What follows belongs to an exercise in optimizing a design on an open flow for small area; a production flow would make more cautious choices. In this exercise RTL edits were held to simulation tests only and were not proved equivalent to the original. The series may have gaps, and a smaller design here may also do less where the tests do not look. Power figures rest on the tool's default switching activity, not on a simulated workload.

File: flow/config.mk
export PLATFORM = sky130hd
export DESIGN_NAME = UART
export DESIGN_NICKNAME = UART
export VERILOG_FILES = /design/flow/design.v
export SDC_FILE = /design/flow/constraint.sdc
export NUM_CORES = 4
export LEC_CHECK = 0
export CAP_MARGIN = 20
export CORE_MARGIN = 2
export CORE_UTILIZATION = 40
export SLEW_MARGIN = 20
File: flow/constraint.sdc
create_clock -name core_clock -period 10.0 [get_ports {clk}]
set_input_delay 2.0000 -clock core_clock [delete_from_list [all_inputs] [get_ports {clk}]]
set_output_delay 2.0000 -clock core_clock [all_outputs]
set_load 0.01 [all_outputs]
File: flow/design.v
`timescale 1ns / 1ps
module clockDiv(
    input logic clock_in,
    input logic rst,
    output logic clock_out,
    output logic tick
);
    parameter baud_rate = 9600;
    logic[27:0] counter;
    always @(posedge clock_in) begin
        if (rst) begin
            counter <= 0;
            clock_out <= 0;
        end else begin
            counter <= counter + 1;
            if(counter>=(100_000_000)/baud_rate)begin
                counter <= 0;
                clock_out <= ~clock_out;
            end
        end
    end
    assign tick = (counter>=(100_000_000)/baud_rate) && !clock_out;
endmodule
`timescale 1ns / 1ps
module TXBUF(
    input logic clk,
    input logic rst,
    input logic [7:0] sw,
    input logic btnC,
    input logic btnD,
    output logic done,
    output logic tx,
    output logic [7:0] led,
    output logic [3:0][7:0] Tdatas
);
    typedef enum logic {idle, transmit} typename;
    typename state;
    logic [3:0] bitcntr;
    logic [10:0]data_hold;
    logic parity;
    logic btnD_prev;
    logic btnC_prev;
    logic clock_out;
    logic tick;
    clockDiv div(clk,rst,clock_out,tick);
    always_ff @(posedge clk) begin
        if (rst) begin
        state <= idle;
        bitcntr <= 0;
        data_hold <= 0;
        parity <= 0;
        btnD_prev <= 0;
        btnC_prev <= 0;
        Tdatas <= 0;
        done <= 0;
        tx <= 1'b1;
        end else if (tick) begin
        btnD_prev <= btnD;
        btnC_prev <= btnC;
        case (state)
        idle: begin
            bitcntr <=0;
            done <= 1'b0;
            tx <= 1'b1;
            if(btnD && ~btnD_prev) begin
                Tdatas [3:1] <= Tdatas [2:0];
                Tdatas[0] <= sw;
                state <= idle;
            end
            if(btnC && ~btnC_prev) begin
                parity <= ^Tdatas[3];
                data_hold <= {1'b1, ~parity, Tdatas[3], 1'b0};
                state <= transmit;
                bitcntr <=0;
            end
        end
        transmit: begin
            tx <= data_hold[bitcntr];
            bitcntr<=bitcntr+1;
            if(bitcntr==10) begin
            done <= 1'b1;
            state <= idle;
            end
        end
        endcase
        end
    end
    assign led = Tdatas[0];
endmodule
`timescale 1ns / 1ps
module RXBUF(
    input logic clk,
    input logic rst,
    input logic rxbit,
    output logic done,
    output logic [7:0] led2,
    output logic [3:0][7:0] Rdatas
);
    typedef enum logic [1:0]{idle, receive, shift} tstate;
    tstate state;
    logic [3:0] bitcntr;
    logic clock_out;
    logic tick;
    logic parity;
    logic [8:0] takenValue;
    clockDiv div(clk,rst,clock_out,tick);
    always_ff @(posedge clk) begin
        if (rst) begin
        state <= idle;
        bitcntr <= 0;
        parity <= 0;
        takenValue <= 0;
        Rdatas <= 0;
        done <= 0;
        end else if (tick) begin
        case (state)
        idle: begin
            done <= 1'b0;
            bitcntr <=0;
            if(!rxbit) begin
                state<=receive;
            end
        end
        receive: begin
            takenValue[bitcntr] <= rxbit;
            bitcntr<=bitcntr+1;
            if(bitcntr==8) begin
                done <= 1'b1;
                state <= shift;
            end
        end
        shift: begin
            Rdatas[3:1] <= Rdatas[2:0];
            parity <= ^takenValue;
            if(parity) Rdatas[0] <= takenValue[7:0];
            else Rdatas[0] <= 0;
            state <= idle;
        end
        default: state <= idle;
        endcase
        end
    end
    assign led2 = Rdatas[3];
endmodule
`timescale 1ns / 1ps
module btn_debouncer(
    input logic clk, rst, button,
    output logic buttonDebounced
);
    integer timer;
    typedef enum logic [1:0] {idleState, debounceState, stabilizeState} stateType;
    stateType state;
    always_ff @(posedge clk) begin
        if (rst) begin
            timer <= 0;
            state <= idleState;
            buttonDebounced <= 0;
        end else
        case (state)
        idleState: begin
            buttonDebounced <= 0;
            if(button) begin
                state <= debounceState;
            end
        end
        debounceState: begin
            timer <= timer+1;
            if(timer >= 25000)begin
                timer <= 0;
                buttonDebounced <= 1;
                state <= stabilizeState;
            end
        end
        stabilizeState: begin
            buttonDebounced <= 0;
            if(~button) begin
                state <= idleState;
            end
        end
        default: state <= idleState;
        endcase
    end
endmodule
`timescale 1ns / 1ps
module bcd_to_7_segment(
    input logic clk,
    input logic rst,
    input logic [3:0] bcd,
    output logic [0:6] seg 
);
    always @(posedge clk) begin
        if (rst) seg = 7'b1111111;
        else
        case(bcd)
        4'b0000: seg = 7'b0000001;  
        4'b0001: seg = 7'b1001111;  
        4'b0010: seg = 7'b0010010;  
        4'b0011: seg = 7'b0000110;  
        4'b0100: seg = 7'b1001100;  
        4'b0101: seg = 7'b0100100;  
        4'b0110: seg = 7'b0100000;  
        4'b0111: seg = 7'b0001111;  
        4'b1000: seg = 7'b0000000;  
        4'b1001: seg = 7'b0000100;  
        4'b1010: seg = 7'b0001000;  
        4'b1011: seg = 7'b1100000;  
        4'b1100: seg = 7'b0110001;  
        4'b1101: seg = 7'b1000010;  
        4'b1110: seg = 7'b0110000;  
        4'b1111: seg = 7'b0111000;  
        default: seg = 7'b1111111;
        endcase
    end
endmodule
`timescale 1ns / 1ps
module segment_display(
    input logic clk,
    input logic rst,
    input logic btnU,
    input logic btnR,
    input logic btnL,
    input logic [3:0][7:0] Tdatas,
    input logic [3:0][7:0] Rdatas,
    output logic [3:0]an,
    output logic [0:6]seg
);
    logic [0:6] showTorR;
    logic [0:6] showIndex;
    logic [3:0] data1;
    logic [3:0] data2;
    logic [0:6] showData1;
    logic [0:6] showData2;
    logic [3:0] index;
    logic isT;
    logic btnU_db;
    logic btnR_db;
    logic btnL_db;
    reg [1:0] active_digit;
    integer refresh_counter;
    always @(posedge clk) begin
        if (rst) begin
            refresh_counter <= 0;
            active_digit <= 0;
        end else begin
        refresh_counter <= refresh_counter + 1;
        if (refresh_counter == 250000) begin
            refresh_counter <= 0;
            active_digit <= active_digit + 1;
            if (active_digit == 3) active_digit <= 0;
        end
        end
    end
    always @(*) begin
        case (active_digit)
        2'b00: begin
        seg = showData1;
        an = 4'b1110;
        end
        2'b01: begin
        seg = showData2;
        an = 4'b1101;
        end
        2'b10: begin
        seg = showIndex;
        an = 4'b1011;
        end
        2'b11: begin
        seg = showTorR;
        an = 4'b0111;
        end
        endcase
    end
    always_ff@(posedge clk) begin
        if (rst) begin
            index <= 0;
            isT <= 1;
            data1 <= 0;
            data2 <= 0;
            showTorR <= 7'b1111111;
        end else begin
        if(btnU_db) begin
            isT <= ~isT;
        end
        if (btnR_db) begin
        if (index == 3)
            index <= 0;
        else
            index <= index + 1;
        end
        if (btnL_db) begin
            if (index == 0)
                index <= 3;
            else
                index <= index - 1;
        end
        if(isT)begin
            if(index != 3) begin
                showTorR <= 7'b1110000;
                data1 <= Tdatas[index[1:0]][3:0];
                data2 <= Tdatas[index[1:0]][7:4];
            end 
            else begin
                showTorR <= 7'b1110000;
                data1 <= Tdatas[3][3:0];
                data2 <= Tdatas[3][7:4];
            end
        end
        else begin
            showTorR <= 7'b1111010;
            data1 <= Rdatas[index[1:0]][3:0];
            data2 <= Rdatas[index[1:0]][7:4];
        end
        end
    end 
    btn_debouncer b1(clk, rst, btnU, btnU_db);
    btn_debouncer b2(clk, rst, btnR, btnR_db);
    btn_debouncer b3(clk, rst, btnL, btnL_db);
    bcd_to_7_segment bcd1(clk, rst, index, showIndex);
    bcd_to_7_segment bcd2(clk, rst, data1, showData1);
    bcd_to_7_segment bcd3(clk, rst, data2, showData2);
endmodule
`timescale 1ns / 1ps
module UART(
    input logic clk,
    input logic rst,
    input logic [7:0] sw,
    input logic btnC,
    input logic btnD,
    input logic btnU,
    input logic btnR,
    input logic btnL,
    input logic received,
    output logic transmitted,
    output logic [7:0] led2,
    output logic [7:0] led,
    output logic [0:6] seg,
    output logic [3:0] an
);
    logic Rdone, Tdone;
    logic [3:0][7:0]Rdatas;
    logic [3:0][7:0]Tdatas;
    TXBUF transmitter(clk, rst, sw, btnC, btnD, Tdone, transmitted, led, Tdatas);
    RXBUF receiver(clk, rst, received, Rdone, led2, Rdatas);
    segment_display display(clk, rst, btnU, btnR, btnL, Tdatas, Rdatas, an, seg);
endmodule
File: flow/run.sh
#!/bin/bash
# synth_recipe.tcl (not shown) runs the flow's synth.tcl, then flattens the netlist and writes it again
# the make line also repeats each setting of config.mk as NAME=value (left out here)
make -C /OpenROAD-flow-scripts/flow DESIGN_CONFIG=/design/flow/config.mk WORK_HOME=/design/flow/orfs CLKGATE_MAP_FILE= SYNTH_SCRIPT=/design/flow/synth_recipe.tcl finish
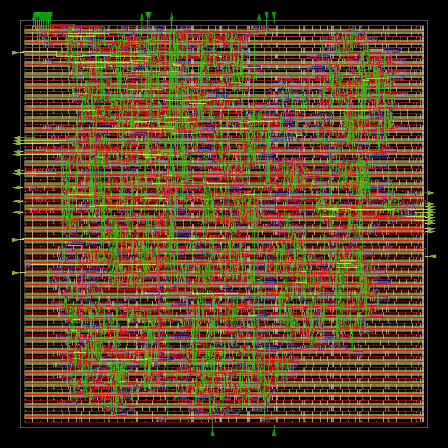
(run_1/routed.png)
met3 wire length: 1500 um
gr usage total: 0.164
DRT met1 WL: 17200 um
WL per Instance: 14.6 um

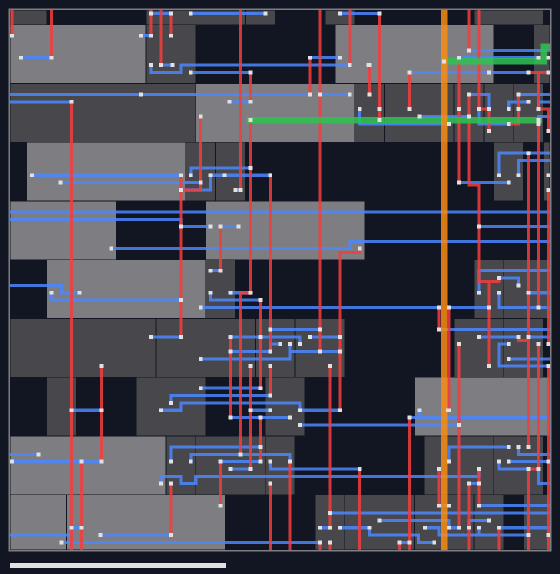
(run_1/closeup.png)
Scale bar: 10 um. Region (88, 128) to (113, 153) um. Cells in grey, sequential cells in the stronger grey; small squares are vias.
| colour | layer |
|---|---|
| green | M3 |
| red | M2 |
| orange | M4 |
| blue | M1 |
cells with their middle in the window: 43
most frequent: nor2_1 (10), dfxtp_1 (10)
sequential cells in the window: 10
netlist names of flops here include: transmitter.div.counter (6), display.data1 (2)

==> impl_metrics.ini, run 1 <==
[sta]
max_freq_ghz = 0.224
setup_viol = 0
worst_pin_slew_ns = 1.05
slew_headroom = 0.296
worst_clock_skew_ns = 0.00873
hold_viol = 0

[setup_path]
crit_path_end = seg[5]
worstSetupStartpointType = flip-flop
reg2reg_from = receiver.bitcntr[0]
regToRegSetupSlack_ns = 7.53
crit_slowest_cell = a222oi_1
worstPathRequired_ns = 8.00
cpPeakStageDelay_ns = 0.50

[pwr]
seq_power_share = 0.450
comb_power_uw = 105
power_frac_comb = 0.035
powerSeq_mw = 1.37
p_leak_nw = 5.92
switching_share = 0.211
maxPowerGroup = the clock network
clock_net_power_mw = 1.57
ir_drop_uv = 105

[placement]
dp_cells = 2263
post-dp-hpwl_um = 22000
numPortBuffers = 43

[logic_synthesis]
synth_compound_area_frac = 0.126
yosys_warnings = 6
synth-main-ff-cell = dfxtp_1
synth_common_cells = dfxtp_1, nand3_1, a21oi_1, nor3_1, o21ai_0
ys_types = 76
async_reset_ff_frac = 0
synth_top_family_by_area = simple AND/OR/NAND/NOR gates
yosysSeqAreaShare = 0.427
synth_simple_gate_area_share = 0.241
synth_top_area_frac = 0.427
synth_area_um2 = 15600
synthTopCellsByArea = dfxtp_1, xnor2_1, nand3_1
synth_xor_area_frac = 0.0904

[clocking]
cts_resized = 0
cts-htree-levels = 2
clockRootBuffer = clkbuf_16
clkLatencyLatePin_ns = 0.52
cts_made_buffers = 38
clkSlewWorstSetupHoldPaths_ns = 0.06
cts_tree = built
holdBufCountCts = 0

[detailed_routing]
drc = 0
ant_nets = 0
dr_wl_met2_um = 14800
finalWirelength_um = 34100
top_layer = met4
drtIter0Drc = 747

[floorplan]
die_width_um = 201
io_pins = 44
die_h_um = 201
core_um2 = 38600

[grt]
gr-usage-met1 = 0.237
grtUsageMet3 = 0.0301
busiest_layer = met2

[job]
drv_cap = 0

[cells_and_area]
n_clock_buffer = 51
final_nets = 1844
nNonClkBuffers = 62

[min_path]
worstHoldPathType = flip-flop to flip-flop

[status]
status = timing/DRC/antenna clean
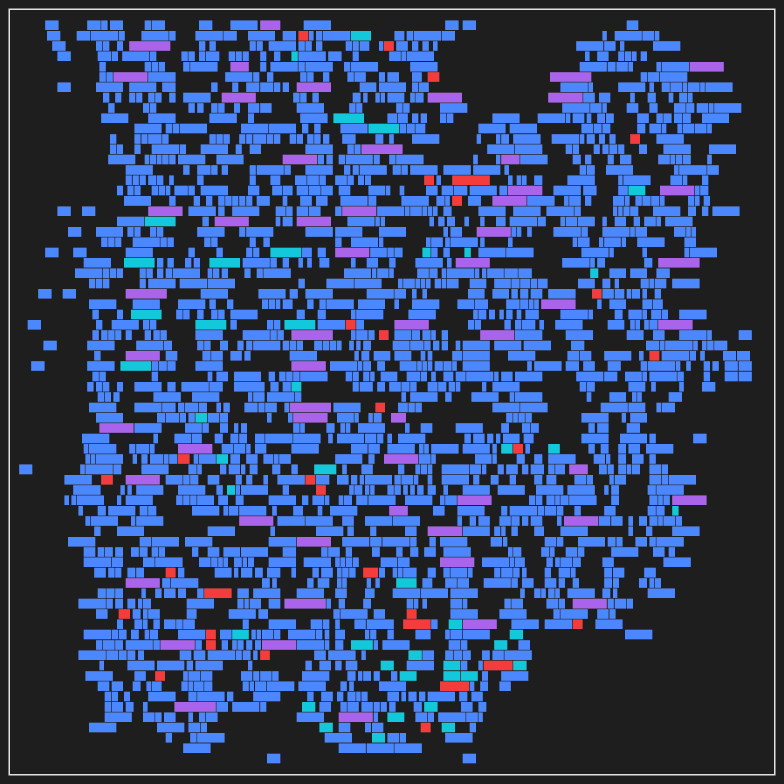
(run_1/sizing.png)
| colour | size | cells |
|---|---|---|
| blue | x1 and smaller | 1686 |
| red | x3 and x4 | 31 |
| cyan | x2 | 43 |
| purple | x6 and larger | 56 |
Area growth, synth to finish: 14.5%
Final WS setup: 5.53 ns

[run 1: worst min path at each step]
stage / endpoint / slack (ns) / start / cells after the start
2_1_floorplan: transmitter.data_hold[10] / 0.44 / transmitter.data_hold[10] / 2
3_3_place_gp: transmitter.data_hold[10] / 0.45 / transmitter.data_hold[10] / 2
3_5_place_dp: transmitter.data_hold[10] / 0.47 / transmitter.data_hold[10] / 2
4_1_cts: transmitter.Tdatas[27] / 0.48 / transmitter.Tdatas[19] / 2
5_1_grt: transmitter.data_hold[10] / 0.50 / transmitter.data_hold[10] / 2
6_report: transmitter.data_hold[10] / 0.47 / transmitter.data_hold[10] / 2
[run 1: metrics by stage]
| stage | setup WS, ns | instance area (um^2) | utilization | hold slack, ns |
|---|---|---|---|---|
| 5_1_grt | 5.38 | 17800 | 0.462 | 0.502 |
| 2_1_floorplan | 6.61 | 15700 | - | 0.437 |
| 3_3_place_gp | 5.64 | 16300 | 0.424 | 0.454 |
| 3_5_place_dp | 5.60 | 16300 | 0.424 | 0.465 |
| 6_report | 5.53 | 17800 | 0.462 | 0.472 |
| 4_1_cts | 5.55 | 17800 | 0.461 | 0.475 |
==> run_1/m1.png <==
Supply wires on this layer in grey.
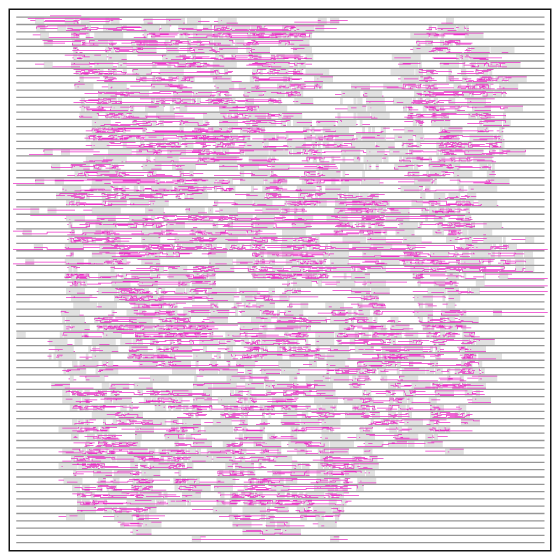

--- run 2 (changed files replaced; the others as in run 1) ---
==> flow/design.v <==
`timescale 1ns / 1ps
module clockDiv(
    input  logic clk,
    input  logic rst,
    output logic tick
);
    localparam logic [14:0] S0   = 15'h5ef8;    
    localparam logic [14:0] SRST = 15'h28c6;    
    localparam logic [14:0] TERM = 15'h2e8b;    
    localparam logic [14:0] MASK = 15'h7fae;    
    logic [14:0] lfsr;
    assign tick = ((lfsr ^ TERM) & MASK) == 15'd0;
    always_ff @(posedge clk) begin
        if (rst)       lfsr <= SRST;
        else if (tick) lfsr <= S0;
        else           lfsr <= {lfsr[13:0], lfsr[14] ^ lfsr[13]};
    end
endmodule
`timescale 1ns / 1ps
module TXBUF(
    input  logic clk,
    input  logic rst,
    input  logic tick,
    input  logic [7:0] sw,
    input  logic btnC,
    input  logic btnD,
    output logic tx,
    output logic [3:0][7:0] Tdatas
);
    logic [11:0] sr;
    logic parity;
    logic btnD_prev, btnC_prev;
    logic busy;
    assign busy = |sr[11:1];
    assign tx = sr[0];
    always_ff @(posedge clk) begin
        if (rst) begin
            sr <= 12'd1;
            parity <= 1'b0;
            btnD_prev <= 1'b0;
            btnC_prev <= 1'b0;
            Tdatas <= '0;
        end else if (tick) begin
            btnD_prev <= btnD;
            btnC_prev <= btnC;
            if (busy) begin
                sr <= {1'b0, sr[11:1]};
                parity <= parity ^ sr[1];
            end else begin
                if (btnD && !btnD_prev) begin
                    Tdatas[3:1] <= Tdatas[2:0];
                    Tdatas[0] <= sw;
                end
                if (btnC && !btnC_prev)
                    sr <= {1'b1, ~parity, Tdatas[3], 1'b0, 1'b1};
            end
        end
    end
endmodule
`timescale 1ns / 1ps
module RXBUF(
    input  logic clk,
    input  logic rst,
    input  logic tick,
    input  logic rxbit,
    output logic [3:0][7:0] Rdatas
);
    logic [9:0] sr;
    logic parity, pacc;
    logic idle;
    assign idle = ~|sr;
    always_ff @(posedge clk) begin
        if (tick) begin
            if (idle) pacc <= 1'b0;
            else if (!sr[0]) pacc <= pacc ^ rxbit;
        end
        if (rst) begin
            sr <= '0;
            parity <= 1'b0;
            Rdatas <= '0;
        end else if (tick) begin
            if (idle) begin
                if (!rxbit) sr <= 10'b10_0000_0000;
            end else if (!sr[0]) begin
                sr <= {rxbit & parity, sr[9:1]};
            end else begin
                Rdatas[3:1] <= Rdatas[2:0];
                Rdatas[0] <= sr[8:1];
                parity <= pacc;
                sr <= '0;
            end
        end
    end
endmodule
`timescale 1ns / 1ps
module btn_debouncer(
    input  logic clk, rst, button,
    output logic buttonDebounced
);
    localparam logic [14:0] S0   = 15'h22c7;    
    localparam logic [14:0] TERM = 15'h0671;    
    localparam logic [14:0] MASK = 15'h6ddf;    
    logic [14:0] timer;
    logic busy, stab;
    logic term;
    assign term = ((timer ^ TERM) & MASK) == 15'd0;
    assign buttonDebounced = stab & timer[5];
    always_ff @(posedge clk) begin
        if (!busy) timer <= S0;
        else       timer <= {timer[13:0], timer[14] ^ timer[13]};
        if (rst) begin
            busy <= 1'b0;
            stab <= 1'b0;
        end else if (busy) begin
            busy <= !term;
            stab <= term;
        end else begin
            busy <= !stab && button;
            stab <= stab && button;
        end
    end
endmodule
`timescale 1ns / 1ps
module bcd_to_7_segment(
    input  logic [3:0] bcd,
    output logic [0:6] seg
);
    always_comb begin
        case (bcd)
        4'b0000: seg = 7'b0000001;  
        4'b0001: seg = 7'b1001111;  
        4'b0010: seg = 7'b0010010;  
        4'b0011: seg = 7'b0000110;  
        4'b0100: seg = 7'b1001100;  
        4'b0101: seg = 7'b0100100;  
        4'b0110: seg = 7'b0100000;  
        4'b0111: seg = 7'b0001111;  
        4'b1000: seg = 7'b0000000;  
        4'b1001: seg = 7'b0000100;  
        4'b1010: seg = 7'b0001000;  
        4'b1011: seg = 7'b1100000;  
        4'b1100: seg = 7'b0110001;  
        4'b1101: seg = 7'b1000010;  
        4'b1110: seg = 7'b0110000;  
        default: seg = 7'b0111000;  
        endcase
    end
endmodule
`timescale 1ns / 1ps
module segment_display(
    input  logic clk,
    input  logic rst,
    input  logic btnU,
    input  logic btnR,
    input  logic btnL,
    input  logic [3:0][7:0] Tdatas,
    input  logic [3:0][7:0] Rdatas,
    output logic [3:0] an,
    output logic [0:6] seg
);
    localparam logic [17:0] S0 = 18'h22550;    
    localparam logic [17:0] E1 = 18'h26927;    
    logic [17:0] refresh;
    logic e1, e0;                               
    logic [1:0] active_digit, ad_next;
    logic [1:0] index;
    logic isT;
    logic [3:0] D, N;
    logic rflag;
    logic btnU_db, btnR_db, btnL_db;
    logic [7:0] sel;
    logic hi;
    logic [0:6] hex;
    assign e1 = refresh == E1;
    assign ad_next = rst ? 2'd0 : active_digit + {1'b0, e0};
    assign sel = isT ? Tdatas[index] : Rdatas[index];
    assign hi = active_digit[0] ^ (e0 | e1);
    always_ff @(posedge clk) begin
        if (rst | e0) refresh <= S0;
        else          refresh <= {refresh[16:0], refresh[17] ^ refresh[10]};
        e0 <= !rst && e1;
        active_digit <= ad_next;
        rflag <= rst;
        if (rst) begin
            index <= 2'd0;
            isT <= 1'b1;
            D <= 4'd0;
        end else begin
            if (btnU_db) isT <= ~isT;
            if (btnL_db) index <= index - 2'd1;
            else if (btnR_db) index <= index + 2'd1;
            D <= hi ? sel[7:4] : sel[3:0];
        end
        case (ad_next)
        2'd2:    N <= {2'b00, index};
        2'd3:    N <= {3'b000, isT};
        default: N <= D;
        endcase
    end
    bcd_to_7_segment dec(N, hex);
    always_comb begin
        if (rflag)                  seg = 7'b1111111;
        else if (active_digit == 3) seg = N[0] ? 7'b1110000 : 7'b1111010;
        else                        seg = hex;
        case (active_digit)
        2'd0: an = 4'b1110;
        2'd1: an = 4'b1101;
        2'd2: an = 4'b1011;
        default: an = 4'b0111;
        endcase
    end
    btn_debouncer b1(clk, rst, btnU, btnU_db);
    btn_debouncer b2(clk, rst, btnR, btnR_db);
    btn_debouncer b3(clk, rst, btnL, btnL_db);
endmodule
`timescale 1ns / 1ps
module UART(
    input logic clk,
    input logic rst,
    input logic [7:0] sw,
    input logic btnC,
    input logic btnD,
    input logic btnU,
    input logic btnR,
    input logic btnL,
    input logic received,
    output logic transmitted,
    output logic [7:0] led2,
    output logic [7:0] led,
    output logic [0:6] seg,
    output logic [3:0] an
);
    logic tick;
    logic [3:0][7:0] Rdatas;
    logic [3:0][7:0] Tdatas;
    clockDiv div(clk, rst, tick);
    TXBUF transmitter(clk, rst, tick, sw, btnC, btnD, transmitted, Tdatas);
    RXBUF receiver(clk, rst, tick, received, Rdatas);
    segment_display display(clk, rst, btnU, btnR, btnL, Tdatas, Rdatas, an, seg);
    assign led = Tdatas[0];
    assign led2 = Rdatas[3];
endmodule
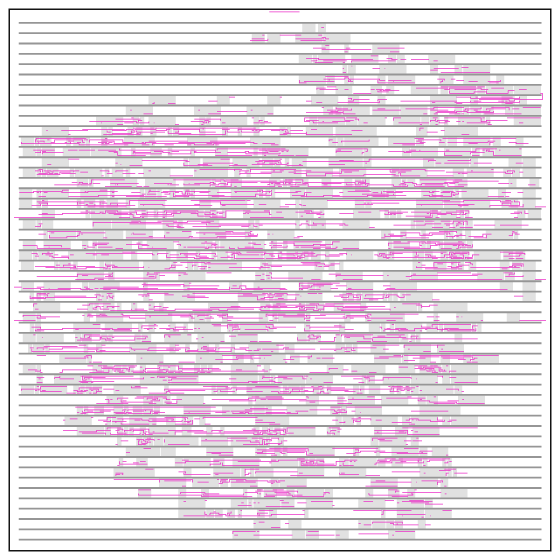
(run_2/m1.png)
Supply wires on this layer in grey.
share of all routed wire: 50%
nets with wire on the layer: 781
wire length on this layer: 7670 um
main direction: horizontal
WL final: 15300 um
met1 Use GR: 0.225

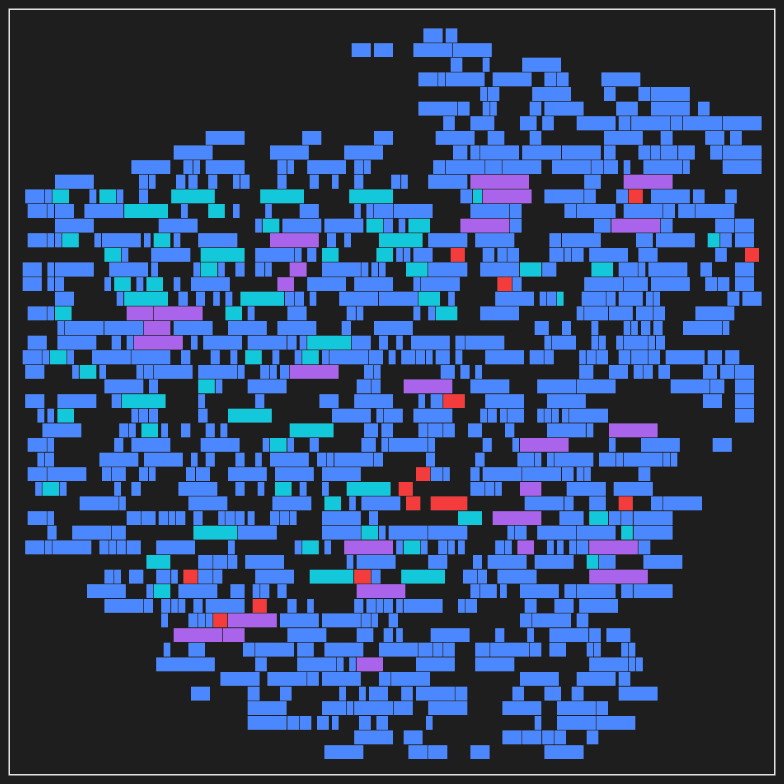
(run_2/sizing.png)
| colour | size | cells |
|---|---|---|
| blue | x1 and smaller | 720 |
| red | x3 and x4 | 14 |
| cyan | x2 | 60 |
| purple | x6 and larger | 27 |

==> impl_metrics.ini, run 2 <==
[status]
status = timing/DRC/antenna clean

[detailed_routing]
routed-wl-met3_um = 579
drc = 0
wl_met1_um = 7670
ant_nets = 0
wl_per_cell_um = 14.5
dr_wl_met2_um = 6860
drtIter0Drc = 398
vias = 5327
top_layer = met4

[logic_synthesis]
synth_area_um2 = 7630
yosys_warnings = 6
avgSynthCellArea_um2 = 9.50
synth-main-ff-cell = dfxtp_1
syn_inst = 803
async_reset_ff_frac = 0
synth_compound_area_frac = 0.106
synthTopCellsByArea = dfxtp_1, nand2_1, mux4_2
synth_simple_gate_area_share = 0.236
synthMuxAreaShare = 0.0705
yosysSeqAreaShare = 0.510
synth_xor_area_frac = 0.00689
synth_common_cells = dfxtp_1, nand2_1, a21oi_1, nor2_1, nand3_1
ys_types = 56
synth.most_common_cell = dfxtp_1
synth_top_family_by_area = simple AND/OR/NAND/NOR gates
synth_top_area_frac = 0.506

[placement]
numPortBuffers = 43
post-dp-hpwl_um = 9580
place_congestion = 0.730
dpl_cell_area_um2 = 8070
dp_cells = 1023
dp_slack_ns = 5.56

[setup_path]
worstPathMaxFanout = 6
worstPathRequired_ns = 8.00
cp_num_buf_inv = 2
worstSetupStartpointType = flip-flop
critPathTopFamily = buffers and inverters
regToRegSetupSlack_ns = 7.15
cpPeakStageDelay_ns = 0.52
crit_slowest_cell = clkdlybuf4s50_1
cp_cell_sequence = and2_1 -> inv_1 -> o21bai_1 -> a21o_1 -> clkdlybuf4s50_1
reg2reg_from = display.e0
path_depth = 5
worstRegToRegCells = 9
worstPathArrival_ns = 1.97
crit_path_end = seg[3]

[pwr]
ir_drop_uv = 103
power_frac_comb = 0.027
switching_share = 0.217
p_leak_nw = 3.06
seq_power_share = 0.521
p_total_mw = 1.54

[cells_and_area]
fillers = 1733
final_nets = 835
top_regs = receiver.Rdatas: 32 flops, transmitter.Tdatas: 32 flops, display.refresh: 18 flops
fin_area_um2 = 8680
final_common_cell = dfxtp_1
area_delta_synth_final_pct = 13.8
antennaDiodeCount = 0
final_cell_mix = dfxtp_1, nand2_1, a21oi_1

[floorplan]
core_um2 = 18700
die_h_um = 142
io_pins = 44
rows = 50
start_util = 0.408
die_width_um = 142

[clocking]
cts.sinks = 194
cts_made_buffers = 17
cts_tree = built
clkLatencyLatePin_ns = 0.43
holdBufCountCts = 0
cts-htree-levels = 4
cts_resized = 0
clkSlewWorstSetupHoldPaths_ns = 0.07
clockRootBuffer = clkbuf_16

[sta]
slew_headroom = 0.299
setup_viol = 0
hold_viol = 0
slew_viol_final = 0
setup_tns_ns = 0
grt_setup_unrepaired = no
max_freq_ghz = 0.252
fin_crit_sh = 0.397
worst_slack_ns = 6.03
hold_slack_ns = 0.407
worst_clock_skew_ns = 0.0119
worst_pin_slew_ns = 1.05

[min_path]
hp-start = display.b3.timer[12]
min_path_cells = 1
worstHoldPathType = flip-flop to flip-flop
holdPathEnd = display.b3.timer[13]

[grt]
grt_pass1_vias = 4996
busiest_layer = met2
grt_use_total = 0.159
grtUsageMet3 = 0.0377

[job]
drv_cap = 0
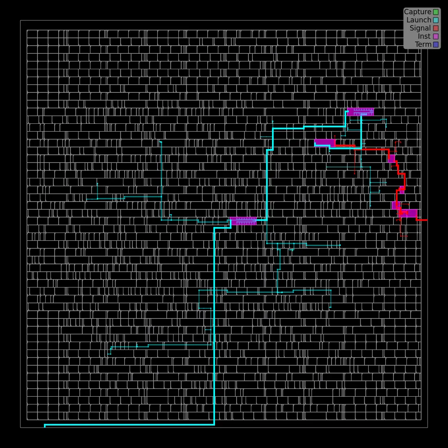
(run_2/critical_path.png)
post-layout util: 0.464
Post-Layout Cell Count: 1055

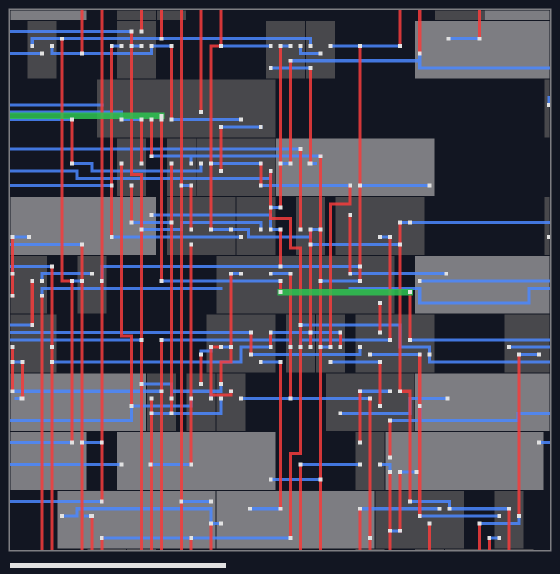
(run_2/closeup.png)
Scale bar: 10 um. Region (59, 87) to (84, 112) um. Cells in grey, sequential cells in the stronger grey; small squares are vias.
| colour | layer |
|---|---|
| red | M2 |
| blue | M1 |
| green | M3 |
cells with their middle in the window: 38
sequential cells in the window: 10
netlist names of flops here include: display.D (3), receiver.Rdatas (3), transmitter.Tdatas (3)
most frequent: dfxtp_1 (10), nand2_1 (8), nor2_1 (5)

## run 2: changes by cell type in the layout (fill, tap and decap cells not counted), moves of 29 or more
cell     previous run  this run
a21oi_1           119        56
a21oi_2             1        30
dfxtp_1           332       193
ha_1               42        11
inv_1              65        16
nand2_1            96       129
nand3_1           132        36
nand4_1            58         2
nor2_1            113        49
nor3_1            117        19
nor4_1             45         3
o21ai_0           117         6
xnor2_1            94         3
xor2_1             64         3
## run 2: power by group through the flow
stage | Combinational, mW | Clock [mW] | Sequential [mW]
floorplan | 0.0301 | 0 | 0.816
finish | 0.0414 | 0.697 | 0.803
global route | 0.0467 | 0.745 | 0.806
detailed placement | 0.0418 | 0 | 0.821
global placement | 0.0417 | 0 | 0.821
CTS | 0.0422 | 0.712 | 0.803
## run 2: area by class of cell
cell class	instances	area, um^2	area share
Clock inverter	12	145	0.0167
Tap cell	234	293	0.0337
Multi-Input combinational cell	528	3340	0.385
Sequential cell	194	3890	0.449
Inverter	17	63.8	0.00735
Clock buffer	20	467	0.0538
Timing Repair Buffer	50	480	0.0553
==> run_2/gates.png <==
Scale bar: 50 um.
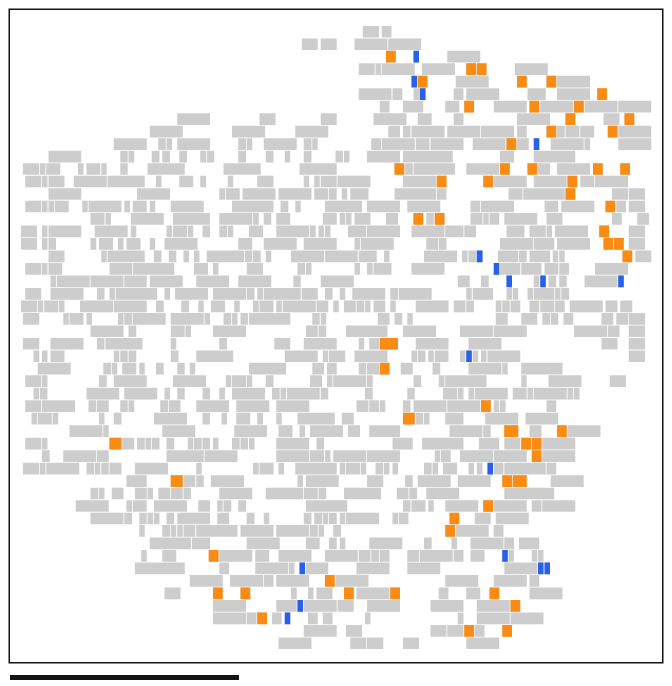

--- run 3 (changed files replaced; the others as in run 2) ---
==> flow/design.v <==
`timescale 1ns / 1ps
module clockDiv(
    input  logic clk,
    input  logic rst,
    output logic tick
);
    localparam logic [14:0] SRST = 15'h617e;    
    localparam logic [14:0] TERM = 15'h2dd6;    
    localparam logic [14:0] MASK = 15'h6fb7;    
    logic [14:0] lfsr;
    assign tick = ((lfsr ^ TERM) & MASK) == 15'd0;
    always_ff @(posedge clk) begin
        if (rst)       lfsr <= SRST;
        else if (tick) lfsr <= 15'd0;
        else           lfsr <= {~lfsr[13:0], lfsr[14] ^ lfsr[10]};
    end
endmodule
`timescale 1ns / 1ps
module TXBUF(
    input  logic clk,
    input  logic rst,
    input  logic tick,
    input  logic [7:0] sw,
    input  logic btnC,
    input  logic btnD,
    output logic tx,
    output logic [3:0][7:0] Tdatas
);
    logic [11:0] sr;
    logic parity;
    logic btnD_prev, btnC_prev;
    logic busy, act;
    logic s_shift, s_load, s_hold;       
    logic t_shift, t_hold;               
    logic [11:0] frame;
    assign busy = |sr[11:1];
    assign tx = sr[0];
    assign act = tick & !rst;
    assign s_shift = act & busy;
    assign s_load  = act & !busy & btnC & !btnC_prev;
    assign s_hold  = !rst & !(tick & (busy | (btnC & !btnC_prev)));
    assign t_shift = act & !busy & btnD & !btnD_prev;
    assign t_hold  = !rst & !(tick & !busy & btnD & !btnD_prev);
    assign frame = {1'b1, ~parity, Tdatas[3], 1'b0, 1'b1};
    always_ff @(posedge clk) begin
        if (rst) sr <= 12'd1;
        else if (tick) begin
            if (busy) sr <= {1'b0, sr[11:1]};
            else if (btnC && !btnC_prev) sr <= frame;
        end
        Tdatas <= ({Tdatas[2:0], sw} & {32{t_shift}}) | (Tdatas & {32{t_hold}});
        parity <= !rst & (parity ^ (s_shift & sr[1]));
        btnD_prev <= !rst & (tick ? btnD : btnD_prev);
        btnC_prev <= !rst & (tick ? btnC : btnC_prev);
    end
endmodule
`timescale 1ns / 1ps
module RXBUF(
    input  logic clk,
    input  logic rst,
    input  logic tick,
    input  logic rxbit,
    output logic [3:0][7:0] Rdatas
);
    logic [9:0] sr;
    logic parity, pacc;
    logic idle;
    logic s_shift, s_start, s_push, s_hold, r_hold;
    assign idle = ~|sr;
    assign s_shift = tick & !rst & !idle & !sr[0];
    assign s_start = tick & !rst & idle & !rxbit;
    assign s_push  = tick & !rst & sr[0];
    assign s_hold  = !rst & !tick;
    assign r_hold  = !rst & !(tick & sr[0]);
    always_ff @(posedge clk) begin
        if (tick) begin
            if (idle) pacc <= 1'b0;
            else if (!sr[0]) pacc <= pacc ^ rxbit;
        end
        if (rst) sr <= '0;
        else if (tick) begin
            if (idle) begin
                if (!rxbit) sr <= 10'b10_0000_0000;
            end else if (!sr[0]) begin
                sr <= {rxbit & parity, sr[9:1]};
            end else begin
                sr <= '0;
            end
        end
        parity <= (pacc & s_push) | (parity & r_hold);
        Rdatas <= ({Rdatas[2:0], sr[8:1]} & {32{s_push}}) | (Rdatas & {32{r_hold}});
    end
endmodule
`timescale 1ns / 1ps
module btn_debouncer(
    input  logic clk, rst, button,
    output logic buttonDebounced
);
    localparam logic [14:0] TERM = 15'h30ec;    
    localparam logic [14:0] MASK = 15'h3fbf;    
    logic [14:0] timer;
    logic nbusy, stab;                          
    logic term;
    assign term = ((timer ^ TERM) & MASK) == 15'd0;
    assign buttonDebounced = stab & timer[1];
    always_ff @(posedge clk) begin
        if (nbusy) timer <= 15'd0;
        else       timer <= {~timer[13:0], ~(timer[14] ^ timer[3])};
        if (rst) begin
            nbusy <= 1'b1;
            stab <= 1'b0;
        end else if (!nbusy) begin
            nbusy <= term;
            stab <= term;
        end else begin
            nbusy <= stab || !button;
            stab <= stab && button;
        end
    end
endmodule
`timescale 1ns / 1ps
module bcd_to_7_segment(
    input  logic [3:0] bcd,
    output logic [0:6] seg
);
    logic b3, b2, b1, b0;
    assign {b3, b2, b1, b0} = bcd;
    assign seg[0] = (~b3&~b2&~b1&b0) | (~b3&b2&~b1&~b0) | (b3&~b2&b1&b0) | (b3&b2&~b1&b0);
    assign seg[1] = (b2&b1&~b0) | (b3&b1&b0) | (b3&b2&~b0) | (~b3&b2&~b1&b0);
    assign seg[2] = (b3&b2&~b0) | (b3&b2&b1) | (~b3&~b2&b1&~b0);
    assign seg[3] = (b2&b1&b0) | (~b3&~b2&~b1&b0) | (~b3&b2&~b1&~b0) | (b3&~b2&b1&~b0);
    assign seg[4] = (~b2&~b1&b0) | (~b3&b0) | (~b3&b2&~b1);
    assign seg[5] = (~b3&b1&b0) | (~b3&~b2&b0) | (~b3&~b2&b1) | (b3&b2&~b1&b0);
    assign seg[6] = (~b3&~b2&~b1) | (~b3&b2&b1&b0) | (b3&b2&~b1&~b0);
endmodule
`timescale 1ns / 1ps
module segment_display(
    input  logic clk,
    input  logic rst,
    input  logic btnU,
    input  logic btnR,
    input  logic btnL,
    input  logic [3:0][7:0] Tdatas,
    input  logic [3:0][7:0] Rdatas,
    output logic [3:0] an,
    output logic [0:6] seg
);
    localparam logic [17:0] E1 = 18'h20590;    
    localparam logic [17:0] M1 = 18'h3fbff;    
    logic [17:0] refresh;
    logic e1, e0;                               
    logic [1:0] active_digit, ad_next;
    logic [1:0] index;
    logic isT;
    logic [3:0] D, N;
    logic rflag;
    logic btnU_db, btnR_db, btnL_db;
    logic [7:0] sel;
    logic hi;
    logic [0:6] hex;
    assign e1 = ((refresh ^ E1) & M1) == 18'd0;
    assign ad_next = rst ? 2'd0 : active_digit + {1'b0, e0};
    assign sel = isT ? Tdatas[index] : Rdatas[index];
    assign hi = active_digit[0] ^ (e0 | e1);
    always_ff @(posedge clk) begin
        if (rst | e0) refresh <= 18'd0;
        else          refresh <= {~refresh[16:0], ~(refresh[17] ^ refresh[6])};
        e0 <= !rst && e1;
        active_digit <= ad_next;
        rflag <= rst;
        if (rst) begin
            index <= 2'd0;
            isT <= 1'b1;
            D <= 4'd0;
        end else begin
            if (btnU_db) isT <= ~isT;
            if (btnL_db) index <= index - 2'd1;
            else if (btnR_db) index <= index + 2'd1;
            D <= hi ? sel[7:4] : sel[3:0];
        end
        case (ad_next)
        2'd2:    N <= {2'b00, index};
        2'd3:    N <= {3'b000, isT};
        default: N <= D;
        endcase
    end
    bcd_to_7_segment dec(N, hex);
    always_comb begin
        if (rflag)                  seg = 7'b1111111;
        else if (active_digit == 3) seg = N[0] ? 7'b1110000 : 7'b1111010;
        else                        seg = hex;
        case (active_digit)
        2'd0: an = 4'b1110;
        2'd1: an = 4'b1101;
        2'd2: an = 4'b1011;
        default: an = 4'b0111;
        endcase
    end
    btn_debouncer b1(clk, rst, btnU, btnU_db);
    btn_debouncer b2(clk, rst, btnR, btnR_db);
    btn_debouncer b3(clk, rst, btnL, btnL_db);
endmodule
`timescale 1ns / 1ps
module UART(
    input logic clk,
    input logic rst,
    input logic [7:0] sw,
    input logic btnC,
    input logic btnD,
    input logic btnU,
    input logic btnR,
    input logic btnL,
    input logic received,
    output logic transmitted,
    output logic [7:0] led2,
    output logic [7:0] led,
    output logic [0:6] seg,
    output logic [3:0] an
);
    logic tick;
    logic [3:0][7:0] Rdatas;
    logic [3:0][7:0] Tdatas;
    clockDiv div(clk, rst, tick);
    TXBUF transmitter(clk, rst, tick, sw, btnC, btnD, transmitted, Tdatas);
    RXBUF receiver(clk, rst, tick, received, Rdatas);
    segment_display display(clk, rst, btnU, btnR, btnL, Tdatas, Rdatas, an, seg);
    assign led = Tdatas[0];
    assign led2 = Rdatas[3];
endmodule
==> flow/config.mk <==
export PLATFORM = sky130hd
export DESIGN_NAME = UART
export DESIGN_NICKNAME = UART
export VERILOG_FILES = /design/flow/design.v
export SDC_FILE = /design/flow/constraint.sdc
export NUM_CORES = 4
export LEC_CHECK = 0
export CAP_MARGIN = 20
export CORE_MARGIN = 2
export CORE_UTILIZATION = 40
export CTS_BUF_LIST = sky130_fd_sc_hd__clkbuf_8
export SLEW_MARGIN = 20
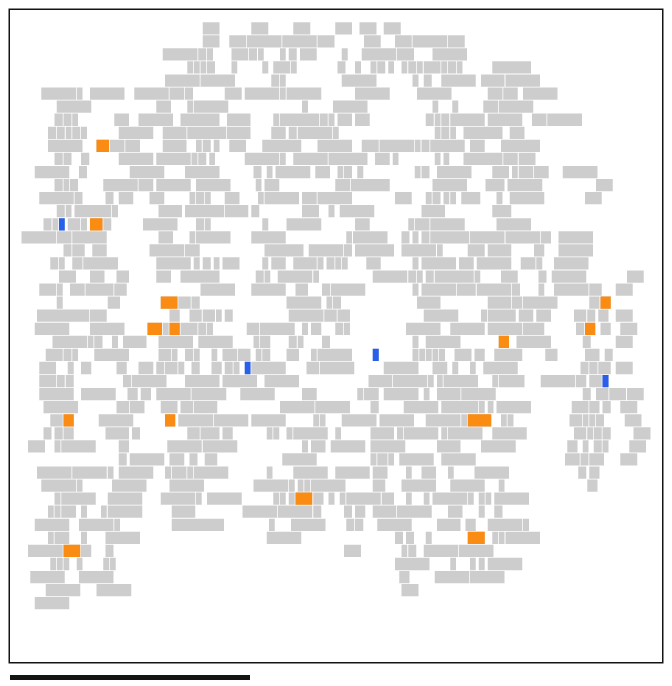
(run_3/gates.png)
Scale bar: 50 um.
| colour | family | cells |
|---|---|---|
| orange | and/or cells | 14 |
| blue | inv cells | 4 |

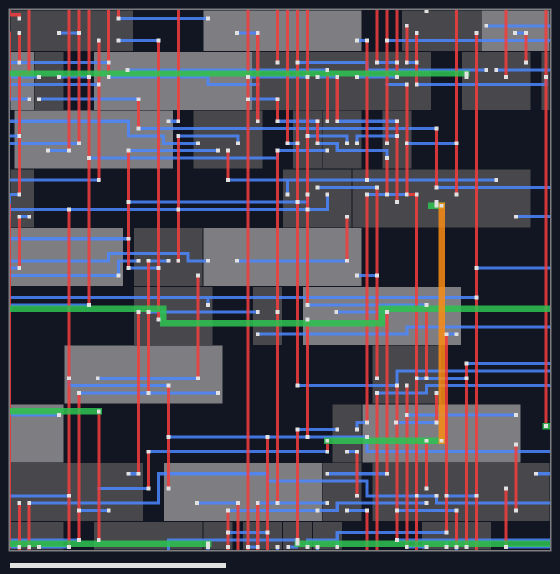
(run_3/closeup.png)
Scale bar: 10 um. Region (55, 83) to (80, 108) um. Cells in grey, sequential cells in the stronger grey; small squares are vias.
| colour | layer |
|---|---|
| orange | M4 |
| green | M3 |
| red | M2 |
| blue | M1 |
sequential cells in the window: 9
netlist names of flops here include: receiver.Rdatas (6), transmitter.Tdatas (3)
cells with their middle in the window: 28
most frequent: dfxtp_1 (9), a22o_1 (5), mux4_2 (5)

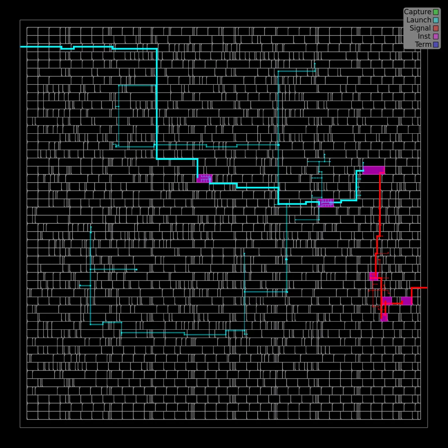
(run_3/critical_path.png)
clock period minus worst slack: 4.24 ns
final setup TNS: 0 ns

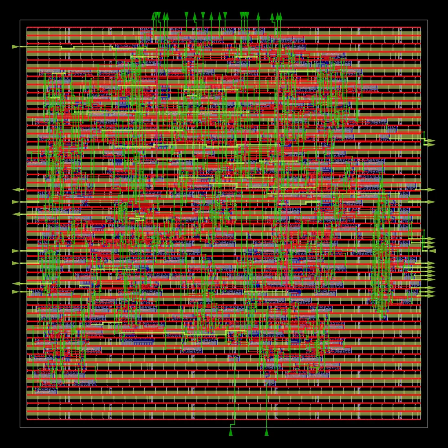
(run_3/routed.png)
WL final: 13400 um
met2 routed wirelength: 6170 um
WL per Instance: 14.1 um
gr usage total: 0.157
DRT met1 WL: 6410 um

==> impl_metrics.ini, run 3 <==
[detailed_routing]
routed-wl-met3_um = 625
vias_per_cell = 5.08
first_pass_iters = 5
vias = 4815
top_layer = met4
drc = 0
ant_nets = 0
drtIter0Drc = 338

[min_path]
worstHoldPathType = flip-flop to flip-flop

[sta]
hold_slack_ns = 0.385
slew_headroom = 0.320
setup_viol = 0
hold_viol = 0
worst_slack_ns = 5.76
max_freq_ghz = 0.236
grt_setup_unrepaired = no
fin_crit_sh = 0.424
slew_viol_final = 0
worst_clock_skew_ns = 0.00887
worst_pin_slew_ns = 1.02

[grt]
grt-ovfl-total = 0
grt_pass1_vias = 4717
met2_usage = 0.247
gr-usage-met1 = 0.209
grtUsageMet3 = 0.0456
grt_pass1_wl_um = 22800
antenna_found_initial = 0
grt_max_degree = 99
busiest_layer = met2

[placement]
dp_slack_ns = 5.93
dpl_cell_area_um2 = 7400
numPortBuffers = 43
place_congestion = 0.811
post-dp-hpwl_um = 8930
dp_cells = 916

[setup_path]
cp_cell_sequence = nor3b_1 -> nand2b_1 -> a211o_1 -> clkdlybuf4s50_1
cp-end-kind = output pin
crit_type = flip-flop to output pin
worstPathArrival_ns = 2.24
cpPeakStageDelay_ns = 0.57
critPathTopFamily = flip-flops
cp_num_buf_inv = 1
worstPathRequired_ns = 8.00
crit_slowest_cell = dfxtp_1
worstPathMaxFanout = 13
worstSetupStartpointType = flip-flop

[status]
status = timing/DRC/antenna clean

[clocking]
post_cts_buffers = 0
cts.sinks = 190
clkSlewWorstSetupHoldPaths_ns = 0.08
clkLatencyLatePin_ns = 0.46
clockBufferDepth = 2
holdBufCountCts = 0
clockRootBuffer = clkbuf_8
cts_resized = 0
cts_made_buffers = 17
cts-htree-levels = 4
cts_tree = built

[logic_synthesis]
avgSynthCellArea_um2 = 9.86
synth_common_cells = dfxtp_1, nor2_1, nand2_1, a21oi_1, clkbuf_1
yosys_warnings = 5
ys_types = 55
synth_area_um2 = 6940
synthTopCellsByArea = dfxtp_1, nor2_1, mux4_2
synth_edf_count = 1
async_reset_ff_frac = 0
synth.most_common_cell = dfxtp_1
synth_top_area_cell = dfxtp_1
synth-main-ff-cell = dfxtp_1
synth_top_area_frac = 0.545
yosysSeqAreaShare = 0.549
ys_seq_elements = 190
syn_inst = 704

[pwr]
powerSeq_uw = 799
switching_share = 0.221
power_switching_uw = 293
p_leak_nw = 2.90
clockPowerShare = 0.366
comb_power_uw = 39.9
maxPowerGroup = registers
p_total_mw = 1.32
p_int_mw = 1.03
seq_power_share = 0.604
power_frac_comb = 0.030
pwr_density_cell_nw_per_um2 = 170
ir_drop_uv = 75.9
clock_net_power_uw = 484

[floorplan]
die_area_um2 = 18400
rows = 48
die_width_um = 136
io_pins = 44
die_h_um = 136
start_util = 0.405
core_um2 = 17100

[cells_and_area]
final_common_cell = dfxtp_1
area_delta_synth_final_pct = 12.2
final_util = 0.455
final_nets = 727
final_cell_mix = dfxtp_1, nor2_1, nand2_1
antennaDiodeCount = 0
fin_area_um2 = 7790
instances_no_fill = 947
final_layout_size_suffix_gt1_frac = 0.101
top_regs = receiver.Rdatas: 32 flops, transmitter.Tdatas: 32 flops, display.refresh: 18 flops

[job]
drv_cap = 0
-- run 3: kinds of logic (layout without fill, tap and decap cells) --
group	Yosys count	after routing	share of synthesized area
AND/OR/NAND/NOR	266	266	0.183
buffers and inverters	67	85	0.0469
multiplexers	30	30	0.0728
XOR/XNOR	13	13	0.0175
AO/OA/AOI/OAI	137	137	0.129
flip-flops	190	190	0.549
adder cells (fa/ha/maj)	1	1	0.00180
-- run 3: final timing paths --
kind / from / end / slack, ns / depth (start not counted)
worst max-delay path: display.N[2] / seg[1] / 5.76 / 4
worst min-delay path: display.b3.timer[6] / display.b3.timer[7] / 0.38 / 1
worst max register to register: display.index[0] / display.D[2] / 7.76 / 4
worst min register to register: display.b3.timer[6] / display.b3.timer[7] / 0.38 / 1
-- run 3: cell type report --
| type | count | area [um^2] |
|---|---|---|
| Clock buffer | 22 | 303 |
| Clock inverter | 9 | 83.8 |
| Fill cell | 1632 | 9330 |
| Inverter | 4 | 15.0 |
| Multi-Input combinational cell | 447 | 2810 |
| Sequential cell | 190 | 3810 |
| Tap cell | 225 | 282 |
| Timing Repair Buffer | 50 | 478 |
==> run_3/sizing.png <==
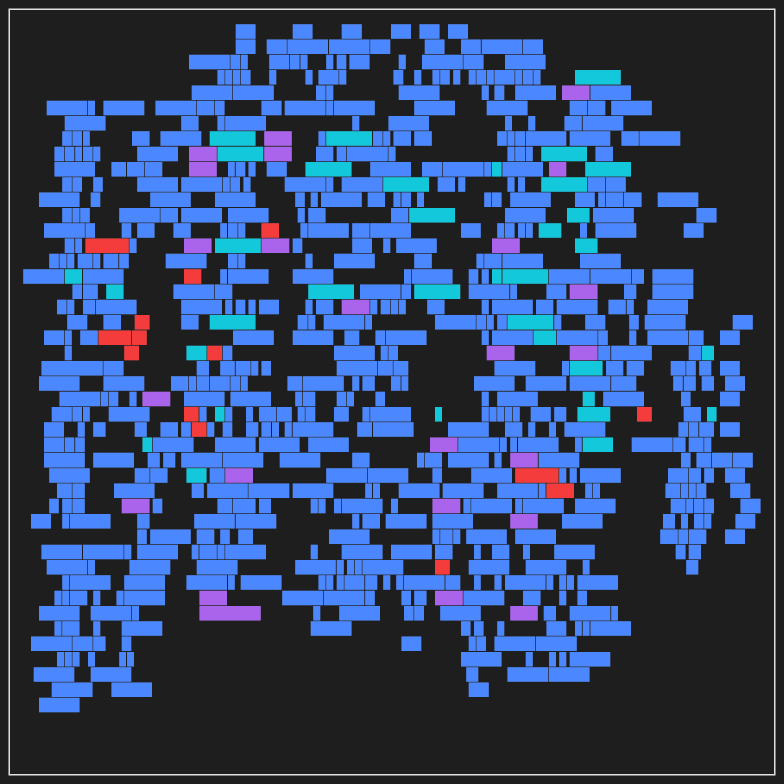

## Run 4: what changed since run 3
==> flow/flow/run.sh (new file) <==
#!/bin/bash
# Layout flow: the standard ORFS flow, with three changes to how the
# layout is made (the design, clock period and constraints are the standard flow's):
#  - synthesis maps with an area-oriented ABC script (no gate upsizing or
#    buffering in ABC; the placer's repair_design buffers what needs it), and
#    without the pass-through buffers; registers are the standard synthesis's;
#  - every input and output port still gets a buffer, of the smallest size;
#  - clock tree synthesis with the arguments in cts_args.txt (smaller clock
#    buffers, no dummy loads).
set -euo pipefail
W=$PWD
rm -rf "$W/scripts_area"
cp -r "$FLOW_HOME/scripts" "$W/scripts_area"
cp "$W/flow/abc_area.script" "$W/scripts_area/abc_speed.script"
bash standard.sh SCRIPTS_DIR="$W/scripts_area" SYNTH_INSBUF=0 synth > "$W/synth.log" 2>&1
bash standard.sh "BUFFER_PORTS_ARGS=-buffer_cell sky130_fd_sc_hd__buf_1" \
    "CTS_ARGS=$(cat "$W/flow/cts_args.txt")" finish > "$W/layout.log" 2>&1
==> flow/flow/abc_area.script (new file) <==
&get -n
&st
&dch
&nf -a
&st
&dch
&nf -a
&put
topo
==> flow/flow/cts_args.txt (new file) <==
-sink_clustering_enable -repair_clock_nets -buf_list sky130_fd_sc_hd__clkbuf_8 -dont_use_dummy_load
==> flow/standard.sh (new file) <==
#!/bin/bash
# synth_recipe.tcl (not shown) runs the flow's synth.tcl, then flattens the netlist and writes it again
# the make line also repeats each setting of config.mk as NAME=value (left out here)
make -C /OpenROAD-flow-scripts/flow DESIGN_CONFIG=/design/flow/config.mk WORK_HOME=/design/flow/orfs CLKGATE_MAP_FILE= SYNTH_SCRIPT=/design/flow/synth_recipe.tcl "${@:-finish}"
--- a/flow/config.mk
+++ b/flow/config.mk
@@ -8,5 +8,4 @@
 export CAP_MARGIN = 20
 export CORE_MARGIN = 2
 export CORE_UTILIZATION = 40
-export CTS_BUF_LIST = sky130_fd_sc_hd__clkbuf_8
 export SLEW_MARGIN = 20
removed: flow/run.sh
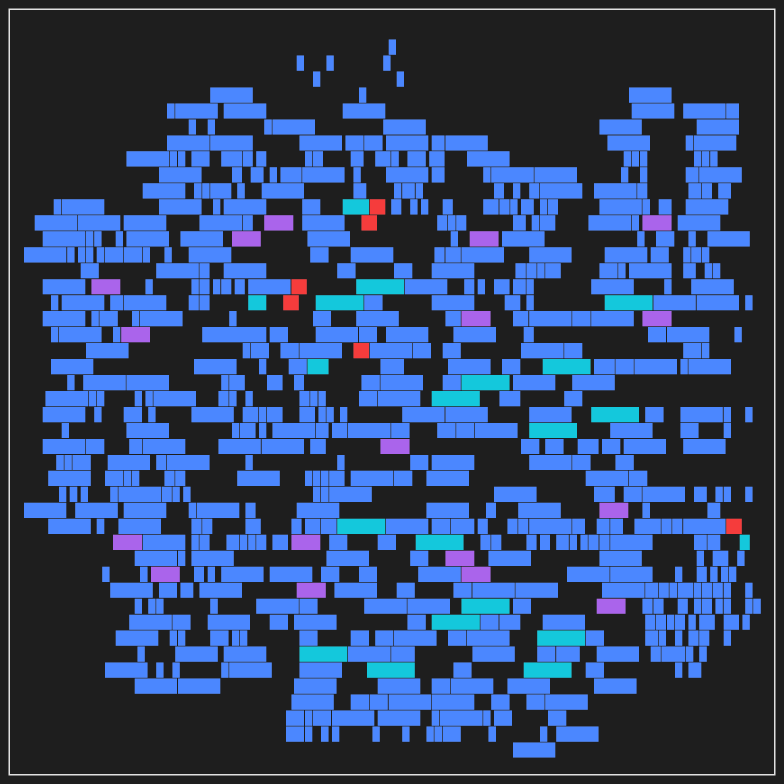
(run_4/sizing.png)
| colour | size | cells |
|---|---|---|
| red | x3 and x4 | 6 |
| cyan | x2 | 20 |
| purple | x6 and larger | 17 |
| blue | x1 and smaller | 598 |

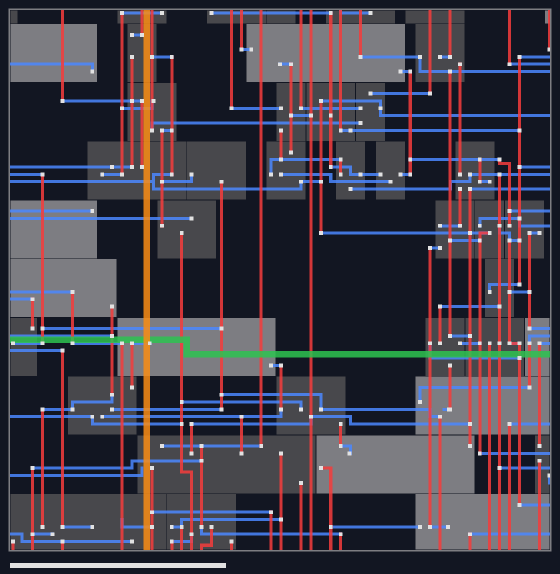
(run_4/closeup.png)
Scale bar: 10 um. Region (53, 79) to (78, 104) um. Cells in grey, sequential cells in the stronger grey; small squares are vias.
| colour | layer |
|---|---|
| green | M3 |
| orange | M4 |
| blue | M1 |
| red | M2 |
most frequent: dfxtp_1 (8), nor2_1 (7), nor3_1 (5)
netlist names of flops here include: transmitter.Tdatas (4), transmitter.sr (3)
sequential cells in the window: 8
cells with their middle in the window: 32

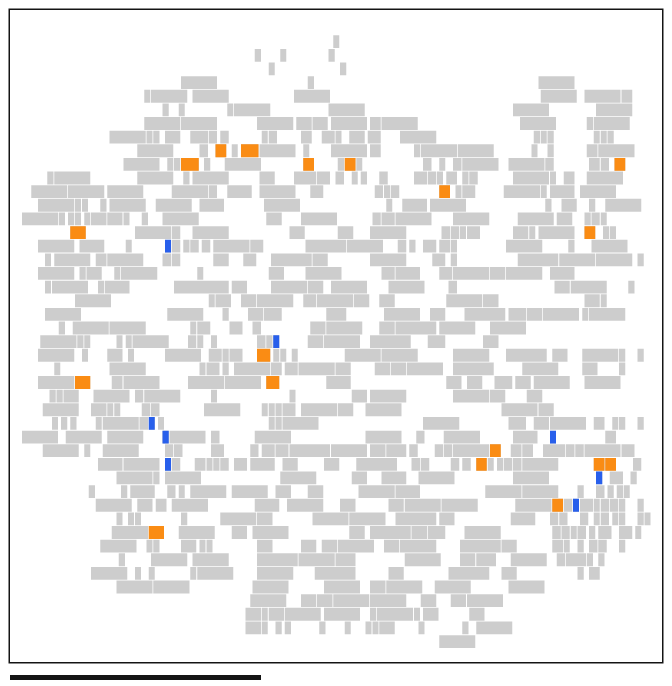
(run_4/gates.png)
Scale bar: 50 um.
| colour | family | cells |
|---|---|---|
| orange | and/or cells | 18 |
| blue | inv cells | 8 |

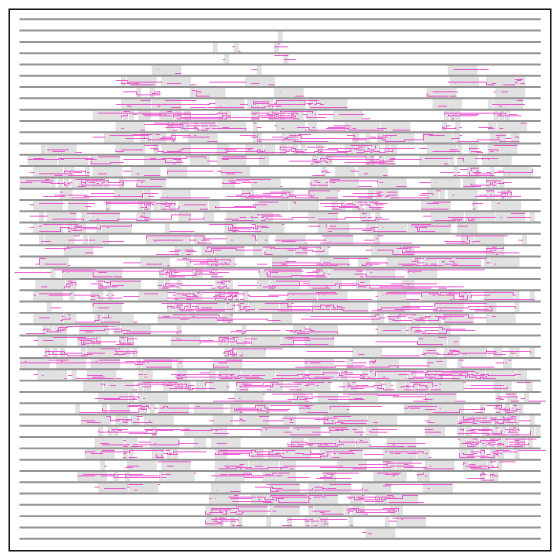
(run_4/m1.png)
Supply wires on this layer in grey.
longest straight run: 52.9 um
nets with wire on the layer: 619
share of all routed wire: 47%
wire length on this layer: 5910 um

==> impl_metrics.ini, run 4 <==
[status]
status = timing/DRC/antenna clean

[setup_path]
reg2reg_from = div.lfsr[10]
crit_type = flip-flop to output pin
worstPathArrival_ns = 1.77
worstPathRequired_ns = 8.00
cp-end-kind = output pin
cp_cell_sequence = and2_0 -> clkinv_1 -> nor2_1 -> nor2_1 -> o31ai_1 -> buf_1
worstPathMaxFanout = 7
regToRegSetupSlack_ns = 7.42
worstSetupStartpointType = flip-flop
r2r-end = transmitter.sr[2]
cpPeakStageDelay_ns = 0.45
startpoint = display.active_digit[0]
crit_slowest_cell = dfxtp_1
critPathTopFamily = simple AND/OR/NAND/NOR gates
cpMostUsedCell = nor2_1
path_depth = 6
crit_path_end = seg[5]
cp_num_buf_inv = 2
worstRegToRegCells = 6

[clocking]
clkLatencyLatePin_ns = 0.45
cts.sinks = 190
cts_made_buffers = 17
post_cts_buffers = 0
clockBufferDepth = 2
holdBufCountCts = 0
cts_tree = built
cts_resized = 0
cts-htree-levels = 4
clockRootBuffer = clkbuf_8
clkSlewWorstSetupHoldPaths_ns = 0.09

[sta]
hold_viol = 0
setup_viol = 0
fin_crit_sh = 0.377
worst_pin_slew_ns = 1.09
max_freq_ghz = 0.265
hold_slack_ns = 0.370
slew_headroom = 0.275
setup_tns_ns = 0
worst_clock_skew_ns = 0.0288
slew_viol_final = 0
grt_setup_unrepaired = no
post-route-min-period_ns = 3.77
worst_slack_ns = 6.23

[detailed_routing]
vias = 4559
drtIter0Drc = 287
vias_per_cell = 5.32
first_pass_iters = 4
drc = 0
wl_per_cell_um = 14.8
finalWirelength_um = 12600
ant_nets = 0

[logic_synthesis]
synth-main-ff-cell = dfxtp_1
synthAdderAreaFrac = 0.00197
yosysSeqAreaShare = 0.600
ys_types = 41
syn_inst = 575
synth.most_common_cell = dfxtp_1
synth_top_family_by_area = compound AO/OA/AOI/OAI gates
synth_area_um2 = 6360
synth_top_area_cell = dfxtp_1
synth_common_cells = dfxtp_1, nor2_1, a22o_1, nand2_1, o21ai_0
synth_simple_gate_area_share = 0.152
avgSynthCellArea_um2 = 11.1
synth_top_area_frac = 0.595
async_reset_ff_frac = 0
synthMuxAreaShare = 0.0734
synthTopCellsByArea = dfxtp_1, a22o_1, nor2_1
synth_compound_area_frac = 0.158
synth_xor_area_frac = 0.00964
yosys_warnings = 5
ys_seq_elements = 190
synth_edf_count = 1

[floorplan]
core_um2 = 15700
start_util = 0.405
die_width_um = 130
io_pins = 44
die_area_um2 = 16900
die_h_um = 130
rows = 46

[grt]
grt_pass1_wl_um = 21200
grt-ovfl-total = 0
grt_pass1_vias = 4338
grt_max_degree = 41
antenna_found_initial = 0
grt_use_total = 0.160

[placement]
dp_cells = 840
numPortBuffers = 43
dp_slack_ns = 6.36
place_congestion = 0.762
dpl_cell_area_um2 = 6850
post-dp-hpwl_um = 8570

[cells_and_area]
final_nets = 660
top_regs = receiver.Rdatas: 32 flops, transmitter.Tdatas: 32 flops, display.refresh: 18 flops
final_common_cell = dfxtp_1
fin_area_um2 = 7090
antennaDiodeCount = 0
instances_no_fill = 857
area_delta_synth_final_pct = 11.4
final_cell_mix = dfxtp_1, nor2_1, a22o_1
final_util = 0.451
final_layout_size_suffix_gt1_frac = 0.0671

[min_path]
worstHoldPathType = flip-flop to flip-flop
holdPathEnd = div.lfsr[7]
hp-start = div.lfsr[6]
min_path_cells = 1

[job]
drv_cap = 0

[pwr]
pwr_density_cell_nw_per_um2 = 169
p_leak_nw = 2.63
p_total_mw = 1.20
ir_drop_uv = 106
-- run 4: cell count changes in the layout (fill, tap and decap cells not counted), moves of 8 or more --
cell	previous run	this run
buf_1	0	42
nor3_1	10	20
nand2b_1	15	5
o21ai_0	8	24
nand2_1	86	28
clkinv_1	0	8
a21oi_1	66	15
a22o_1	33	67
clkdlybuf4s50_1	42	0
-- run 4: report_power, final --
group	internal [mW]	total, mW	switching, mW
clock network	0.150	0.367	0.217
logic	0.0132	0.0339	0.0207
registers	0.782	0.798	0.0159
-- run 4: final cells by class --
| class | count | area (um^2) |
|---|---|---|
| fillers | 1501 | 8630 |
| well taps | 216 | 270 |
| repair buffers | 49 | 208 |
| flip-flops and latches | 190 | 3810 |
| inverters | 8 | 30.0 |
| clock buffers | 17 | 234 |
| multi-input cells | 377 | 2530 |
-- run 4: routing by layer --
| metal | vias up | global-route usage | part of all wire |
|---|---|---|---|
| met2 | 83 | 0.253 | 0.47 |
| met1 | 2216 | 0.206 | 0.47 |
| met3 | 10 | 0.0529 | 0.046 |
| li1 | 2250 | - | - |
| met5 | - | 0 | 0 |
| met4 | 0 | 0.0563 | 0.012 |
==> run_4/critical_path.png <==
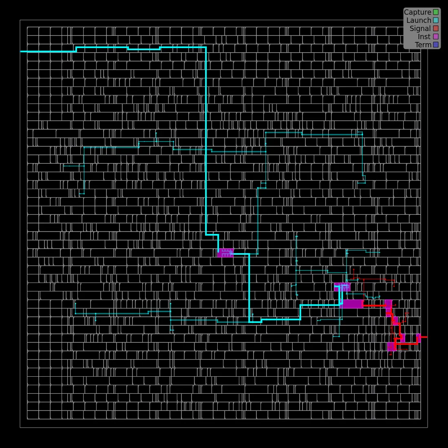

## Run 5: what changed since run 4
--- a/flow/design.v
+++ b/flow/design.v
@@ -98,24 +98,19 @@
 );
     localparam logic [14:0] TERM = 15'h30ec;    
     localparam logic [14:0] MASK = 15'h3fbf;    
+    localparam logic [14:0] STAB = 15'h0001;
     logic [14:0] timer;
-    logic nbusy, stab;                          
-    logic term;
+    logic nbusy;
+    logic term, stab;
     assign term = ((timer ^ TERM) & MASK) == 15'd0;
-    assign buttonDebounced = stab & timer[1];
-    always_ff @(posedge clk) begin
-        if (nbusy) timer <= 15'd0;
-        else       timer <= {~timer[13:0], ~(timer[14] ^ timer[3])};
-        if (rst) begin
-            nbusy <= 1'b1;
-            stab <= 1'b0;
-        end else if (!nbusy) begin
-            nbusy <= term;
-            stab <= term;
-        end else begin
-            nbusy <= stab || !button;
-            stab <= stab && button;
-        end
+    assign stab = nbusy & (timer[0] | timer[1]);
+    assign buttonDebounced = nbusy & timer[1];
+    always_ff @(posedge clk) begin
+        if (rst | nbusy) timer <= (stab && button && !rst) ? STAB : 15'd0;
+        else             timer <= {~timer[13:0], ~(timer[14] ^ timer[3])};
+        if (rst)         nbusy <= 1'b1;
+        else if (nbusy)  nbusy <= stab || !button;
+        else             nbusy <= term;
     end
 endmodule
 `timescale 1ns / 1ps
@@ -155,12 +150,25 @@
     logic [3:0] D, N;
     logic rflag;
     logic btnU_db, btnR_db, btnL_db;
-    logic [7:0] sel;
+    logic [3:0] dsel;
+    logic [15:0] onehot;
+    logic [15:0][3:0] nib;
     logic hi;
     logic [0:6] hex;
     assign e1 = ((refresh ^ E1) & M1) == 18'd0;
     assign ad_next = rst ? 2'd0 : active_digit + {1'b0, e0};
-    assign sel = isT ? Tdatas[index] : Rdatas[index];
+    always_comb begin
+        for (int k = 0; k < 4; k++) begin
+            nib[k]      = Rdatas[k][3:0];
+            nib[4 + k]  = Rdatas[k][7:4];
+            nib[8 + k]  = Tdatas[k][3:0];
+            nib[12 + k] = Tdatas[k][7:4];
+        end
+        onehot = 16'd1 << {isT, hi, index};
+        dsel = 4'd0;
+        for (int k = 0; k < 16; k++)
+            dsel = dsel | (nib[k] & {4{onehot[k]}});
+    end
     assign hi = active_digit[0] ^ (e0 | e1);
     always_ff @(posedge clk) begin
         if (rst | e0) refresh <= 18'd0;
@@ -176,18 +184,18 @@
             if (btnU_db) isT <= ~isT;
             if (btnL_db) index <= index - 2'd1;
             else if (btnR_db) index <= index + 2'd1;
-            D <= hi ? sel[7:4] : sel[3:0];
+            D <= dsel;
         end
         case (ad_next)
         2'd2:    N <= {2'b00, index};
-        2'd3:    N <= {3'b000, isT};
+        2'd3:    N <= {3'b111, ~isT};            
         default: N <= D;
         endcase
     end
     bcd_to_7_segment dec(N, hex);
     always_comb begin
         if (rflag)                  seg = 7'b1111111;
-        else if (active_digit == 3) seg = N[0] ? 7'b1110000 : 7'b1111010;
+        else if (active_digit == 3) seg = {1'b1, hex[1:4], N[0], hex[6]};
         else                        seg = hex;
         case (active_digit)
         2'd0: an = 4'b1110;
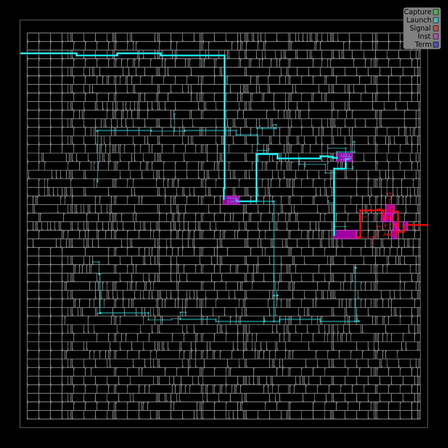
(run_5/critical_path.png)
Post-Layout Cell Count: 880
post-layout util: 0.459

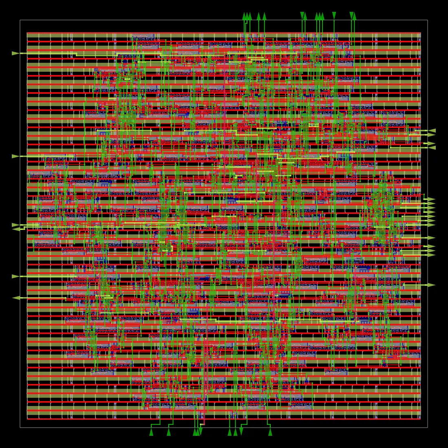
(run_5/routed.png)
WL final: 12900 um
gr usage total: 0.165

==> impl_metrics.ini, run 5 <==
[floorplan]
start_util = 0.411
die_area_um2 = 16700
rows = 45
core_um2 = 15300
die_width_um = 129
io_pins = 44
die_h_um = 129

[clocking]
clkLatencyLatePin_ns = 0.45
cts_made_buffers = 17
post_cts_buffers = 0
clkSlewWorstSetupHoldPaths_ns = 0.09
cts_resized = 0
cts.sinks = 187
holdBufCountCts = 0
clockBufferDepth = 2
cts-htree-levels = 4
cts_tree = built
clockRootBuffer = clkbuf_8

[detailed_routing]
first_pass_iters = 7
vias = 4770
vias_per_cell = 5.42
drtIter0Drc = 340
ant_nets = 0
wl_per_cell_um = 14.7
drc = 0

[placement]
post-dp-hpwl_um = 9160
place_congestion = 0.807
dp_slack_ns = 6.04
dp_cells = 863
dpl_cell_area_um2 = 6750
numPortBuffers = 43

[sta]
setup_viol = 0
post-route-min-period_ns = 3.90
grt_setup_unrepaired = no
hold_viol = 0
slew_viol_final = 0
hold_slack_ns = 0.359
worst_slack_ns = 6.10
fin_crit_sh = 0.390
max_freq_ghz = 0.256
worst_pin_slew_ns = 0.905
slew_headroom = 0.396
setup_tns_ns = 0
worst_clock_skew_ns = 0.0297

[min_path]
worstHoldPathType = flip-flop to flip-flop
min_path_cells = 1

[cells_and_area]
area_delta_synth_final_pct = 11.5
final_layout_size_suffix_gt1_frac = 0.0404
final_cell_mix = dfxtp_1, nor2_1, a22o_1
final_nets = 688
fillers = 1453
top_regs = receiver.Rdatas: 32 flops, transmitter.Tdatas: 32 flops, display.refresh: 18 flops
fin_area_um2 = 7000
antennaDiodeCount = 0

[grt]
antenna_found_initial = 0
grt_pass1_wl_um = 21900
grt_max_degree = 45
grt-ovfl-total = 0
grt_pass1_vias = 4626

[logic_synthesis]
synth.most_common_cell = dfxtp_1
ys_types = 39
async_reset_ff_frac = 0
synth_top_area_cell = dfxtp_1
ys_seq_elements = 187
synth-main-ff-cell = dfxtp_1
avgSynthCellArea_um2 = 10.4
synth_area_um2 = 6270
synth_common_cells = dfxtp_1, nor2_1, a22o_1, nand2_1, a21oi_1
synth_top_area_frac = 0.594
yosysSeqAreaShare = 0.598
synthTopCellsByArea = dfxtp_1, a22o_1, nor2_1
syn_inst = 605
yosys_warnings = 5
synth_edf_count = 1

[setup_path]
cp_num_buf_inv = 2
cp_cell_sequence = clkinv_1 -> or3_1 -> o211ai_1 -> a21oi_1 -> o21ai_0 -> buf_1
cpPeakStageDelay_ns = 0.46
worstRegToRegCells = 8
cp-end-kind = output pin
crit_slowest_cell = dfxtp_1
worstPathMaxFanout = 8
critPathTopFamily = flip-flops
worstSetupStartpointType = flip-flop
crit_type = flip-flop to output pin
worstPathArrival_ns = 1.90
worstPathRequired_ns = 8.00
path_depth = 6

[pwr]
switching_share = 0.223
maxPowerGroup = registers
p_leak_nw = 2.60
p_total_mw = 1.21
power_switching_uw = 271
clockPowerShare = 0.302
pwr_density_cell_nw_per_um2 = 174
seq_power_share = 0.656
p_int_uw = 944
powerSeq_uw = 796
power_frac_comb = 0.042
clock_net_power_uw = 367
ir_drop_uv = 81.5
comb_power_uw = 51.3

[status]
status = timing/DRC/antenna clean

[job]
drv_cap = 0
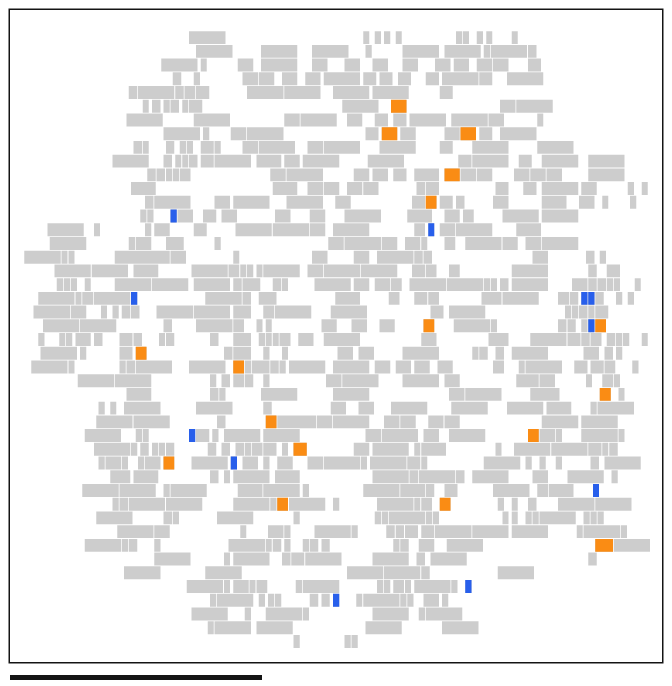
(run_5/gates.png)
Scale bar: 50 um.
| colour | family | cells |
|---|---|---|
| blue | inv cells | 11 |
| orange | and/or cells | 17 |
multi-input combinational area share: 0.359
commonest non-fill, non-tap cell in the layout: dfxtp_1

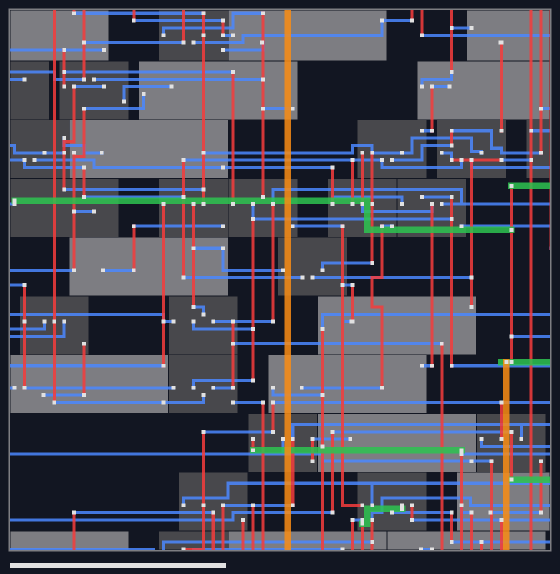
(run_5/closeup.png)
Scale bar: 10 um. Region (52, 78) to (77, 103) um. Cells in grey, sequential cells in the stronger grey; small squares are vias.
| colour | layer |
|---|---|
| blue | M1 |
| red | M2 |
| orange | M4 |
| green | M3 |
netlist names of flops here include: receiver.Rdatas (10), transmitter.Tdatas (2)
sequential cells in the window: 12
cells with their middle in the window: 30
most frequent: a22o_1 (16), dfxtp_1 (12)

## run 5: cell count changes after synthesis, sizes merged, moves of 12 or more
cell and delta:
a21oi +13, mux4 -16, a211oi -12, nand2 +14, a22oi +16, nor2 -13
## run 5: kinds of logic after synthesis
logic type	share of synthesized area
AOI/OAI and AO/OA	0.212
xor gates and xnor gates	0.00558
adders and majority gates	0.00199
buffers and inverters	0.00658
DFF	0.598
muxes	0.0132
and+or+nand+nor	0.162
## run 5: worst paths after layout
check                                     to  slack (ns)           startpoint
worst max-delay path                  seg[5]        6.10         display.N[0]
worst min-delay path             div.lfsr[5]        0.36          div.lfsr[4]
worst max register to register  display.D[2]        6.83  display.refresh[16]
worst min register to register   div.lfsr[5]        0.36          div.lfsr[4]
## run 5: routing by layer
layer / track usage / wire [um]
met5: 0 / 0
met4: 0.0588 / 197
met3: 0.0500 / 593
met2: 0.263 / 5890
met1: 0.214 / 6240
## run 5: area by class of cell
cell class	instances	area [um^2]	share of cell area
multi-input cells	407	2510	0.359
flip-flops and latches	187	3750	0.536
well taps	211	264	0.0377
repair buffers	47	193	0.0275
clock buffers	17	234	0.0334
inverters	11	41.3	0.00590
==> run_5/sizing.png <==
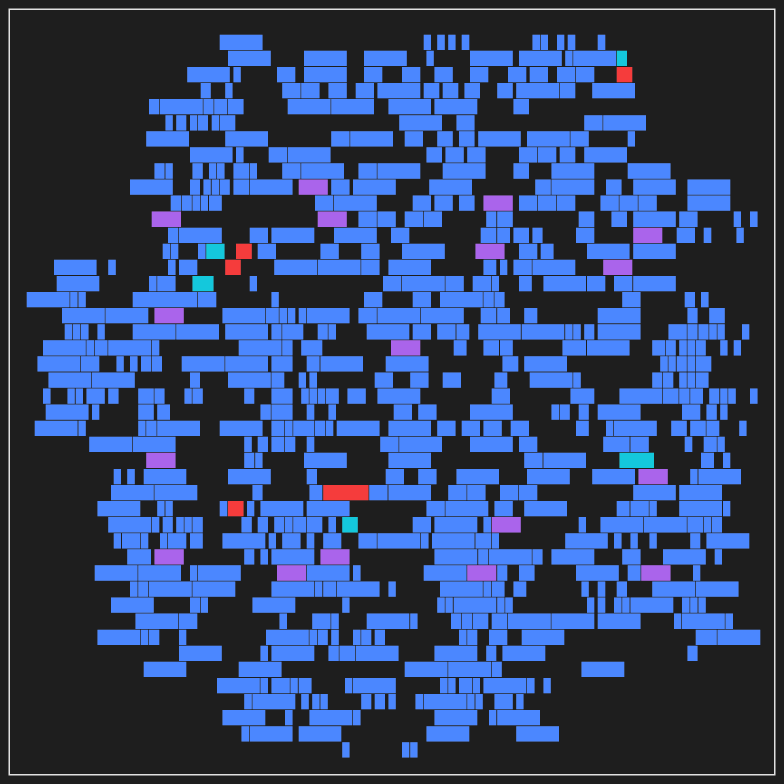

## Run 6: what changed since run 5
--- a/flow/design.v
+++ b/flow/design.v
@@ -30,7 +30,7 @@
     logic parity;
     logic btnD_prev, btnC_prev;
     logic busy, act;
-    logic s_shift, s_load, s_hold;       
+    logic s_shift, s_load;               
     logic t_shift, t_hold;               
     logic [11:0] frame;
     assign busy = |sr[11:1];
@@ -38,16 +38,13 @@
     assign act = tick & !rst;
     assign s_shift = act & busy;
     assign s_load  = act & !busy & btnC & !btnC_prev;
-    assign s_hold  = !rst & !(tick & (busy | (btnC & !btnC_prev)));
     assign t_shift = act & !busy & btnD & !btnD_prev;
     assign t_hold  = !rst & !(tick & !busy & btnD & !btnD_prev);
     assign frame = {1'b1, ~parity, Tdatas[3], 1'b0, 1'b1};
     always_ff @(posedge clk) begin
-        if (rst) sr <= 12'd1;
-        else if (tick) begin
-            if (busy) sr <= {1'b0, sr[11:1]};
-            else if (btnC && !btnC_prev) sr <= frame;
-        end
+        sr[11:1] <= ({1'b0, sr[11:2]} & {11{s_shift}}) | (frame[11:1] & {11{s_load}}) |
+                    (sr[11:1] & {11{!rst && !tick}});
+        sr[0] <= rst | (sr[1] & s_shift) | s_load | (sr[0] & !(tick & busy));
         Tdatas <= ({Tdatas[2:0], sw} & {32{t_shift}}) | (Tdatas & {32{t_hold}});
         parity <= !rst & (parity ^ (s_shift & sr[1]));
         btnD_prev <= !rst & (tick ? btnD : btnD_prev);
@@ -77,16 +74,8 @@
             if (idle) pacc <= 1'b0;
             else if (!sr[0]) pacc <= pacc ^ rxbit;
         end
-        if (rst) sr <= '0;
-        else if (tick) begin
-            if (idle) begin
-                if (!rxbit) sr <= 10'b10_0000_0000;
-            end else if (!sr[0]) begin
-                sr <= {rxbit & parity, sr[9:1]};
-            end else begin
-                sr <= '0;
-            end
-        end
+        sr <= ({rxbit & parity, sr[9:1]} & {10{s_shift}}) | {s_start, 9'd0} |
+              (sr & {10{s_hold}});
         parity <= (pacc & s_push) | (parity & r_hold);
         Rdatas <= ({Rdatas[2:0], sr[8:1]} & {32{s_push}}) | (Rdatas & {32{r_hold}});
     end
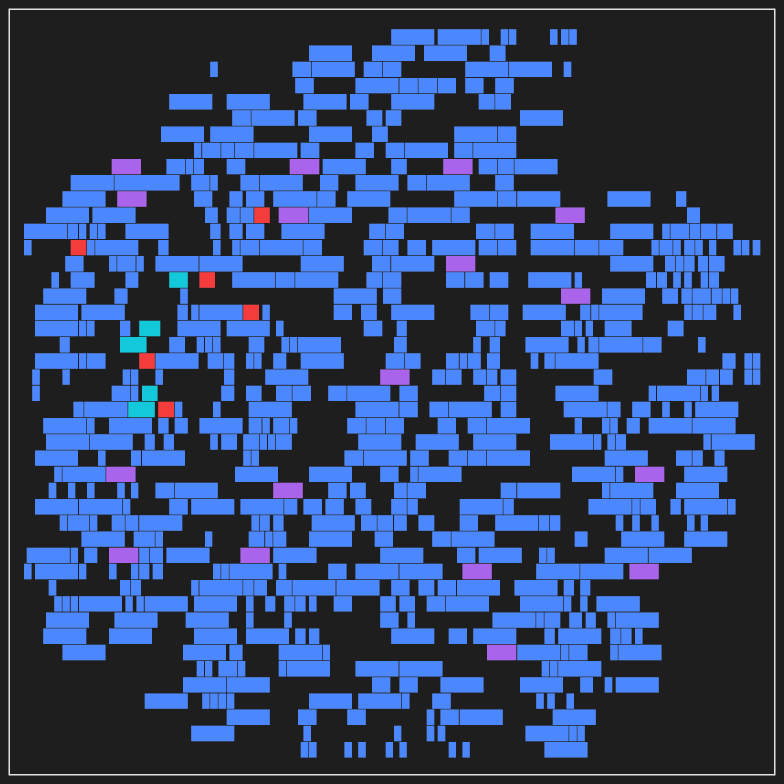
(run_6/sizing.png)
| colour | size | cells |
|---|---|---|
| blue | x1 and smaller | 622 |
| cyan | x2 | 5 |
| red | x3 and x4 | 6 |
| purple | x6 and larger | 17 |
Area growth, synth to finish: 11.3%
Non-clk bufs: 49
Final WS setup: 6.08 ns
post-layout instance area: 6880 um^2

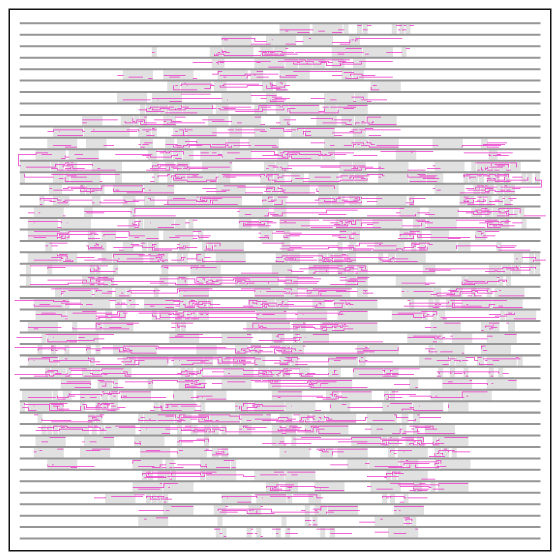
(run_6/m1.png)
Supply wires on this layer in grey.
main direction: horizontal
share of all routed wire: 47%
longest straight run: 63.9 um
wire length on this layer: 6180 um
met1 Use GR: 0.213
WL final: 13200 um
DR vias: 4562

==> impl_metrics.ini, run 6 <==
[floorplan]
die_h_um = 128
core_um2 = 15100
die_area_um2 = 16500
start_util = 0.408

[sta]
grt_setup_unrepaired = no
worst_pin_slew_ns = 1.02
hold_slack_ns = 0.385
setup_tns_ns = 0
fin_crit_sh = 0.392
setup_viol = 0
worst_clock_skew_ns = 0.0301
hold_viol = 0
max_freq_ghz = 0.255
slew_headroom = 0.314

[grt]
grt_pass1_wl_um = 21500
grtUsageMet3 = 0.0447
grt_max_degree = 34
grt_pass1_vias = 4286
grt_use_total = 0.166
antenna_found_initial = 0
busiest_layer = met2

[setup_path]
worstPathMaxFanout = 8
cp-end-kind = output pin
worstPathRequired_ns = 8.00
worstSetupStartpointType = flip-flop
crit_slowest_cell = dfxtp_1
cp_num_buf_inv = 2
regToRegSetupSlack_ns = 6.36
crit_type = flip-flop to output pin
critPathTopFamily = flip-flops
cp_cell_sequence = clkinv_1 -> or3_1 -> o211ai_1 -> a21oi_1 -> o21ai_0 -> buf_1

[detailed_routing]
drtIter0Drc = 345
drc = 0
top_layer = met4
first_pass_iters = 4
dr_wl_met2_um = 6260
ant_nets = 0

[cells_and_area]
top_regs = receiver.Rdatas: 32 flops, transmitter.Tdatas: 32 flops, display.refresh: 18 flops
antennaDiodeCount = 0
final_nets = 669
final_common_cell = dfxtp_1
final_cell_mix = dfxtp_1, nor2_1, a22o_1
final_layout_size_suffix_gt1_frac = 0.0431

[pwr]
p_leak_nw = 2.59
pwr_density_cell_nw_per_um2 = 177
switching_share = 0.226
p_int_uw = 944
maxPowerGroup = registers
seq_power_share = 0.653
p_total_mw = 1.22
clockPowerShare = 0.304
comb_power_uw = 51.8
power_frac_comb = 0.043
power_switching_uw = 276
powerSeq_uw = 797

[logic_synthesis]
synth_top_area_frac = 0.603
avgSynthCellArea_um2 = 10.6
synth_area_um2 = 6180
ys_seq_elements = 187
yosys_warnings = 5
ys_types = 41
async_reset_ff_frac = 0
syn_inst = 584
synthTopCellsByArea = dfxtp_1, a22o_1, nor2_1
synth_top_area_cell = dfxtp_1
synth-main-ff-cell = dfxtp_1
yosysSeqAreaShare = 0.607

[clocking]
clockBufferDepth = 2
cts_made_buffers = 17
cts_resized = 0
clkSlewWorstSetupHoldPaths_ns = 0.09
cts.sinks = 187
post_cts_buffers = 0
clockRootBuffer = clkbuf_8
cts-htree-levels = 4
cts_tree = built
clkLatencyLatePin_ns = 0.46
holdBufCountCts = 0

[status]
status = timing/DRC/antenna clean

[placement]
dp_cells = 821
post-dp-hpwl_um = 9220
place_congestion = 0.815
dp_slack_ns = 5.91
dpl_cell_area_um2 = 6640

[min_path]
worstHoldPathType = flip-flop to flip-flop

[job]
drv_cap = 0
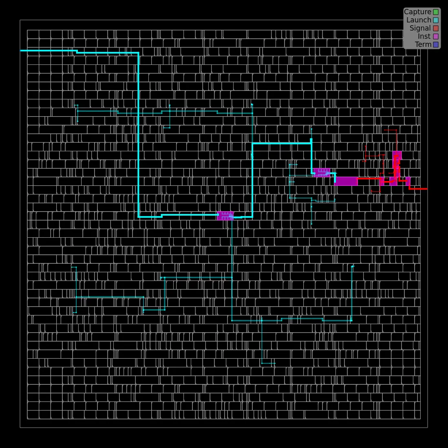
(run_6/critical_path.png)
post-layout util: 0.454
clock period minus worst slack: 3.92 ns
Post-Layout Cell Count: 838

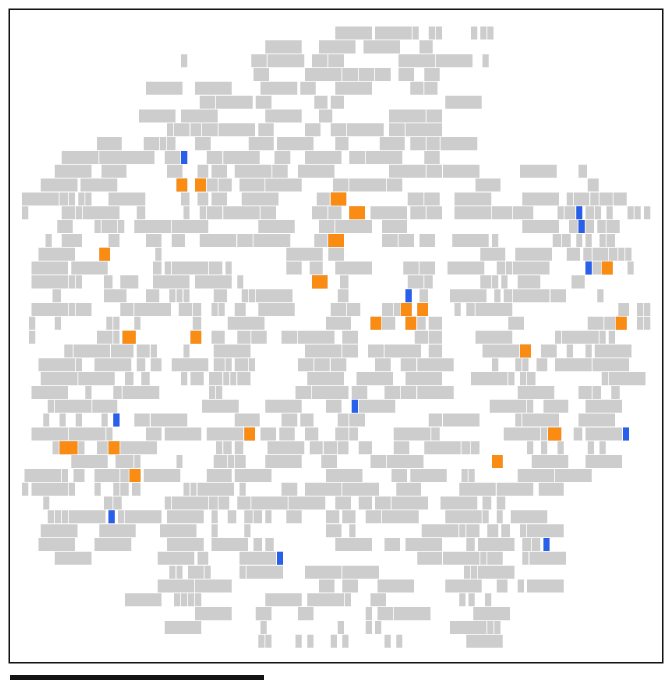
(run_6/gates.png)
Scale bar: 50 um.
| colour | family | cells |
|---|---|---|
| orange | and/or cells | 22 |
| blue | inv cells | 11 |
multi-input combinational area share: 0.350

-- run 6: cell count changes after synthesis, moves of 4 or more --
cell	previous run	this run
a22oi_1	21	32
nor3_1	22	16
a41oi_1	1	5
mux2i_1	6	0
a22o_1	75	79
a31oi_1	10	2
a221oi_1	8	4
nor2_1	91	79
a21oi_1	29	19
-- run 6: path summary, 6_finish.rpt --
path	startpoint	to	depth (start not counted)
max	display.N[0]	seg[5]	6
max reg2reg	display.refresh[13]	display.D[0]	8
min	display.refresh[7]	display.refresh[8]	1
min reg2reg	display.refresh[7]	display.refresh[8]	1
-- run 6: area by class of cell --
class | count | area (um^2)
clock buffers | 17 | 234
fillers | 1423 | 8270
inverters | 11 | 41.3
multi-input cells | 386 | 2410
flip-flops and latches | 187 | 3750
well taps | 188 | 235
repair buffers | 49 | 206
-- run 6: cells by family after synthesis --
kind of cell | share of synthesized area
buffers and inverters | 0.00668
AOI/OAI and AO/OA | 0.216
muxes | 0.00364
adders and majority gates | 0.00202
DFF | 0.607
xor gates and xnor gates | 0.00567
and+or+nand+nor | 0.159

[port drivers added, routing unchanged]
How much do the figures lean on ideal ports? The routed layouts below were timed once more, with nothing changed but the port constraints.
Step 1 (the two cells are an assumption about what drives the block):
set clk [get_ports {clk}]
set_driving_cell -lib_cell sky130_fd_sc_hd__clkbuf_16 $clk
set_driving_cell -lib_cell sky130_fd_sc_hd__buf_2 [delete_from_list [all_inputs] $clk]
Step 2 adds t to the input delays and takes it off the output delays; t is the mean of the earliest and latest rising clock arrival at the registers after step 1. Input paths then give back, and output paths get back, about the clock's delay inside the block.
a / b / c = ideal ports / drivers / drivers and shift; a / b = the first two.
run	t (ns)	slack for setup (ns)	latest minus earliest clock arrival (ns)	slew at the worst register clock pin (ns)
run 1	0.571	5.531 / 5.480 / 5.517	0.011 / 0.011	0.06 / 0.06
run 2	0.468	6.028 / 5.985 / 5.591	0.012 / 0.012	0.07 / 0.07
run 3	0.493	5.764 / 5.730 / 6.224	0.010 / 0.009	0.09 / 0.09
run 4	0.475	6.228 / 6.190 / 6.387	0.029 / 0.029	0.09 / 0.09
run 5	0.473	6.100 / 6.066 / 6.213	0.031 / 0.031	0.09 / 0.09
run 6	0.479	6.084 / 6.048 / 6.088	0.032 / 0.031	0.10 / 0.10
After both steps every run listed still meets setup and hold. For run 2, which loses most, drivers alone change the setup slack by -0.043 ns; drivers and shift together by -0.437 ns.
